This design comes from an exercise in tuning for small area on the open sky130 flow, not from production work.
The RTL was checked by simulation tests, not by an equivalence proof against the original design.
The series may have gaps, and a smaller design here may also do less where the tests do not look.
No driver is modelled on the clock port, so clocking that relies on it looks cheaper here than on a real chip.
Power and IR drop assume default switching activity.

==> run_1/detail.png <==
Region (86, 86) to (116, 116) um. Cells in gray, sequential cells in the stronger gray; small squares are vias.
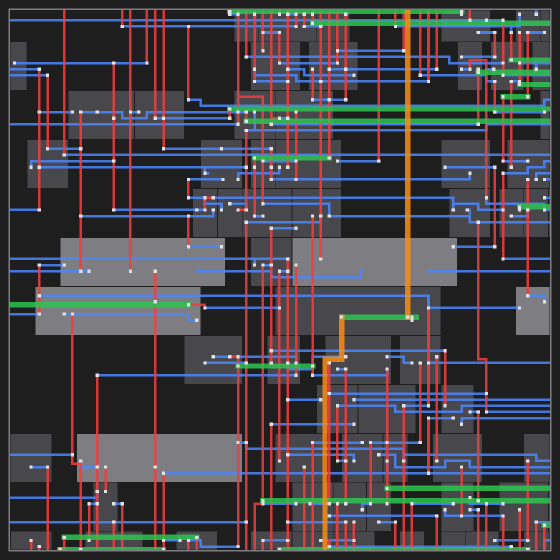
==> run_1/sizes.png <==
Scale bar: 50 um.
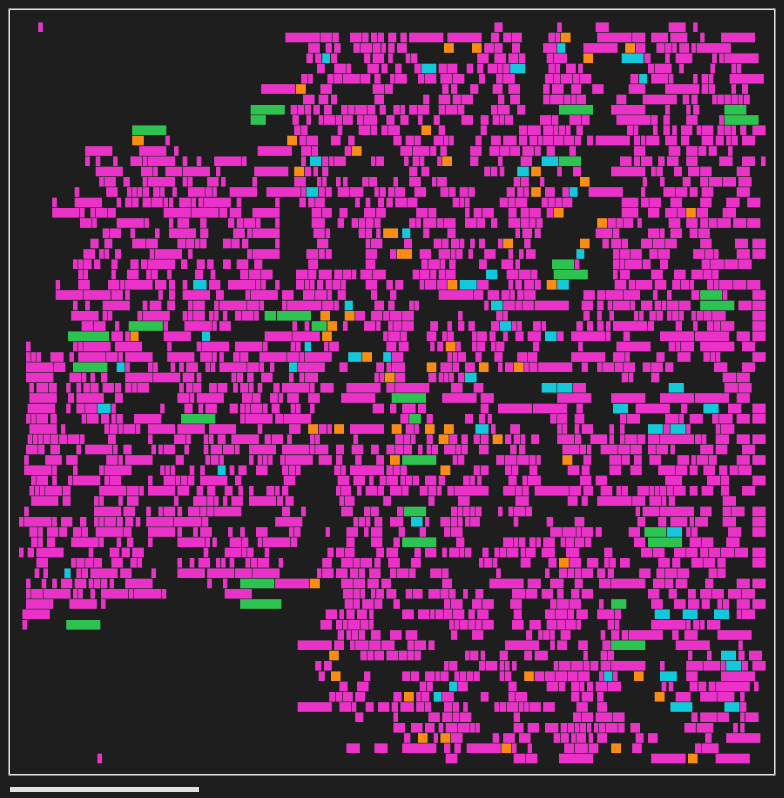
==> run_1/flops_by_reg.png <==
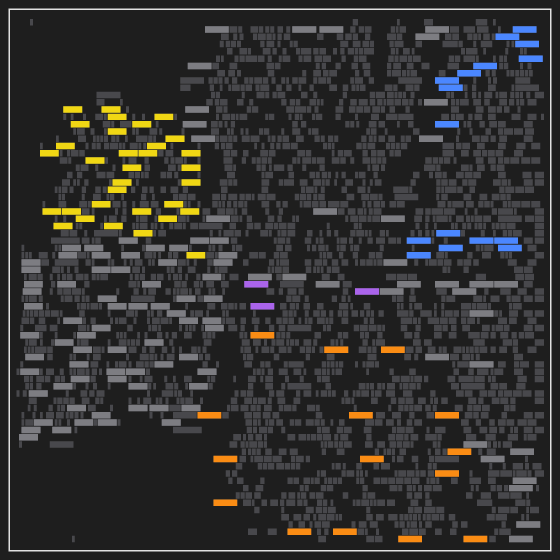
**config.mk**
```make
export PLATFORM = sky130hd
export DESIGN_NAME = proj01
export DESIGN_NICKNAME = proj01
export VERILOG_FILES = /design/flow/design.v
export SDC_FILE = /design/flow/constraint.sdc
export NUM_CORES = 4
export LEC_CHECK = 0
export CAP_MARGIN = 20
export CORE_MARGIN = 2
export CORE_UTILIZATION = 40
export PLACE_DENSITY = 0.6
export SLEW_MARGIN = 20
```
**constraint.sdc**
```tcl
create_clock -name core_clock -period 10.0 [get_ports {clk}]
set_input_delay 2.0000 -clock core_clock [delete_from_list [all_inputs] [get_ports {clk}]]
set_output_delay 2.0000 -clock core_clock [all_outputs]
set_load 0.01 [all_outputs]
```
**design.v**
```verilog
`timescale 1ns / 1ps
module proj01(
    input wire clk,
    input wire reset,
    input wire [15:0] floor_request,
    input wire [15:0] elevator1_buttons_up,
    input wire [15:0] elevator1_buttons_down,
    input wire [15:0] elevator2_buttons_up,
    input wire [15:0] elevator2_buttons_down,
    output wire [2:0] elevator1_position, 
    output wire [2:0] elevator2_position,
    output wire [2:0] elevator1_display,
    output wire [2:0] elevator2_display
);
    reg [2:0] state1; 
    reg [2:0] state2;
    reg [15:0] elevator1_target_floor;
    reg [15:0] elevator1_current_floor;
    reg [15:0] elevator2_target_floor;
    reg [15:0] elevator2_current_floor;
	 integer z;
	 reg clk_out;
	 integer z2;
	 reg clk_out2;
	 integer z3;
	 reg clk_out3;
	 always@(negedge clk) 
		begin
		if(reset==1)
		begin
		z<=0;
		clk_out<=0;
		end
		else 
		begin
		if(z==500000)
		begin
		clk_out <= ~clk_out;
		z<=0;
		end
		else 
		z <= z+1;
		end
		end  
		always@(negedge clk) 
		begin
		if(reset==1)
		begin
		z2<=0;
		clk_out2<=0;
		end
		else 
		begin
		if(z2==200000)
		begin
		clk_out2 <= ~clk_out2;
		z2<=0;
		end
		else 
		z2 <= z2+1;
		end
		end  
		always@(negedge clk) 
		begin
		if(reset==1)
		begin
		z3<=0;
		clk_out3<=0;
		end
		else 
		begin
		if(z3==300000)
		begin
		clk_out3 <= ~clk_out3;
		z3<=0;
		end
		else 
		z3 <= z3+1;
		end
		end  
    always @(posedge clk or posedge reset) begin  
        if (reset) begin
            state1 <= 3'b000;
            state2 <= 3'b000;
            elevator1_target_floor <= 16'b0;
            elevator1_current_floor <= 16'b0000000000000000;
            elevator2_target_floor <= 16'b0;
            elevator2_current_floor <= 16'b0000000000000001;
        end else begin
        if (elevator1_buttons_up) begin  
            case (state1)
                0: begin
                    if ((elevator1_buttons_up % 2 == 0) && (clk_out)) begin
                        elevator1_target_floor <= elevator1_buttons_up;
                        if (elevator1_current_floor < elevator1_target_floor)
                            elevator1_current_floor <= elevator1_current_floor + 2;
                        state1 <= 1;
								if (elevator1_buttons_up == elevator1_current_floor)
                        state1 <= 0;
                    end
                end
                1: begin
                    if ((elevator1_buttons_up) % 2 == 0 && (clk_out2)) begin
                        elevator1_target_floor <= elevator1_buttons_up;
                        if (elevator1_current_floor < elevator1_target_floor)
                            elevator1_current_floor <= elevator1_current_floor + 2;
                        else
                            state1 <= 2;
                    end
                end
                2: begin
                    if ((elevator1_buttons_up % 2 == 0) && (clk_out2)) begin
                        elevator1_target_floor <= elevator1_buttons_up;
                        if (elevator1_current_floor > elevator1_target_floor)
                            elevator1_current_floor <= elevator1_current_floor - 2;
                        else
                            state1 <= 0;
                    end
                end
            endcase
        end
        if (elevator1_buttons_down) begin  
            case (state1)
                0: begin
                    if ((elevator1_buttons_down % 2 == 0) && (clk_out)) begin
                        elevator1_target_floor <= elevator1_buttons_down;
                        if (elevator1_current_floor < elevator1_target_floor)
                            elevator1_current_floor <= elevator1_current_floor + 2;
                        state1 <= 1;
								if (elevator1_buttons_down == elevator1_current_floor)
                        state1 <= 0;
                    end
                end
                1: begin
                    if ((elevator1_buttons_down) % 2 == 0 && (clk_out2)) begin
                        elevator1_target_floor <= elevator1_buttons_down;
                        if (elevator1_current_floor < elevator1_target_floor)
                            elevator1_current_floor <= elevator1_current_floor + 2;
                        else
                            state1 <= 2;
                    end
                end
                2: begin
                    if ((elevator1_buttons_down % 2 == 0) && (clk_out2)) begin
                        elevator1_target_floor <= elevator1_buttons_down;
                        if (elevator1_current_floor > elevator1_target_floor)
                            elevator1_current_floor <= elevator1_current_floor - 2;
                        else
                            state1 <= 0;
                    end
                end
            endcase
        end
        if (elevator2_buttons_down) begin  
            case (state2)
                0: begin
                    if ((elevator2_buttons_down % 2 != 0) && (clk_out)) begin
                        elevator2_target_floor <= elevator2_buttons_down;
                        if (elevator2_current_floor < elevator2_target_floor)
                            elevator2_current_floor <= elevator2_current_floor + 2;
                        state2 <= 1;
								if (elevator2_buttons_down == elevator2_current_floor)
                        state2 <= 0;
                    end
                end
                1: begin
                    if ((elevator2_buttons_down % 2 != 0) && (clk_out3)) begin
                        elevator2_target_floor <= elevator2_buttons_down;
                        if (elevator2_current_floor < elevator2_target_floor)
                            elevator2_current_floor <= elevator2_current_floor + 2;
                        else
                            state2 <= 2;
                    end
                end
                2: begin
                    if ((elevator2_buttons_down % 2 != 0) && (clk_out3)) begin
                        if (elevator2_current_floor > elevator2_target_floor)
                            elevator2_current_floor <= elevator2_current_floor - 2;
                        else
                            state2 <= 0;
                    end
                end
            endcase
        end
        if (elevator2_buttons_up) begin  
            case (state2)
                0: begin
                    if ((elevator2_buttons_up % 2 != 0) && (clk_out)) begin
                        elevator2_target_floor <= elevator2_buttons_up;
                        if (elevator2_current_floor < elevator2_target_floor)
                            elevator2_current_floor <= elevator2_current_floor + 2;
                        state2 <= 1;
								if (elevator2_buttons_up == elevator2_current_floor)
                        state2 <= 0;
                    end
                end
                1: begin
                    if ((elevator2_buttons_up % 2 != 0) && (clk_out3)) begin
                        elevator2_target_floor <= elevator2_buttons_up;
                        if (elevator2_current_floor < elevator2_target_floor)
                            elevator2_current_floor <= elevator2_current_floor + 2;
                        else
                            state2 <= 2;
                    end
                end
                2: begin
                    if ((elevator2_buttons_up % 2 != 0) && (clk_out3)) begin
                        if (elevator2_current_floor > elevator2_target_floor)
                            elevator2_current_floor <= elevator2_current_floor - 2;
                        else
                            state2 <= 0;
                    end
                end
            endcase
        end
        if (floor_request) begin  
            case (state1)
                0: begin
                    if ((floor_request % 2 == 0) && (clk_out)) begin
                        elevator1_target_floor <= floor_request;
                        if (elevator1_current_floor < elevator1_target_floor)
                            elevator1_current_floor <= elevator1_current_floor + 2;
                        state1 <= 1;
								if (floor_request == elevator1_current_floor)
                        state1 <= 0;
                    end
                end
                1: begin
                    if ((floor_request) % 2 == 0 && (clk_out2)) begin
                        elevator1_target_floor <= floor_request;
                        if (elevator1_current_floor < elevator1_target_floor)
                            elevator1_current_floor <= elevator1_current_floor + 2;
                        else
                            state1 <= 2;
                    end
                end
                2: begin
                    if ((floor_request % 2 == 0) && (clk_out2)) begin
                        elevator1_target_floor <= floor_request;
                        if (elevator1_current_floor > elevator1_target_floor)
                            elevator1_current_floor <= elevator1_current_floor - 2;
                        else
                            state1 <= 0;
                    end
                end
            endcase
            case (state2)
                0: begin
                    if ((floor_request % 2 != 0) && (clk_out)) begin
                        elevator2_target_floor <= floor_request;
                        if (elevator2_current_floor < elevator2_target_floor)
                            elevator2_current_floor <= elevator2_current_floor + 2;
                        state2 <= 1;
								if (floor_request == elevator2_current_floor)
                        state2 <= 0;
                    end
                end
                1: begin
                    if ((floor_request % 2 != 0) && (clk_out3)) begin
                        elevator2_target_floor <= floor_request;
                        if (elevator2_current_floor < elevator2_target_floor)
                            elevator2_current_floor <= elevator2_current_floor + 2;
                        else
                            state2 <= 2;
                    end
                end
                2: begin
                    if ((floor_request % 2 != 0) && (clk_out3)) begin
                        if (elevator2_current_floor > elevator2_target_floor)
                            elevator2_current_floor <= elevator2_current_floor - 2;
                        else
                            state2 <= 0;
                    end
                end
            endcase
        end
        end
    end
    assign elevator1_display = 3'b000;
    assign elevator2_display = 3'b000;
    assign elevator1_position = state1;
    assign elevator2_position = state2;
endmodule
```
**run.sh**
```bash
#!/bin/bash
# synth_recipe.tcl (not shown) runs the flow's synth.tcl, then flattens the netlist and writes it again
# the make line also repeats each setting of config.mk as NAME=value (left out here)
make -C /OpenROAD-flow-scripts/flow DESIGN_CONFIG=/design/flow/config.mk WORK_HOME=/design/flow/orfs CLKGATE_MAP_FILE= SYNTH_SCRIPT=/design/flow/synth_recipe.tcl finish
```
==> impl_results.md, run 1 <==
- Synth-to-layout area growth: 14.79%
- Crit Path Class: flop to flop
- Sw Ratio: between 50% and 60%
- Drt total wl: between 60 and 70 mm
- Synthesis Warnings: 1
- Setup violators final: 0
- Met2 WL: 26.47 mm
- Chip Height: ~200 um
- Synth area leader: dfxtp_1
- Seq. pwr: between 0.8 and 0.9 mW
- Worst setup path startpoint: clk_out2
- Comb pwr: 2.17 mW
- EDFF count, synth: 0
- Core box area: just under 0.04 mm^2
- R2R Setup Slk: roughly 1.7 ns
- Ports: 94
- Final Slew Violations: 0
- All-layer global routing usage: between 30% and 40%
- CP Max Fanout: 13
- Most frequent cells in the layout: nor2_1 (227), a21oi_1 (174), nand2_1 (172)
- Clk_skew: 0.02361 ns
- Final core occ: 46.47%
- Synth Instances: between 2,000 and 2,500
- Reg2reg start: clk_out2
- Tap Count: between 500 and 600
- Most area-consuming cells after synthesis: dfxtp_1 (13%), dfrtp_1 (11%), xnor2_1 (7.7%), xor2_1 (5.7%), a21oi_1 (5.6%)
- Crit. End Element: flop
- Gate power share: 54.7%
- Storage cell area: approximately 0.0037 mm^2
- Layout cells sized above 1: 6.222%
- Share of power burned in registers: between 20 and 25%
- Path depth of the worst reg2reg path: 7
- Clock power share: a little under a quarter
- Regs by FF count: z2 x32, z3 x32, z x32
- Max-cap violations: 0
- Number of sequential cells: 167
- Total power: approximately 4.0 mW
- Netlist Area Pre-Place: approximately 0.016 mm^2
- Top power group: combinational logic
- Post-route ant nets: 0
- Slowest CP cell: o21ai_0
- Worst hold slack: about 0.49 ns
- Grt peak-use layer: met2
- Leak: roughly 6.9 nW
- # diodes: 0
- GR Util met2: 45.87%
- Status: complete, no violations
- Post-Place Setup Slack: about 1.5 ns
- Non-clk invs: 64
- Clock sinks: between 150 and 200
- Clock Buffer Count: 17
- Critical Path Sink: elevator1_current_floor[8]
- Clock slew at reported path FFs: ~0.09 ns
- Adder-cell share of the synthesized area: roughly 3.2%
- Met3 WL: roughly 8.1 mm
- Full die area: approximately 0.041 mm^2
- Synth Area in XOR/XNOR: between 10 and 15%
- CTS Buf Count: 17
- CTS tree: built
- Worst Hold Class: flop to flop
- Vias/cell: 6.515
- Largest net degree at the start of global routing: between 60 and 70
- Sequential share of cell area: 20.51%
- Synth Register Bits: 167
- FFs w/ async S/R, synth: 40.72%
- Clk pwr: 0.900 mW
- Dominant class by area: multi-input combinational cells
- First-pass GRT wire length: 98.77 mm
- First-pass DRT Iterations: 6
- Die span in x: approximately 200 um
- Switching Power: 1.986 mW
- Worst-skew pair later-pin latency: roughly 0.51 ns
- Starting Density: about two fifths
- Setup ws final: ~1.7 ns
- Initial antenna violation count: 0
- Root Driver: clkbuf_16
- Worst-path cell chain: nand2b_1, o21ai_0, nand3_1, o22ai_1, a222oi_1, o31a_1, o32ai_1
- Most common cell after layout, fill and taps aside: nor2_1
- Seq/Total Area, Yosys: 23.54%
- RR Endpoint: elevator1_current_floor[8]
- CP arrival: between 8 and 9 ns
- H-tree levels: 4
- P_int: ~2 mW
- Final Cell Area: around 0.018 mm^2
- Vias: between 15,000 and 20,000
- CP peak stage delay: 0.70 ns
- Worst Setup Start Kind: flop
- Measured slew at the worst slew-check pin: 1.247 ns
- Grt met3 use: around 8.4%
- Avg Cell Area, Syn: 7.308 um^2
- Power Dens Cells: approximately 220 mW/mm^2
- Number of hold buffers added after cts: 0
- Multi-input logic area: about 0.011 mm^2
- Fill cell count: ~4,000
- Buffers excl. clock: between 100 and 150
- Cells after DPL: 2,638
- Fin cells: between 2,000 and 3,000
- CTS max path bufs: 2
- Vias in the first global route: approximately 17,000
- Synth Flop Type: dfxtp_1
- Rel. slew slack: between 10% and 20%
- Placer Congestion: between 0.9 and 1
- DRT met1 WL: ~25 mm
- Post-synthesis mux area share: under 10%
- Cell Rows: slightly above 70
- CP required: roughly 10 ns
- DRT iter0 DRCs: 2,513
- Cell Area, Placed: 0.01694 mm^2
- Yosys cell types: 84
- HPWL after DPL: 43.39 mm
- Post-Synth Simple-Gate Area: 26.02%
- Post-CTS Resized: 0
- RSZ-0062 raised after global routing: no
- Non-clock buffers, area share: just over 7%
- Final Hold Fails: 0
- Largest family of logic cells by synthesized area: simple AND/OR/NAND/NOR gates
About detail.png:
- green: metal 3
- red: metal 2
- orange: metal 4
- blue: metal 1
- most frequent: buf_4 (8), nand2_1 (6), nor2_1 (5)
- sequential cells in the window: 4
- cells with their middle in the window: 51
- netlist names of flops here include: `state1` (2)

About sizes.png:
- orange: _3 and _4 cells (cells 58; share 2.6%)
- cyan: _2 cells (cells 52; share 2.3%)
- magenta: _0 and _1 cells (cells 2,110; share 94%)
- green: _6 and larger (cells 30; share 1.3%)

About flops_by_reg.png:
- yellow: `z3` (sequential cells 32)
- purple: `state1` (sequential cells 3)
- orange: `elevator1_current_floor` (sequential cells 15)
- blue: `elevator2_target_floor` (sequential cells 16; where north-east)
- not colored: 101

## run 1: synth_stat cells, drive strengths merged (15+ instances only)
library cell	count
nor2	228
a21oi	176
nand2	172
xnor2	137
clkbuf	129
o21ai	121
xor2	102
dfxtp	99
nand3	90
dfrtp	68
nand4	66
inv	65
nor4	61
nor3	43
ha	40
buf	39
or3	36
and3	29
a211oi	26
a31oi	25
o221ai	25
o22ai	24
a21o	19
mux2i	19
o32ai	16
a221oi	15
## run 1: worst min-delay path by stage
stage                                    startpoint                        end  slack [ns]  cells past startpoint
after floorplan           elevator2_target_floor[0]  elevator2_target_floor[0]        0.44                      1
after global placement                        z3[0]                      z3[0]        0.46                      1
after detailed placement  elevator2_target_floor[0]  elevator2_target_floor[0]        0.47                      1
after CTS                 elevator2_target_floor[0]  elevator2_target_floor[0]        0.49                      1
after global routing      elevator2_target_floor[0]  elevator2_target_floor[0]        0.50                      1
final                                         z2[0]                      z2[0]        0.49                      1
## run 1: worst max-delay path: cells and delay by family (launching register included)
kind,cells,cell delay [ns]
AND/OR/NAND/NOR,2,1.07
AO/OA/AOI/OAI,5,1.64
flip-flops,1,0.49
==> run_1/congestion.png <==
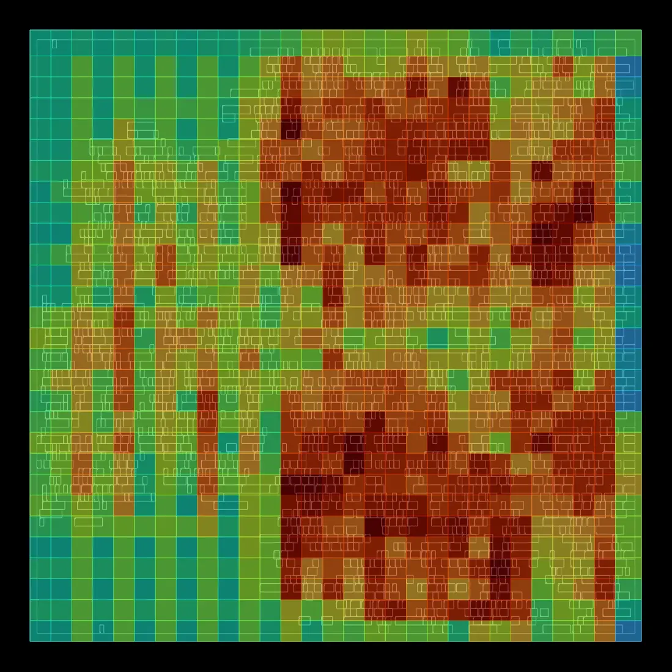

==> run 2, diff against run 1 <==
==> design.v (replaced) <==
`timescale 1ns / 1ps
module proj01(
    input wire clk,
    input wire reset,
    input wire [15:0] floor_request,
    input wire [15:0] elevator1_buttons_up,
    input wire [15:0] elevator1_buttons_down,
    input wire [15:0] elevator2_buttons_up,
    input wire [15:0] elevator2_buttons_down,
    output wire [2:0] elevator1_position, 
    output wire [2:0] elevator2_position,
    output wire [2:0] elevator1_display,
    output wire [2:0] elevator2_display
);
    localparam [18:0] SEED_S = 19'b1000111010100011011, MASK_S = 19'b0101011111111111111, TERM_S = 19'b0000001010101010101;
    localparam [17:0] SEED_1 = 18'b001011101011001101, MASK_1 = 18'b000111111111111111, TERM_1 = 18'b000001101110100010;
    localparam [18:0] SEED_2 = 19'b1010010010000011000, MASK_2 = 19'b0000111111111111111, TERM_2 = 19'b0000111000111001100;
    reg [18:0] div_s;    
    reg [17:0] div_1;    
    reg [18:0] div_2;    
    reg clk_out, clk_out2, clk_out3;
    wire end_s = (div_s & MASK_S) == TERM_S;
    wire end_1 = (div_1 & MASK_1) == TERM_1;
    wire end_2 = (div_2 & MASK_2) == TERM_2;
    always @(negedge clk) begin
        div_s <= (reset | end_s) ? SEED_S : {~div_s[17:0], div_s[18] ^ div_s[5]};
        div_1 <= (reset | end_1) ? SEED_1 : {~div_1[16:0], div_1[17] ^ div_1[6]};
        div_2 <= (reset | end_2) ? SEED_2 : {~div_2[17:0], div_2[18] ^ div_2[5]};
        clk_out  <= ~reset & (clk_out  ^ end_s);
        clk_out2 <= ~reset & (clk_out2 ^ end_1);
        clk_out3 <= ~reset & (clk_out3 ^ end_2);
    end
    wire [15:0] fr = floor_request;
    wire [15:0] u1 = elevator1_buttons_up;
    wire [15:0] d1 = elevator1_buttons_down;
    wire [15:0] u2 = elevator2_buttons_up;
    wire [15:0] d2 = elevator2_buttons_down;
    wire fr1 = ~fr[0] & (|fr[15:1]);
    wire d1v = ~d1[0] & (|d1[15:1]);
    wire u1v = ~u1[0] & (|u1[15:1]);
    wire [14:0] req1 = fr1 ? fr[15:1] : d1v ? d1[15:1] : u1[15:1];
    reg [1:0] state1;
    reg [14:0] cur1;      
    reg rel1;             
    wire take1 = (fr1 | d1v | u1v) & ((state1 == 2'd0) ? clk_out : clk_out2);
    wire move1 = take1 & rel1;
    wire [14:0] nxt1 = move1 ? (state1[1] ? cur1 - 15'd1 : cur1 + 15'd1) : cur1;
    reg [1:0] ns1;
    always @* begin
        case (state1)
            2'd0: ns1 = (req1 == cur1) ? 2'd0 : 2'd1;
            2'd1: ns1 = rel1 ? 2'd1 : 2'd2;
            default: ns1 = rel1 ? 2'd2 : 2'd0;
        endcase
    end
    wire [15:0] cmp1 = {1'b0, nxt1} + {1'b0, ~req1} + {15'd0, ~ns1[1]};
    wire nrel1 = ns1[1] ? cmp1[15] : ~cmp1[15];
    always @(posedge clk or posedge reset) begin
        if (reset) begin
            state1 <= 2'd0;
            cur1 <= 15'd0;
            rel1 <= 1'b0;
        end else if (take1) begin
            state1 <= ns1;
            cur1 <= nxt1;
            rel1 <= nrel1;
        end
    end
    wire fr2 = fr[0];
    wire u2v = u2[0];
    wire d2v = d2[0];
    wire [14:0] req2 = fr2 ? fr[15:1] : u2v ? u2[15:1] : d2[15:1];
    reg [1:0] state2;
    reg [14:0] cur2;      
    reg [14:0] tgt2;      
    wire [15:0] cmp2 = {1'b0, cur2} + {1'b0, ~tgt2} + {15'd0, ~state2[1]};
    wire rel2 = state2[1] ? cmp2[15] : ~cmp2[15];
    wire take2 = (fr2 | u2v | d2v) & ((state2 == 2'd0) ? clk_out : clk_out3);
    wire move2 = take2 & rel2;
    wire [14:0] nxt2 = move2 ? (state2[1] ? cur2 - 15'd1 : cur2 + 15'd1) : cur2;
    reg [1:0] ns2;
    always @* begin
        case (state2)
            2'd0: ns2 = (req2 == cur2) ? 2'd0 : 2'd1;
            2'd1: ns2 = rel2 ? 2'd1 : 2'd2;
            default: ns2 = rel2 ? 2'd2 : 2'd0;
        endcase
    end
    always @(posedge clk or posedge reset) begin
        if (reset) begin
            state2 <= 2'd0;
            cur2 <= 15'd0;
            tgt2 <= 15'd0;
        end else if (take2) begin
            state2 <= ns2;
            cur2 <= nxt2;
            if (!state2[1])
                tgt2 <= req2;
        end
    end
    assign elevator1_display = 3'b000;
    assign elevator2_display = 3'b000;
    assign elevator1_position = {1'b0, state1};
    assign elevator2_position = {1'b0, state2};
endmodule
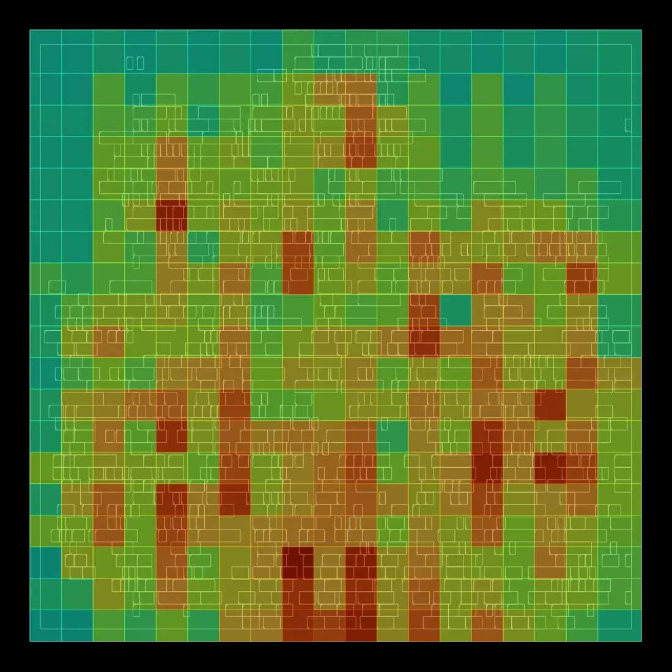
(run_2/congestion.png)
met1 Use GR: 25.82%
GR Util met2: 35.73%
drt wl/cell: 15.98 um

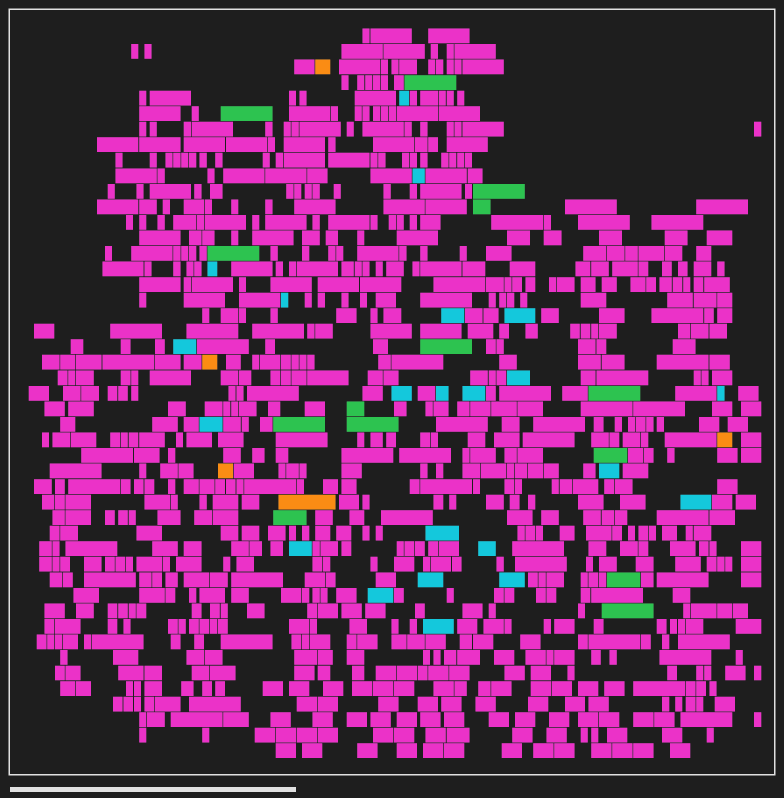
(run_2/sizes.png)
Scale bar: 50 um.
- magenta: _0 and _1 cells (cells 841; share 95%)
- green: _6 and larger (cells 14; share 1.6%)
- orange: _3 and _4 cells (cells 5; share 0.57%)
- cyan: _2 cells (cells 22; share 2.5%)

==> run 2 against run 1 <==
Still clean. Clock skew up 0.034 ns. Critical path depth rose by 5. Synthesized cell count decreased by 65%. First-iteration DRC count down 89%. Routed wire length fell by 72%. Sequential power is 45% lower. Worst setup slack worse by 0.73 ns. Synthesized area fell by 57%. Via count is 68% lower. Largest cell class unchanged.
==> impl_results.md, run 2 <==
- Status: complete, no violations
- WHS Endpoint: div_2[16]
- Die span in x: 133.7 um (-34%)
- Leak: 3.866 nW (-44%)
- Critical Path Sink: rel1
- Cell Rows: 47 (-35%)
- CP peak stage delay: 0.67 ns (-0.03 ns)
- Met2 WL: 8.919 mm (-66%)
- Max-cap violations: 0 (unchanged)
- FFs w/ async S/R, synth: 45.87% (+5.2 points)
- Max VDD drop: approximately 85 uV
- Worst Setup Start Kind: flop
- Initial antenna violation count: 0 (unchanged)
- First-pass DRT Iterations: 5 (-1)
- Post-route ant nets: 0 (unchanged)
- Root Driver: clkbuf_16
- Most frequent cells in the layout: inv_1 (86), nor2_1 (86), clkdlybuf4s50_1 (85)
- Most common library cells after synthesis: nor2_1 (86), nand2_1 (80), dfxtp_1 (59)
- Regs by FF count: div_2 x19, div_s x19, div_1 x18
- Seq/Total Area, Yosys: 36.13% (+13 points)
- Worst Hold Class: flop to flop
- Ports: 94 (unchanged)
- CP required: 10.19 ns (-0.21 ns)
- Most area-consuming cells after synthesis: dfrtp_1 (19%), dfxtp_1 (18%), ha_1 (10%), xnor2_1 (5.3%), nor2_1 (4.8%)
- CP Max Fanout: 39 (+26)
- Met3 WL: 418 um (-95%)
- Crit. End Element: flop
- Synth Instances: 746 (-65%)
- Clock Buffer Count: 9 (-8)
- Clk_skew: 0.05732 ns (+0.03371 ns)
- Final core occ: 49.83% (+3.4 points)
- Starting Density: 40.74% (+0.26 points)
- Largest delay share family, worst path: simple AND/OR/NAND/NOR gates
- Core box area: 0.01652 mm^2 (-57%)
- # diodes: 0 (unchanged)
- Rel. slew slack: 29.68% (+13 points)
- Drt total wl: 17.61 mm (-72%)
- Number of hold buffers added after cts: 0 (unchanged)
- Buf+Inv Stages, Crit Path: 0 (unchanged)
- Worst-skew pair later-pin latency: 0.41 ns (-0.10 ns)
- Non-clock buffers, area share: 10.70% (+3.5 points)
- RR Endpoint: rel1
- Dominant class by area: multi-input combinational cells
- Full die area: 0.01789 mm^2 (-56%)
- DRC: 0
- Buffers excl. clock: 89 (-37%)
- Multi-input logic area: 0.004014 mm^2 (-64%)
- Post-CTS setup buffer count: 0
- Netlist Area Pre-Place: 0.006733 mm^2 (-57%)
- Hold Startpoint: div_2[15]
- Nets: just over 1,000
- Post-CTS Resized: 0 (unchanged)
- DRT met1 WL: 8.036 mm (-68%)
- Highest metal used: met4
- Synthesis Warnings: 1 (unchanged)
- Chip Height: 133.7 um (-34%)
- Yosys top cell area share: 18.58%
- CP arrival: 9.24 ns (+0.53 ns)
- R2R Setup Slk: 0.96 ns (-0.73 ns)
- Top-count cell post-synth: nor2_1
- Sequential share of cell area: 29.54% (+9.0 points)
- DRT iter0 DRCs: 277 (-89%)
- Vias: 5,797 (-68%)
- Clock slew at reported path FFs: 0.08 ns (about the same)
- CTS Buf Count: 9 (-8)
- Clock Network Area Fraction: approximately 6.4%
- Number of sequential cells: 109 (-35%)
- Final Slew Violations: 0 (unchanged)
- Yosys cell types: 70 (-17%)
- Multi-input gate share of total cell area: between 40 and 50%
- Fill cell count: 1,589 (-59%)
- Storage cell area: 0.002432 mm^2 (-34%)
- Reg2reg start: clk_out2
- Total stage count of the critical path: 12 (+5)
- Crit Path Class: flop to flop
- Avg Cell Area, Syn: 9.025 um^2 (+23%)
- Worst setup path startpoint: clk_out2
- Tap Count: 220 (-58%)
- Clock sinks: 109 (-35%)
- Hold path depth: 1 (unchanged)
- Setup total negative slack: 0 ns
- H-tree levels: 3 (-1)
- Placer Congestion: 0.8929 (-9.7%)
- Largest net degree at the start of global routing: 42 (-39%)
- Post-Place Setup Slack: 1.021 ns (-0.4591 ns)
- Synth area leader: dfrtp_1
- Slowest CP cell: nand2_1
- EDFF count, synth: 0 (unchanged)
- Layout cells sized above 1: 4.649% (-1.6 points)
- Vias in the first global route: 5,997 (-66%)
- Setup ws final: 0.9569 ns (-0.7310 ns)
- First-pass GRT wire length: 29.16 mm (-70%)
- Synth-to-layout area growth: 22.30%
- RSZ-0062 raised after global routing: no
- Multi-input comb cells: 580
- CTS max path bufs: 2 (unchanged)
- Worst-path cell chain: o21ai_0, a21oi_1, nand2_1, nand2_1, o21ai_0, ha_1, nand4_1, a2111o_1, or4_1, o211ai_1, mux2i_1, a211oi_1
- Setup violators final: 0 (unchanged)
- Measured slew at the worst slew-check pin: 1.052 ns (-0.1959 ns)
- Path depth of the worst reg2reg path: 12 (+5)
- HPWL after DPL: 13.95 mm (-68%)
- GR Overflow Total: 0
- Port bufs: between 80 and 90
- Synth Register Bits: 109 (-35%)
- Power Dens Cells: 140.9 mW/mm^2 (-36%)
- CTS tree: built
- Non-clk invs: 29 (-55%)
- Synth Flop Type: dfxtp_1
- Vias/cell: 5.260 (-19%)
- Final Hold Fails: 0 (unchanged)
- All-layer global routing usage: 20.51% (-10 points)
## run 2: metrics by stage
step	instance area [um^2]	hold slack, ns	instances	power (mW)
floorplan	6759	0.3434	753	0.6752
global placement	7715	0.3464	1028	0.7509
detailed placement	7715	0.3561	1028	0.7575
CTS	8234	0.3637	1102	1.179
global route	8234	0.3725	1102	1.243
finish	8234	0.3584	1102	1.160
## run 2: per-layer routing
layer | vias up | GRT usage, %
met2 | 76 | 35.73
li1 | 2898 | -
met4 | 0 | 6.856
met5 | - | 0
met1 | 2807 | 25.82
met3 | 16 | 3.311
## run 2: power by group
part / internal (mW) / switching (mW)
clock network: 0.208 / 0.238
logic: 0.108 / 0.110
registers: 0.467 / 0.0288
## run 2: cells by family (layout without fill, tap and decap cells)
logic type | Yosys count | after routing | synth area share [%]
compound gates | 164 | 164 | 15.91
fa+ha+maj | 58 | 58 | 11.00
mux | 47 | 47 | 7.322
flops | 109 | 109 | 36.13
other cells | 1 | 8 | 0.05570
buf+inv | 64 | 193 | 4.646
xor+xnor | 64 | 64 | 8.325
simple gates | 239 | 239 | 16.61
==> run_2/flops_by_reg.png <==
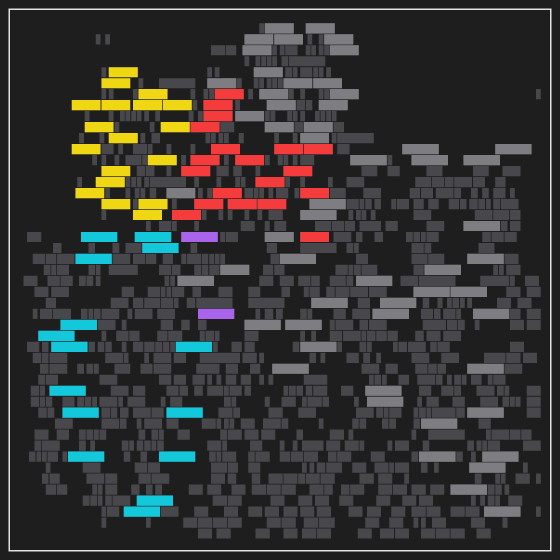

--- run 3 (changed files replaced; the others as in run 2) ---
removed: run.sh
==> design.v <==
`timescale 1ns / 1ps
module proj01(
    input wire clk,
    input wire reset,
    input wire [15:0] floor_request,
    input wire [15:0] elevator1_buttons_up,
    input wire [15:0] elevator1_buttons_down,
    input wire [15:0] elevator2_buttons_up,
    input wire [15:0] elevator2_buttons_down,
    output wire [2:0] elevator1_position, 
    output wire [2:0] elevator2_position,
    output wire [2:0] elevator1_display,
    output wire [2:0] elevator2_display
);
    localparam [18:0] SEED_S = 19'b1000111010100011011, MASK_S = 19'b0101011111111111111, TERM_S = 19'b0000001010101010101;
    localparam [17:0] SEED_1 = 18'b001011101011001101, MASK_1 = 18'b000111111111111111, TERM_1 = 18'b000001101110100010;
    localparam [18:0] SEED_2 = 19'b1010010010000011000, MASK_2 = 19'b0000111111111111111, TERM_2 = 19'b0000111000111001100;
    reg [18:0] div_s;    
    reg [17:0] div_1;    
    reg [18:0] div_2;    
    reg clk_out, clk_out2, clk_out3;
    wire end_s = (div_s & MASK_S) == TERM_S;
    wire end_1 = (div_1 & MASK_1) == TERM_1;
    wire end_2 = (div_2 & MASK_2) == TERM_2;
    always @(negedge clk) begin
        div_s <= (reset | end_s) ? SEED_S : {~div_s[17:0], div_s[18] ^ div_s[5]};
        div_1 <= (reset | end_1) ? SEED_1 : {~div_1[16:0], div_1[17] ^ div_1[6]};
        div_2 <= (reset | end_2) ? SEED_2 : {~div_2[17:0], div_2[18] ^ div_2[5]};
        clk_out  <= ~reset & (clk_out  ^ end_s);
        clk_out2 <= ~reset & (clk_out2 ^ end_1);
        clk_out3 <= ~reset & (clk_out3 ^ end_2);
    end
    wire [15:0] fr = floor_request;
    wire [15:0] u1 = elevator1_buttons_up;
    wire [15:0] d1 = elevator1_buttons_down;
    wire [15:0] u2 = elevator2_buttons_up;
    wire [15:0] d2 = elevator2_buttons_down;
    genvar i;
    wire fr1 = ~fr[0] & (|fr[15:1]);
    wire d1v = ~d1[0] & (|d1[15:1]);
    wire u1v = ~u1[0] & (|u1[15:1]);
    wire pf1 = fr1;
    wire pd1 = ~fr1 & d1v;
    wire pu1 = ~fr1 & ~d1v;
    wire [14:0] req1 = (fr[15:1] & {15{pf1}}) | (d1[15:1] & {15{pd1}}) | (u1[15:1] & {15{pu1}});
    reg [1:0] state1;
    reg [14:0] cur1;      
    reg rel1;             
    wire take1 = (fr1 | d1v | u1v) & ((state1 == 2'd0) ? clk_out : clk_out2);
    wire [15:0] tog1;
    assign tog1[0] = rel1;
    generate for (i = 0; i < 15; i = i + 1) begin : g_tog1
        assign tog1[i+1] = tog1[i] & (cur1[i] ^ state1[1]);
    end endgenerate
    wire [14:0] nxt1 = cur1 ^ tog1[14:0];
    reg [1:0] ns1;
    always @* begin
        case (state1)
            2'd0: ns1 = (req1 == cur1) ? 2'd0 : 2'd1;
            2'd1: ns1 = rel1 ? 2'd1 : 2'd2;
            default: ns1 = rel1 ? 2'd2 : 2'd0;
        endcase
    end
    wire [15:0] cy1;
    assign cy1[0] = ~ns1[1];
    generate for (i = 0; i < 15; i = i + 1) begin : g_cy1
        assign cy1[i+1] = (nxt1[i] & ~req1[i]) | (nxt1[i] & cy1[i]) | (~req1[i] & cy1[i]);
    end endgenerate
    wire nrel1 = ns1[1] ? cy1[15] : ~cy1[15];
    always @(posedge clk or posedge reset) begin
        if (reset) begin
            state1 <= 2'd0;
            cur1 <= 15'd0;
            rel1 <= 1'b0;
        end else if (take1) begin
            state1 <= ns1;
            cur1 <= nxt1;
            rel1 <= nrel1;
        end
    end
    wire pf2 = fr[0];
    wire pu2 = ~fr[0] & u2[0];
    wire pd2 = ~fr[0] & ~u2[0];
    wire [14:0] req2 = (fr[15:1] & {15{pf2}}) | (u2[15:1] & {15{pu2}}) | (d2[15:1] & {15{pd2}});
    reg [1:0] state2;
    reg [14:0] cur2;      
    reg [14:0] tgt2;      
    wire [15:0] cy2;
    assign cy2[0] = ~state2[1];
    generate for (i = 0; i < 15; i = i + 1) begin : g_cy2
        assign cy2[i+1] = (cur2[i] & ~tgt2[i]) | (cur2[i] & cy2[i]) | (~tgt2[i] & cy2[i]);
    end endgenerate
    wire rel2 = state2[1] ? cy2[15] : ~cy2[15];
    wire take2 = (fr[0] | u2[0] | d2[0]) & ((state2 == 2'd0) ? clk_out : clk_out3);
    wire [15:0] tog2;
    assign tog2[0] = rel2;
    generate for (i = 0; i < 15; i = i + 1) begin : g_tog2
        assign tog2[i+1] = tog2[i] & (cur2[i] ^ state2[1]);
    end endgenerate
    wire [14:0] nxt2 = cur2 ^ tog2[14:0];
    reg [1:0] ns2;
    always @* begin
        case (state2)
            2'd0: ns2 = (req2 == cur2) ? 2'd0 : 2'd1;
            2'd1: ns2 = rel2 ? 2'd1 : 2'd2;
            default: ns2 = rel2 ? 2'd2 : 2'd0;
        endcase
    end
    always @(posedge clk or posedge reset) begin
        if (reset) begin
            state2 <= 2'd0;
            cur2 <= 15'd0;
            tgt2 <= 15'd0;
        end else if (take2) begin
            state2 <= ns2;
            cur2 <= nxt2;
            if (!state2[1])
                tgt2 <= req2;
        end
    end
    assign elevator1_display = 3'b000;
    assign elevator2_display = 3'b000;
    assign elevator1_position = {1'b0, state1};
    assign elevator2_position = {1'b0, state2};
endmodule
==> flow/run.sh <==
#!/bin/bash
# The standard ORFS layout with changes that only affect cell area:
#  - synthesis maps with an area-oriented ABC script (flow/abc_area.script)
#    in place of the delay-oriented one; registers are untouched, so their
#    names and cell types are the standard synthesis's;
#  - ports are buffered with buf_1 instead of the default larger buffer;
set -euo pipefail
W=$(pwd)
rm -rf "$W/scripts"
cp -r "$FLOW_HOME/scripts" "$W/scripts"
cp "$W/flow/abc_area.script" "$W/scripts/abc_speed.script"
C="$W/scripts/cts.tcl"
grep -q '^repair_clock_inverters' "$C"
grep -q '  -repair_clock_nets\]' "$C"
grep -q '^log_cmd clock_tree_synthesis {\*}\$cts_args' "$C"
sed -i 's/^repair_clock_inverters/# repair_clock_inverters/' "$C"
sed -i 's/  -repair_clock_nets\]/  -repair_clock_nets -dont_use_dummy_load -no_insertion_delay]/' "$C"
sed -i "s|^log_cmd clock_tree_synthesis {\*}\$cts_args|&\nsource $W/flow/clock_slew.tcl|" "$C"
bash "$W/standard.sh" "SCRIPTS_DIR=$W/scripts" \
    "BUFFER_PORTS_ARGS=-buffer_cell sky130_fd_sc_hd__buf_1" finish > "$W/flow.log" 2>&1
test -s "$W/out/final.def"
==> flow/abc_area.script <==
strash
dc2
dch -f
amap
==> flow/clock_slew.tcl <==
# After clock tree synthesis: upsize the clock tree's buffers and inverters
# (only cells that drive clock nets) until the estimated slew at every load
# of each is below the limit, one size step at a time.
proc my_clock_drivers {} {
  set drivers {}
  set todo [all_registers -clock_pins -edge_triggered]
  set seen {}
  while {[llength $todo]} {
    set next {}
    foreach pin $todo {
      set net [get_nets -quiet -of_objects $pin]
      if {$net eq "" || [dict exists $seen [get_full_name $net]]} continue
      dict set seen [get_full_name $net] 1
      foreach d [get_pins -quiet -of_objects $net -filter "direction==output"] {
        set c [get_cells -of_objects $d]
        set m [get_property $c ref_name]
        if {[string match sky130_fd_sc_hd__clkbuf_* $m] || [string match sky130_fd_sc_hd__clkinv_* $m] || [string match sky130_fd_sc_hd__inv_* $m]} {
          lappend drivers $c
          lappend next {*}[get_pins -of_objects $c -filter "direction==input"]
        }
      }
    }
    set todo $next
  }
  return $drivers
}

proc my_fix_clock_slew {limit_ps} {
  set up [dict create \
    sky130_fd_sc_hd__clkbuf_1 sky130_fd_sc_hd__clkbuf_2 \
    sky130_fd_sc_hd__clkbuf_2 sky130_fd_sc_hd__clkbuf_4 \
    sky130_fd_sc_hd__clkbuf_4 sky130_fd_sc_hd__clkbuf_8 \
    sky130_fd_sc_hd__clkbuf_8 sky130_fd_sc_hd__clkbuf_16 \
    sky130_fd_sc_hd__clkinv_1 sky130_fd_sc_hd__clkinv_2 \
    sky130_fd_sc_hd__clkinv_2 sky130_fd_sc_hd__clkinv_4 \
    sky130_fd_sc_hd__clkinv_4 sky130_fd_sc_hd__clkinv_8 \
    sky130_fd_sc_hd__inv_1 sky130_fd_sc_hd__clkinv_2 \
    sky130_fd_sc_hd__inv_2 sky130_fd_sc_hd__clkinv_4]
  for {set it 0} {$it < 6} {incr it} {
    estimate_parasitics -placement
    set changed 0
    foreach c [my_clock_drivers] {
      set m [get_property $c ref_name]
      set o [get_pins -of_objects $c -filter "direction==output"]
      set worst 0
      foreach p [get_pins -of_objects [get_nets -of_objects $o] -filter "direction==input"] {
        foreach e {rise fall} {
          foreach an {min max} {
            set s [expr {[sta::time_ui_sta [get_property $p slew_${an}_$e]] * 1e12}]
            if {$s > $worst} { set worst $s }
          }
        }
      }
      if {$worst > $limit_ps && [dict exists $up $m]} {
        puts "clock slew: [get_full_name $c] $m -> [dict get $up $m] ($worst ps)"
        replace_cell $c [dict get $up $m]
        set changed 1
      }
    }
    if {!$changed} break
  }
}
my_fix_clock_slew 105
==> standard.sh <==
#!/bin/bash
# synth_recipe.tcl (not shown) runs the flow's synth.tcl, then flattens the netlist and writes it again
# the make line also repeats each setting of config.mk as NAME=value (left out here)
make -C /OpenROAD-flow-scripts/flow DESIGN_CONFIG=/design/flow/config.mk WORK_HOME=/design/flow/orfs CLKGATE_MAP_FILE= SYNTH_SCRIPT=/design/flow/synth_recipe.tcl "${@:-finish}"
==> config.mk <==
export PLATFORM = sky130hd
export DESIGN_NAME = proj01
export DESIGN_NICKNAME = proj01
export VERILOG_FILES = /design/flow/design.v
export SDC_FILE = /design/flow/constraint.sdc
export NUM_CORES = 4
export LEC_CHECK = 0
export CAP_MARGIN = 20
export CORE_MARGIN = 2
export CORE_UTILIZATION = 40
export CTS_BUF_LIST = sky130_fd_sc_hd__clkbuf_4
export PLACE_DENSITY = 0.6
export SLEW_MARGIN = 20
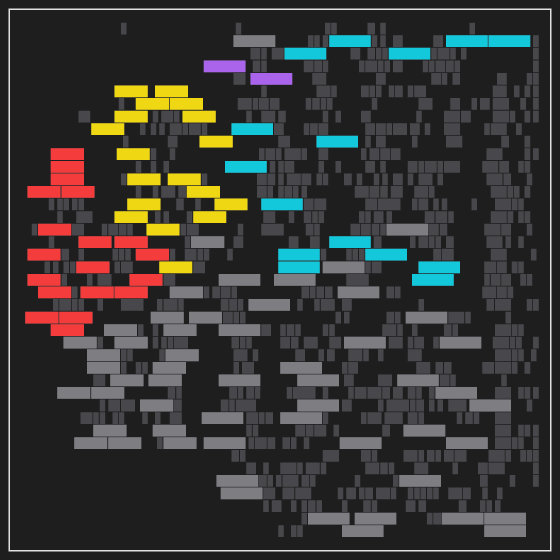
(run_3/flops_by_reg.png)
- red: `div_s` (sequential cells 19; where west)
- cyan: `cur1` (sequential cells 15)
- yellow: `div_1` (sequential cells 18)
- purple: `state1` (sequential cells 2)
- not colored: 55

==> run 3 against run 2 <==
Final cell count fell by 20%. Sequential share of layout area rose by 13 points. Synthesized area fell by 24%. Sequential power rose by 26%. Global-route usage rose by 1.0 points. Hold slack improved by 0.010 ns. Non-clock buffer count rose by 1. Largest cell class is now flip-flops and latches. Count of clock-buffer cells in the layout rose by 5. Register-to-register slack improved by 0.48 ns. Power rose by 17%. First-iteration DRC count rose by 85%. Sequential cell count did not move.
==> impl_results.md, run 3 <==
- Synth Instances: 603 (-19%)
- Status: complete, no violations
- Regs by FF count: div_2 x19, div_s x19, div_1 x18
- Post-CTS setup buffer count: 0 (unchanged)
- Rel. slew slack: 35.37% (+5.7 points)
- All-layer global routing usage: 21.52% (+1.0 points)
- First-pass GRT wire length: 22.51 mm (-23%)
- RSZ-0062 raised after global routing: no
- CTS tree: built
- Gate power share: 36.7% (+18 points)
- Total stage count of the critical path: 17 (+5)
- Vias in the first global route: 4,602 (-23%)
- R2R Setup Slk: 1.44 ns (+0.48 ns)
- Crit Path Class: flop to flop
- CP peak stage delay: 0.44 ns (-0.23 ns)
- Drt wl/cell: 16.79 um (+5.1%)
- Hold Startpoint: div_s[12]
- Full die area: 0.01367 mm^2 (-24%)
- Final Hold Fails: 0 (unchanged)
- Initial antenna violation count: 0 (unchanged)
- Buf+Inv Stages, Crit Path: 6 (+6)
- Cell Area, Placed: 0.005637 mm^2 (-27%)
- Crit. End Element: flop
- Largest family of logic cells by synthesized area: compound AO/OA/AOI/OAI gates
- Synth Flop Type: dfxtp_1
- Largest net degree at the start of global routing: 51 (+21%)
- Clk pwr: 0.232 mW (-48%)
- Yosys cell types: 36 (-49%)
- Core box area: 0.01252 mm^2 (-24%)
- Synth Area in Compound Gates: 28.25% (+12 points)
- CP arrival: 8.76 ns (-0.48 ns)
- Seq/Total Area, Yosys: 47.71% (+12 points)
- FFs w/ async S/R, synth: 45.87% (unchanged)
- RR Endpoint: cur2[14]
- Vias: 5,086 (-12%)
- Synth-to-layout area growth: 13.37%
- Most area-consuming cells after synthesis: dfrtp_1 (25%), dfxtp_1 (23%), nor2_1 (7.7%), o22ai_1 (7.1%), clkinv_1 (6.4%)
- Clk_skew: 0.4179 ns (+0.3606 ns)
- Measured slew at the worst slew-check pin: 0.9658 ns (-0.08568 ns)
- Starting Density: 40.73% (about the same)
- # diodes: 0 (unchanged)
- Leak: 2.142 nW (-45%)
- Die span in x: 116.9 um (-13%)
- Clock slew at reported path FFs: 0.09 ns (about the same)
- Synth Area in XOR/XNOR: 0.1718% (-8.2 points)
- Worst-skew pair later-pin latency: 0.72 ns (+0.31 ns)
- Final Slew Violations: 0 (unchanged)
- Share of power burned in registers: 46.2% (+3.5 points)
- Adder-cell share of the synthesized area: 0.2454% (-11 points)
- Setup total negative slack: 0 ns (unchanged)
- Post-Synth Simple-Gate Area: 15.98% (-0.64 points)
- Post-synthesis mux area share: 0% (-7.3 points)
- Vias/cell: 5.793 (+10%)
- Comb pwr: 0.497 mW (+130%)
- Worst Hold Class: flop to flop
- Placer Congestion: 0.8940 (+0.12%)
- Worst Setup Start Kind: flop
- Seq. pwr: 0.625 mW (+26%)
- Most common cell after layout, fill and taps aside: nor2_1
- Max-cap violations: 0 (unchanged)
- Final Cell Area: 0.005781 mm^2 (-30%)
- Slowest CP cell: nor3_1
- WHS Endpoint: div_s[13]
- Post-route ant nets: 0 (unchanged)
- Top-count cell post-synth: nor2_1
- Hold path depth: 1 (unchanged)
- Worst-path cell chain: o22ai_1, a21oi_1, clkinv_1, nor3_1, o221ai_1, clkinv_1, o221ai_1, clkinv_1, o221ai_1, clkinv_1, o221ai_1, clkinv_1, o221ai_1, clkinv_1, o221ai_1, nand2_1, o21ai_0
- Max VDD drop: 117.6 uV (+38%)
- CP required: 10.20 ns (about the same)
- Nets: 791 (-22%)
- GR Overflow Total: 0 (unchanged)
- Critical Path Sink: cur2[14]
- Most common library cells after synthesis: nor2_1 (105), clkinv_1 (87), dfxtp_1 (59)
- Worst setup path startpoint: clk_out
- P_int: 0.8039 mW (+2.6%)
- Avg Cell Area, Syn: 8.455 um^2 (-6.3%)
- Chip Height: 116.9 um (-13%)
- EDFF count, synth: 0 (unchanged)
- CP Max Fanout: 4 (-90%)
- Synth Register Bits: 109 (unchanged)
- HPWL after DPL: 11.32 mm (-19%)
- Drt total wl: 14.74 mm (-16%)
- Setup violators final: 0 (unchanged)
- Netlist Area Pre-Place: 0.005099 mm^2 (-24%)
- Most frequent cells in the layout: nor2_1 (105), clkinv_1 (86), buf_1 (85)
- Largest delay share family, worst path: compound AO/OA/AOI/OAI gates
- DRT iter0 DRCs: 512 (+85%)
- Clock power share: 17.1% (-21 points)
- Synthesis Warnings: 1 (unchanged)
- Post-CTS Resized: 0 (unchanged)
- Number of hold buffers added after cts: 0 (unchanged)
- Ports: 94 (unchanged)
- Layout cells sized above 1: 2.833% (-1.8 points)
- Yosys top cell area share: 24.54% (+6.0 points)
- Cell Rows: 41 (-13%)
- Switching Power: 0.5491 mW (+46%)
- Path depth of the worst reg2reg path: 17 (+5)
- Synth area leader: dfrtp_1
- Reg2reg start: clk_out
- Port bufs: 85 (unchanged)
- First-pass DRT Iterations: 6 (+1)
- Power Dens Cells: 234.1 mW/mm^2 (+66%)
- Top power group: registers
- DRC: 0 (unchanged)
- Sw Ratio: 40.58% (+8.1 points)
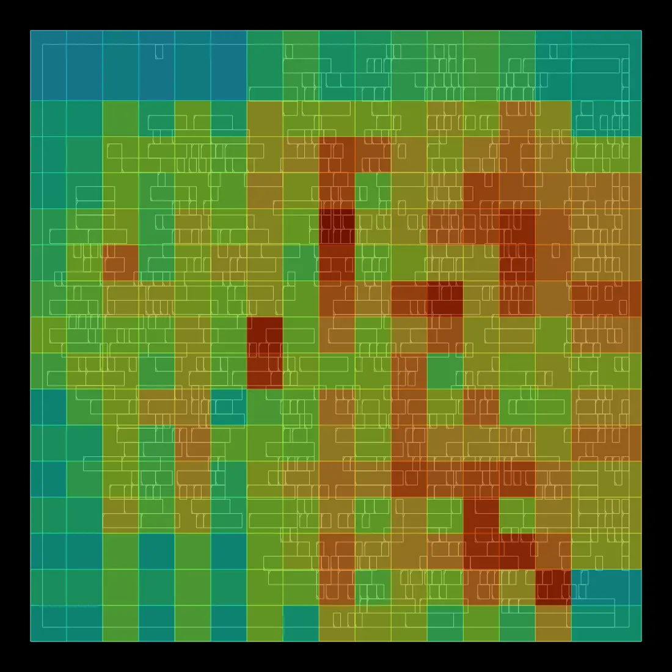
(run_3/congestion.png)
grt met3 use: 4.119%
GR Util met2: 37.84%

-- run 3: cell types whose count changed in the layout (fill, tap and decap cells not counted), sizes merged, moves of 31 or more --
cell,change
o22ai,+57
inv,-91
nand2,-31
xnor2,-40
ha,-55
a222oi,+31
clkinv,+85
buf,+86
clkdlybuf4s50,-85
-- run 3: metrics by stage --
stage,setup WS [ns],instances,utilization [%],power [mW],hold WS (ns)
2_1_floorplan,2.116,610,-,1.006,0.3434
3_3_place_gp,1.676,864,45.03,1.146,0.3649
3_5_place_dp,1.599,864,45.03,1.158,0.3640
4_1_cts,1.470,878,46.17,1.353,0.3752
5_1_grt,1.079,878,46.18,1.452,0.3915
6_report,1.442,878,46.18,1.353,0.3689
-- run 3: final cells by class --
type,instances,area (um^2)
Fill cell,1265,6736
Timing Repair Buffer,90,356.6
Multi-Input combinational cell,406,2306
Clock buffer,14,142.6
Tap cell,172,215.2
Inverter,87,327.8
Sequential cell,109,2432
-- run 3: metal layers --
metal	GRT usage (%)	up-vias	wire length, um
li1	-	2464	-
met1	27.29	2384	6435
met2	37.84	221	6883
met3	4.119	17	1198
met4	5.490	0	225
met5	0	-	0
==> run_3/detail.png <==
Region (43, 43) to (73, 73) um. Cells in gray, sequential cells in the stronger gray; small squares are vias.
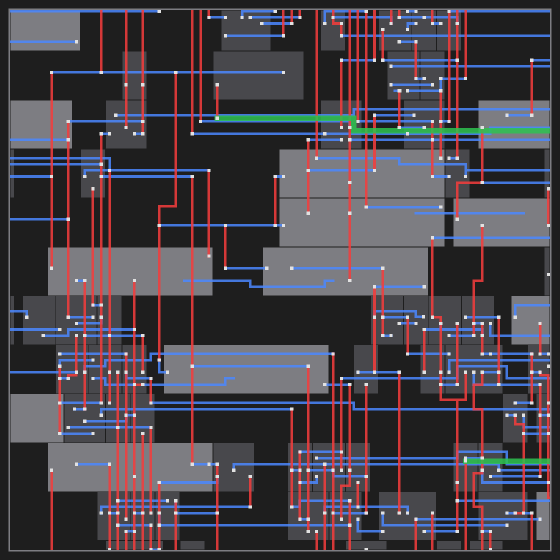

==> run 4, diff against run 3 <==
--- a/flow/run.sh
+++ b/flow/run.sh
@@ -6,2 +6,3 @@
 #  - ports are buffered with buf_1 instead of the default larger buffer;
+#  - the constant outputs share one tie cell;
 set -euo pipefail
@@ -19,3 +20,3 @@
 bash "$W/standard.sh" "SCRIPTS_DIR=$W/scripts" \
-    "BUFFER_PORTS_ARGS=-buffer_cell sky130_fd_sc_hd__buf_1" finish > "$W/flow.log" 2>&1
+    "BUFFER_PORTS_ARGS=-buffer_cell sky130_fd_sc_hd__buf_1" SKIP_REPAIR_TIE_FANOUT=1 finish > "$W/flow.log" 2>&1
 test -s "$W/out/final.def"
--- a/flow/clock_slew.tcl
+++ b/flow/clock_slew.tcl
@@ -62,2 +62,43 @@
 }
+
+# Then try each clock driver one size smaller, keeping the change only while
+# every register clock pin stays below the limit.
+proc my_worst_clock_pin_slew {} {
+  set worst 0
+  foreach p [all_registers -clock_pins -edge_triggered] {
+    foreach e {rise fall} {
+      foreach an {min max} {
+        set s [expr {[sta::time_ui_sta [get_property $p slew_${an}_$e]] * 1e12}]
+        if {$s > $worst} { set worst $s }
+      }
+    }
+  }
+  return $worst
+}
+
+proc my_shrink_clock {limit_ps} {
+  set down [dict create \
+    sky130_fd_sc_hd__clkbuf_16 sky130_fd_sc_hd__clkbuf_8 \
+    sky130_fd_sc_hd__clkbuf_8 sky130_fd_sc_hd__clkbuf_4 \
+    sky130_fd_sc_hd__clkbuf_4 sky130_fd_sc_hd__clkbuf_2 \
+    sky130_fd_sc_hd__clkinv_16 sky130_fd_sc_hd__clkinv_8 \
+    sky130_fd_sc_hd__clkinv_8 sky130_fd_sc_hd__clkinv_4 \
+    sky130_fd_sc_hd__clkinv_4 sky130_fd_sc_hd__clkinv_2]
+  foreach c [my_clock_drivers] {
+    while {1} {
+      set m [get_property $c ref_name]
+      if {![dict exists $down $m]} break
+      replace_cell $c [dict get $down $m]
+      estimate_parasitics -placement
+      if {[my_worst_clock_pin_slew] > $limit_ps} {
+        replace_cell $c $m
+        estimate_parasitics -placement
+        break
+      }
+      puts "clock slew: [get_full_name $c] $m -> [dict get $down $m]"
+    }
+  }
+}
+
 my_fix_clock_slew 105
+my_shrink_clock 105
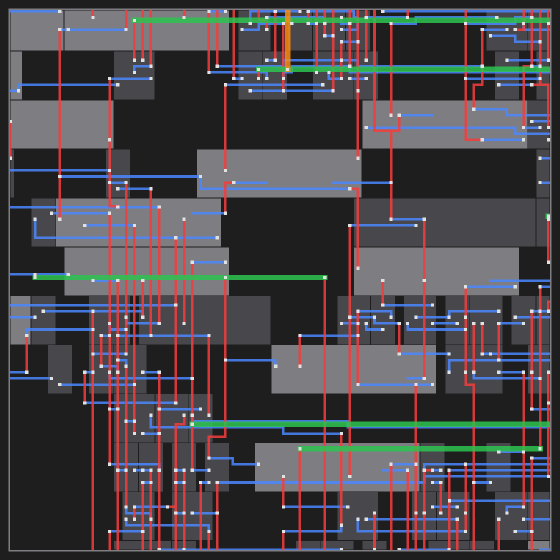
(run_4/detail.png)
Region (43, 43) to (73, 73) um. Cells in gray, sequential cells in the stronger gray; small squares are vias.
- orange: metal 4
- blue: metal 1
- green: metal 3
- red: metal 2
- cells with their middle in the window: 55
- netlist names of flops here include: `cur1` (3), `cur2` (2), `state2` (2)
- most frequent: clkinv_1 (12), nor2_1 (9)
- sequential cells in the window: 9

==> run 4 against run 3 <==
First-iteration DRC count up 4.9%. Power down 0.52%. Sequential share of layout area down 0.10 points. Critical endpoint unchanged. Largest cell class unchanged. Largest power group unchanged.
==> impl_results.md, run 4 <==
- GR Util met2: 37.46% (-0.39 points)
- Full die area: 0.01367 mm^2 (unchanged)
- Reg2reg start: clk_out
- Total power: 1.346 mW (-0.52%)
- Worst Hold Class: flop to flop
- DRC: 0 (unchanged)
- Crit Path Class: flop to flop
- Vias in the first global route: 4,778 (+3.8%)
- Critical Path Sink: cur2[14]
- Vias: 5,045 (-0.81%)
- Synth Flop Type: dfxtp_1
- Drt total wl: 14.53 mm (-1.5%)
- Power Dens Cells: 232.3 mW/mm^2 (-0.75%)
- Synth Area in Compound Gates: 28.25% (unchanged)
- R2R Setup Slk: 1.44 ns (about the same)
- Rel. slew slack: 34.01% (-1.4 points)
- Grt met3 use: 3.965% (-0.15 points)
- Setup ws final: 1.443 ns (+0.001140 ns)
- Post-CTS Resized: 0 (unchanged)
- Final Slew Violations: 0 (unchanged)
- Worst setup path startpoint: clk_out
- RSZ-0062 raised after global routing: no
- DRT iter0 DRCs: 537 (+4.9%)
- CP arrival: 8.83 ns (+0.07 ns)
- Post-Place Setup Slack: 1.544 ns (-0.05439 ns)
- Most area-consuming cells after synthesis: dfrtp_1 (25%), dfxtp_1 (23%), nor2_1 (7.7%), o22ai_1 (7.1%), clkinv_1 (6.4%)
- Post-Synth Simple-Gate Area: 15.98% (unchanged)
- Post-synthesis mux area share: 0% (unchanged)
- Max-cap violations: 0 (unchanged)
- Yosys top cell area share: 24.54% (unchanged)
- Post-CTS setup buffer count: 0 (unchanged)
- Synth Area in XOR/XNOR: 0.1718% (unchanged)
- First-pass GRT wire length: 22.97 mm (+2.0%)
- Cells after DPL: 859 (-0.58%)
- Adder-cell share of the synthesized area: 0.2454% (unchanged)
- Final Hold Fails: 0 (unchanged)
- Clock slew at reported path FFs: 0.10 ns (about the same)
- CTS tree: built
- WHS Endpoint: div_1[17]
- Clk_skew: 0.5026 ns (+0.08473 ns)
- CP Max Fanout: 4 (unchanged)
- CP required: 10.28 ns (+0.08 ns)
- Fin cells: 874 (-0.46%)
- Max VDD drop: 88.05 uV (-25%)
- Largest family of logic cells by synthesized area: compound AO/OA/AOI/OAI gates
- Measured slew at the worst slew-check pin: 0.9862 ns (+0.02034 ns)
- Die span in x: 116.9 um (unchanged)
- Status: complete, no violations
- All-layer global routing usage: 21.97% (+0.45 points)
- Top-count cell post-synth: nor2_1
- Worst hold slack: 0.3485 ns (-0.02042 ns)
- Regs by FF count: div_2 x19, div_s x19, div_1 x18
- Synth area leader: dfrtp_1
- FFs w/ async S/R, synth: 45.87% (unchanged)
- Core box area: 0.01252 mm^2 (unchanged)
- DRT met1 WL: 6.263 mm (-2.7%)
- RR Endpoint: cur2[14]
- Met2 WL: 6.708 mm (-2.5%)
- Number of hold buffers added after cts: 0 (unchanged)
- Most common library cells after synthesis: nor2_1 (105), clkinv_1 (87), dfxtp_1 (59)
- Post-route ant nets: 0 (unchanged)
- Leak: 2.140 nW (about the same)
- CP peak stage delay: 0.43 ns (about the same)
- Cell Rows: 41 (unchanged)
- Starting Density: 40.73% (unchanged)
- Met1 Use GR: 27.40% (+0.11 points)
- Highest metal used: met4
- Crit. End Element: flop
- Ports: 94 (unchanged)
- Met3 WL: 1.096 mm (-8.5%)
- First-pass DRT Iterations: 6 (unchanged)
- Synth Register Bits: 109 (unchanged)
- Worst-path cell chain: o22ai_1, a21oi_1, clkinv_1, nor3_1, o221ai_1, clkinv_1, o221ai_1, clkinv_1, o221ai_1, clkinv_1, o221ai_1, clkinv_1, o221ai_1, clkinv_1, o221ai_1, nand2_1, o21ai_0
- Seq/Total Area, Yosys: 47.71% (unchanged)
- Slowest CP cell: nor3_1
- Synth-to-layout area growth: 13.64%
- Layout cells sized above 1: 3.138% (+0.31 points)
- Vias/cell: 5.772 (-0.35%)
- Placer Congestion: 0.8732 (-2.3%)
- Hold path depth: 1 (unchanged)
- Initial antenna violation count: 0 (unchanged)
- Avg Cell Area, Syn: 8.455 um^2 (unchanged)
- HPWL after DPL: 11.16 mm (-1.4%)
- Synthesis Warnings: 1 (unchanged)
- Grt peak-use layer: met2
- Most common cell after layout, fill and taps aside: nor2_1
- Most frequent cells in the layout: nor2_1 (105), clkinv_1 (86), buf_1 (85)
- EDFF count, synth: 0 (unchanged)
- Synth Instances: 603 (unchanged)
- Path depth of the worst reg2reg path: 17 (unchanged)
- Nets: 786 (-0.63%)
- Netlist Area Pre-Place: 0.005099 mm^2 (unchanged)
- GR Overflow Total: 0 (unchanged)
- Drt wl/cell: 16.62 um (-1.0%)
- Worst Setup Start Kind: flop
- Worst-skew pair later-pin latency: 0.86 ns (+0.14 ns)
- Final Cell Area: 0.005794 mm^2 (+0.24%)
- Setup total negative slack: 0 ns (unchanged)
- Final core occ: 46.29% (+0.11 points)
- Fill cell count: 1,293 (+2.2%)
- Yosys cell types: 36 (unchanged)
- Hold Startpoint: div_1[16]
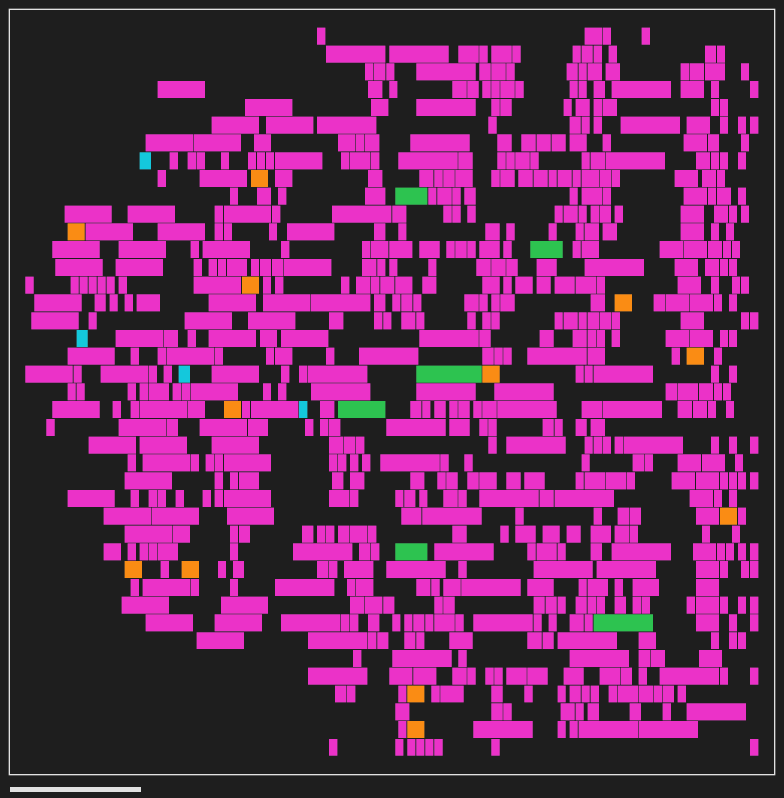
(run_4/sizes.png)
Scale bar: 20 um.
- magenta: _0 and _1 cells (cells 679; share 97%)
- green: _6 and larger (cells 6; share 0.86%)
- cyan: _2 cells (cells 4; share 0.57%)
- orange: _3 and _4 cells (cells 12; share 1.7%)

run 4: changes by cell type in the layout (fill, tap and decap cells not counted), sizes merged:
cell / delta
conb: -7
buf: +2
clkinv: -1
diode: +1
inv: +1
run 4: layout make-up:
| class | count | area [um^2] | share of cell area [%] |
|---|---|---|---|
| repair buffers | 92 | 404.1 | 6.975 |
| diodes | 1 | 2.502 | 0.04319 |
| well taps | 172 | 215.2 | 3.714 |
| flip-flops and latches | 109 | 2432 | 41.98 |
| inverters | 87 | 326.6 | 5.636 |
| clock buffers | 14 | 133.9 | 2.311 |
| multi-input cells | 399 | 2280 | 39.34 |
run 4: cell families (layout without fill, tap and decap cells):
logic type                 Yosys count  in the layout
AOI/OAI and AO/OA                  204            204
xor gates and xnor gates             1              1
adders and majority gates            1              1
buffers and inverters               95            193
DFF                                109            109
other                                1              2
and+or+nand+nor                    192            192
run 4: where the power goes:
part / internal, mW / total [mW] / switching (mW)
sequential: 0.526 / 0.624 / 0.0977
clock: 0.0852 / 0.224 / 0.139
combinational: 0.187 / 0.498 / 0.310
run 4: worst max-delay path, delay by kind of cell (launching register included):
family	cells	cell delay [ns]
simple gates	2	0.52
buf+inv	6	0.70
flops	1	0.40
compound gates	9	1.36
==> run_4/flops_by_reg.png <==
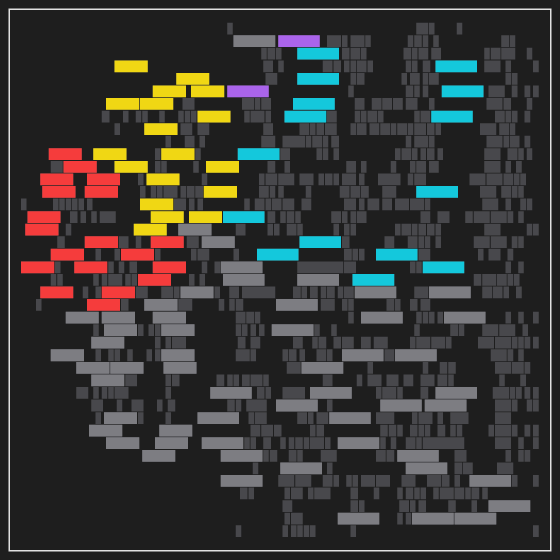

==> run 5, diff against run 4 <==
--- a/flow/run.sh
+++ b/flow/run.sh
@@ -7,2 +7,3 @@
 #  - the constant outputs share one tie cell;
+#  - design and timing repair may not use the large buffers (buf_6 and up);
 set -euo pipefail
@@ -19,2 +20,8 @@
 sed -i "s|^log_cmd clock_tree_synthesis {\*}\$cts_args|&\nsource $W/flow/clock_slew.tcl|" "$C"
+# timing and design repair may not pick the large buffers (FLOW_NO_BUFS)
+for f in floorplan global_place resize cts global_route; do
+  grep -q 'set_dont_use $::env(DONT_USE_CELLS)' "$W/scripts/$f.tcl"
+  sed -i 's/set_dont_use $::env(DONT_USE_CELLS)/set_dont_use "$::env(DONT_USE_CELLS) $::env(FLOW_NO_BUFS)"/' "$W/scripts/$f.tcl"
+done
+export FLOW_NO_BUFS="sky130_fd_sc_hd__buf_6 sky130_fd_sc_hd__buf_8 sky130_fd_sc_hd__buf_12 sky130_fd_sc_hd__buf_16 sky130_fd_sc_hd__bufbuf_8 sky130_fd_sc_hd__bufbuf_16"
 bash "$W/standard.sh" "SCRIPTS_DIR=$W/scripts" \
--- a/flow/clock_slew.tcl
+++ b/flow/clock_slew.tcl
@@ -102,3 +102,3 @@
 
-my_fix_clock_slew 105
-my_shrink_clock 105
+my_fix_clock_slew 115
+my_shrink_clock 115
--- a/config.mk
+++ b/config.mk
@@ -9,5 +9,5 @@
 export CORE_MARGIN = 2
-export CORE_UTILIZATION = 40
+export CORE_UTILIZATION = 60
 export CTS_BUF_LIST = sky130_fd_sc_hd__clkbuf_4
-export PLACE_DENSITY = 0.6
+export PLACE_DENSITY = 0.75
 export SLEW_MARGIN = 20
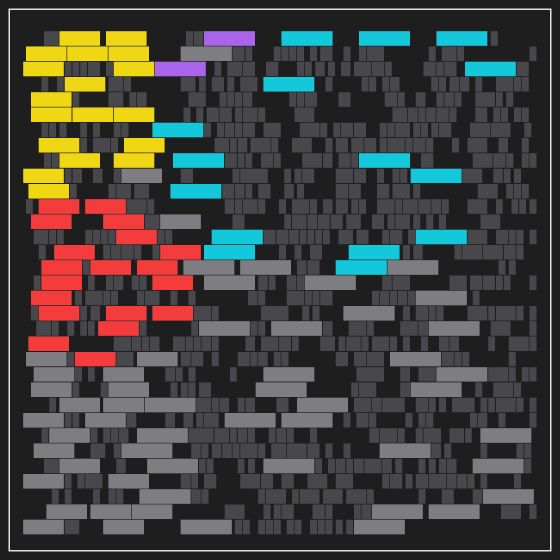
(run_5/flops_by_reg.png)
- yellow: `div_1` (sequential cells 18; where north-west)
- purple: `state1` (sequential cells 2)
- cyan: `cur1` (sequential cells 15)
- red: `div_s` (sequential cells 19; where west)
- not colored: 55

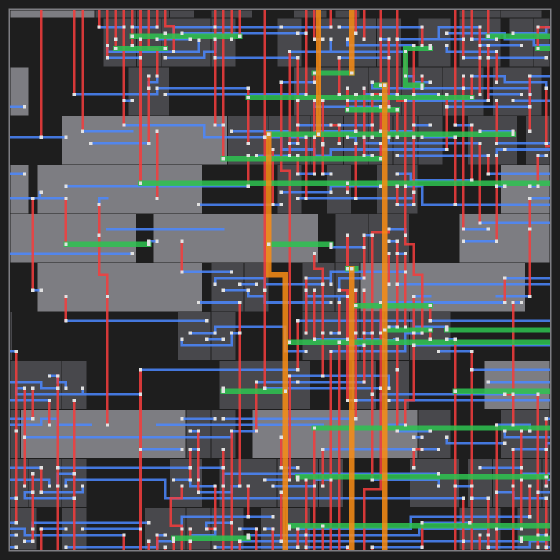
(run_5/detail.png)
Region (33, 33) to (63, 63) um. Cells in gray, sequential cells in the stronger gray; small squares are vias.
- blue: metal 1
- red: metal 2
- orange: metal 4
- green: metal 3
- cells with their middle in the window: 79
- sequential cells in the window: 9
- netlist names of flops here include: `cur1` (3), `cur2` (3), `state2` (2)
- most frequent: clkinv_1 (15), o22ai_1 (14), nor2_1 (13)

==> run 5 against run 4 <==
Still clean on timing, DRC and antenna. Via count is 2.4% higher. Synthesized area stayed put. Register-to-register slack hardly changed. Clock skew is 0.018 ns lower. First-iteration DRC count is 5.8% lower. Cell area is 3.0% lower. Critical endpoint unchanged. Highest routed layer unchanged.
==> impl_results.md, run 5 <==
- Status: complete, no violations
- Slowest CP cell: dfxtp_1
- Vias in the first global route: 4,690 (-1.8%)
- Most area-consuming cells after synthesis: dfrtp_1 (25%), dfxtp_1 (23%), nor2_1 (7.7%), o22ai_1 (7.1%), clkinv_1 (6.4%)
- HPWL after DPL: 10.54 mm (-5.5%)
- Layout cells sized above 1: 2.289% (-0.85 points)
- CP Max Fanout: 4 (unchanged)
- R2R Setup Slk: 1.45 ns (about the same)
- CP arrival: 8.81 ns (-0.02 ns)
- Worst-skew pair later-pin latency: 0.86 ns (about the same)
- Setup violators final: 0
- # diodes: 0 (-1)
- Vias/cell: 6.424 (+11%)
- Drt total wl: 13.93 mm (-4.2%)
- Rel. slew slack: 31.34% (-2.7 points)
- Largest net degree at the start of global routing: between 50 and 60
- Most common library cells after synthesis: nor2_1 (105), clkinv_1 (87), dfxtp_1 (59)
- Cells after DPL: 790 (-8.0%)
- CP peak stage delay: 0.40 ns (-0.03 ns)
- Synth Register Bits: 109 (unchanged)
- Post-CTS setup buffer count: 0 (unchanged)
- Final Slew Violations: 0 (unchanged)
- Largest delay share family, worst path: compound AO/OA/AOI/OAI gates
- Regs by FF count: div_2 x19, div_s x19, div_1 x18
- CTS tree: built
- Placer Congestion: 0.9821 (+12%)
- Clk_skew: 0.4846 ns (-0.01798 ns)
- Reg2reg start: clk_out
- Post-Place Setup Slack: 1.600 ns (+0.05556 ns)
- Most frequent cells in the layout: nor2_1 (104), buf_1 (90), clkinv_1 (86)
- Buf+Inv Stages, Crit Path: 6 (unchanged)
- Post-CTS Resized: 0 (unchanged)
- Worst Hold Class: flop to flop
- Number of hold buffers added after cts: 0 (unchanged)
- All-layer global routing usage: 31.00% (+9.0 points)
- Avg Cell Area, Syn: 8.455 um^2 (unchanged)
- RR Endpoint: cur2[14]
- Initial antenna violation count: 0 (unchanged)
- Worst Setup Start Kind: flop
- Port bufs: between 80 and 90
- First-pass GRT wire length: 21.91 mm (-4.6%)
- Max VDD drop: 150.3 uV (+71%)
- Most common cell after layout, fill and taps aside: nor2_1
- Hold Startpoint: div_s[3]
- Max-cap violations: 0 (unchanged)
- Cell Area, Placed: 0.005508 mm^2
- Seq/Total Area, Yosys: 47.71% (unchanged)
- Crit Path Class: flop to flop
- Synth Instances: 603 (unchanged)
- Final Cell Area: 0.005623 mm^2 (-3.0%)
- Total power: 1.322 mW (-1.8%)
- Synth-to-layout area growth: 10.28%
- Measured slew at the worst slew-check pin: 1.028 ns (+0.04168 ns)
- Netlist Area Pre-Place: 0.005099 mm^2 (unchanged)
- Synth Flop Type: dfxtp_1
- Crit. End Element: flop
- Power Dens Cells: 235.0 mW/mm^2 (+1.2%)
- Worst hold slack: 0.3712 ns (+0.02269 ns)
- FFs w/ async S/R, synth: 45.87% (unchanged)
- GR Overflow Total: 0 (unchanged)
- Drt wl/cell: 17.32 um (+4.2%)
- Final core occ: 68.43% (+22 points)
- Total stage count of the critical path: 17 (unchanged)
- Clock slew at reported path FFs: 0.09 ns (about the same)
- WHS Endpoint: div_s[4]
- Core box area: 0.008217 mm^2 (-34%)
- Post-route ant nets: 0 (unchanged)
- Chip Height: roughly 96 um
- First-pass DRT Iterations: 6 (unchanged)
- Starting Density: 62.05% (+21 points)
- Full die area: 0.009252 mm^2 (-32%)
- Ports: 94 (unchanged)
- DRC: 0 (unchanged)
- Top-count cell post-synth: nor2_1
- RSZ-0062 raised after global routing: no
- Fin cells: 804 (-8.0%)
- Cell Rows: 33 (-20%)
- Synthesis Warnings: 1 (unchanged)
- Setup total negative slack: 0 ns (unchanged)
- Yosys top cell area share: 24.54% (unchanged)
- EDFF count, synth: 0 (unchanged)
- Synth area leader: dfrtp_1
- Hold path depth: 1 (unchanged)
- CP required: 10.26 ns (-0.02 ns)
- DRT iter0 DRCs: 506 (-5.8%)
- Worst-path cell chain: o22ai_1, a21oi_1, clkinv_1, nor3_1, o221ai_1, clkinv_1, o221ai_1, clkinv_1, o221ai_1, clkinv_1, o221ai_1, clkinv_1, o221ai_1, clkinv_1, o221ai_1, nand2_1, o21ai_0
- Vias: 5,165 (+2.4%)
- Die span in x: 96.19 um (-18%)
- Nets: 784 (-0.25%)
- Final Hold Fails: 0 (unchanged)
- Leak: 2.090 nW (-2.3%)
- Path depth of the worst reg2reg path: 17 (unchanged)
- Yosys cell types: 36 (unchanged)
- Setup ws final: 1.450 ns (+0.007150 ns)
## run 5: cell counts after synthesis
No cell type changed its count.
## run 5: per-layer routing
metal	vias to the layer above	wire, um	GRT usage [%]
met3	44	1609	6.421
met1	2341	5682	41.72
li1	2456	-	-
met5	-	0	0
met2	324	6222	49.42
met4	0	412	11.43
## run 5: cell type report
type,count,area [um^2]
Inverter,87,327.8
Sequential cell,109,2432
Multi-Input combinational cell,399,2282
Clock buffer,14,111.4
Tap cell,105,131.4
Fill cell,685,2594
Timing Repair Buffer,90,337.8
## run 5: cells by family after synthesis
| family | synth area share, % |
|---|---|
| AOI/OAI and AO/OA | 28.25 |
| xor gates and xnor gates | 0.1718 |
| adders and majority gates | 0.2454 |
| buffers and inverters | 7.583 |
| DFF | 47.71 |
| other | 0.07355 |
| and+or+nand+nor | 15.98 |
## run 5: worst max path at each step
stage	from	to
global placement	reset	div_s[6]
global route	clk_out	cur2[14]
CTS	clk_out	cur2[14]
finish	clk_out	cur2[14]
detailed placement	reset	div_s[17]
floorplan	reset	div_s[11]
## run 5: power breakdown
group	switching, mW	total (mW)	internal (mW)
clock network	0.133	0.201	0.0682
logic	0.313	0.496	0.183
registers	0.0981	0.624	0.526

==> gallery <==
Cell classes on the final placement.
image #1
Scale bar: 50 um.
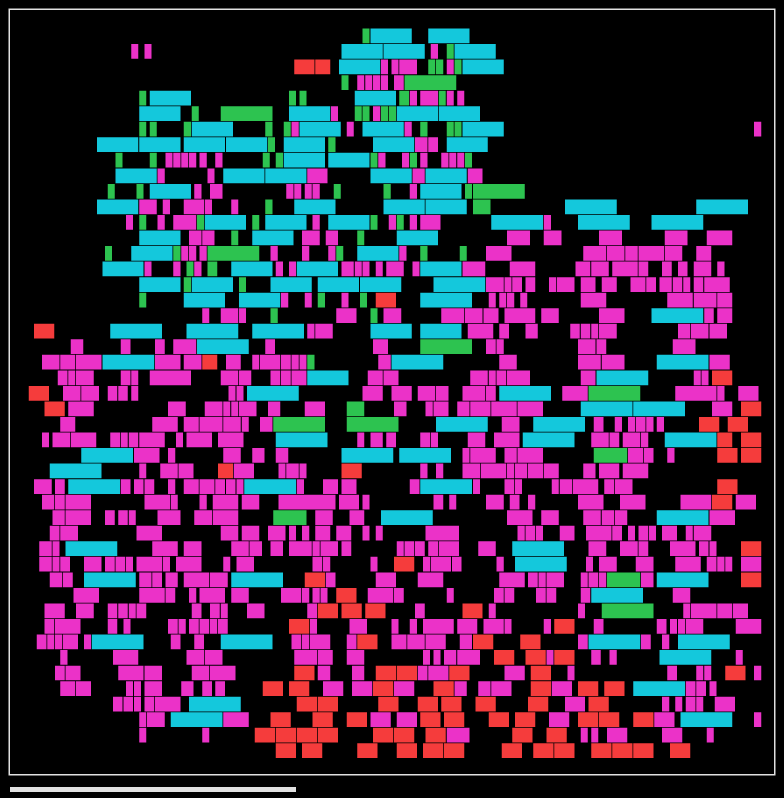
image #2
Scale bar: 50 um.
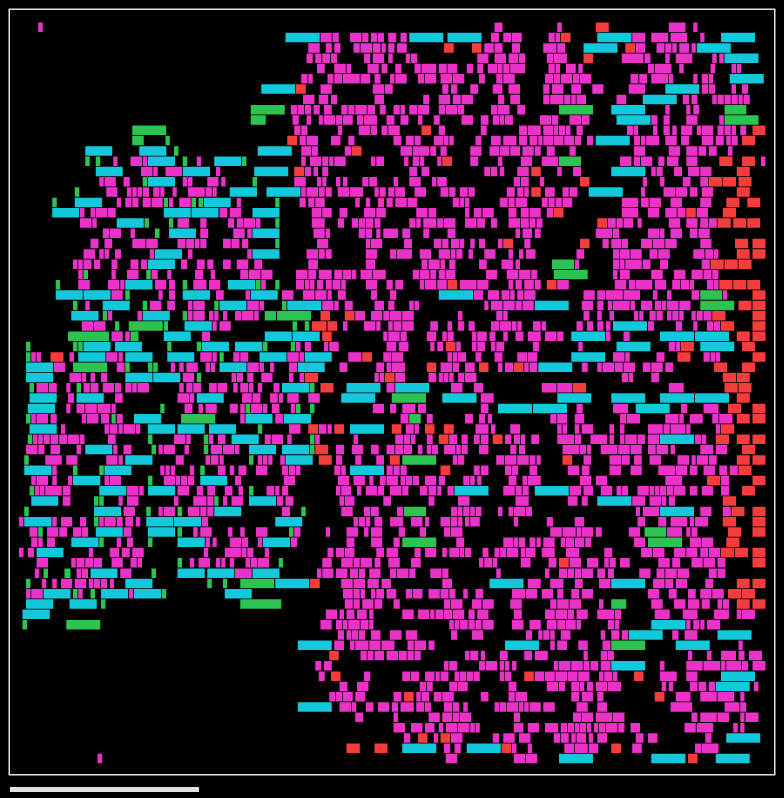
image #3
Scale bar: 20 um.
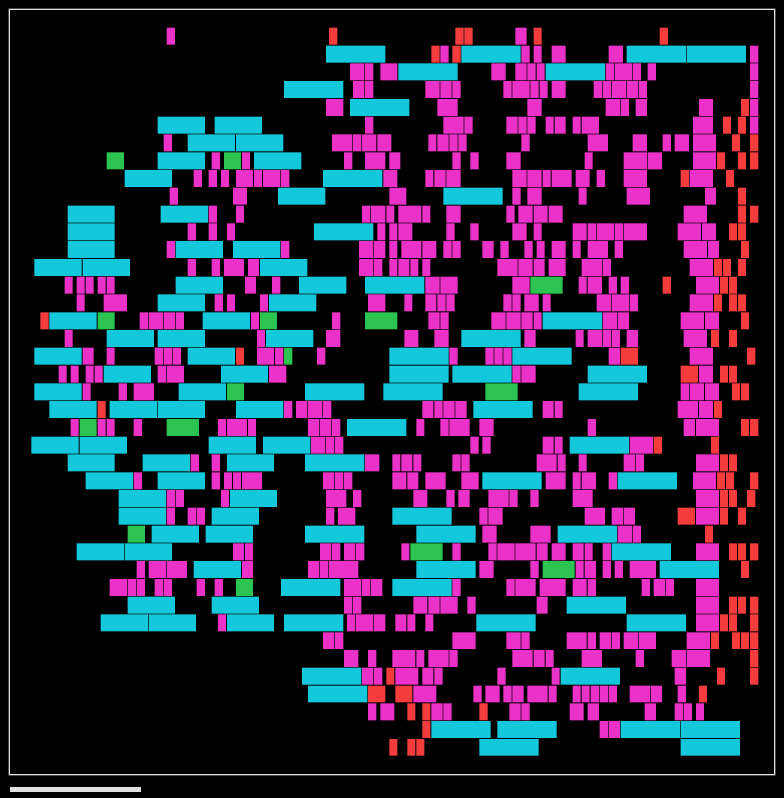
image #4
Scale bar: 20 um.
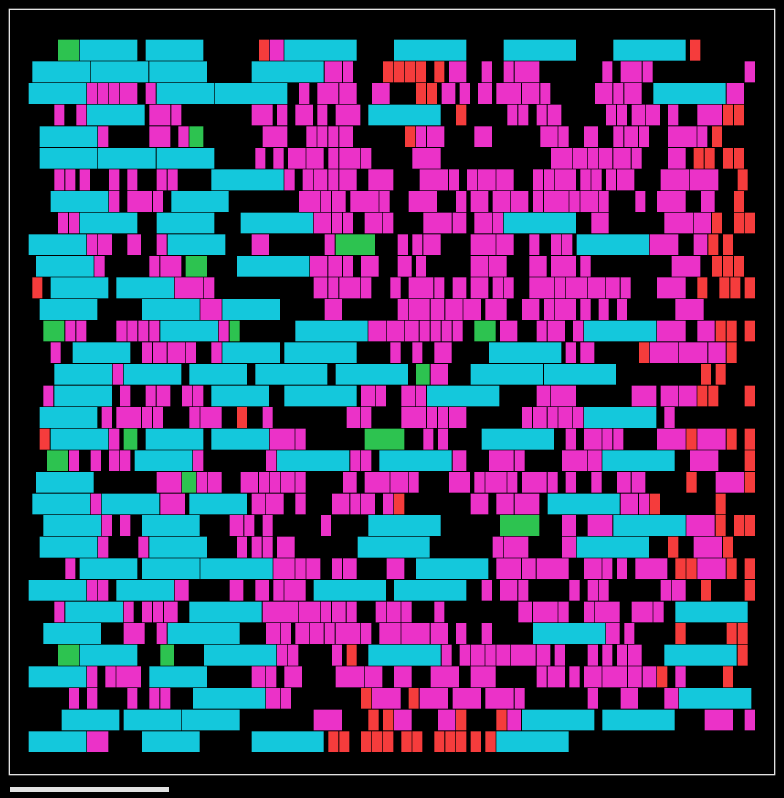
- most cells: image #2
- smallest die: image #4
- run 2 = image #1
- run 5 = image #4
- run 3 = image #3
- run 1 = image #2

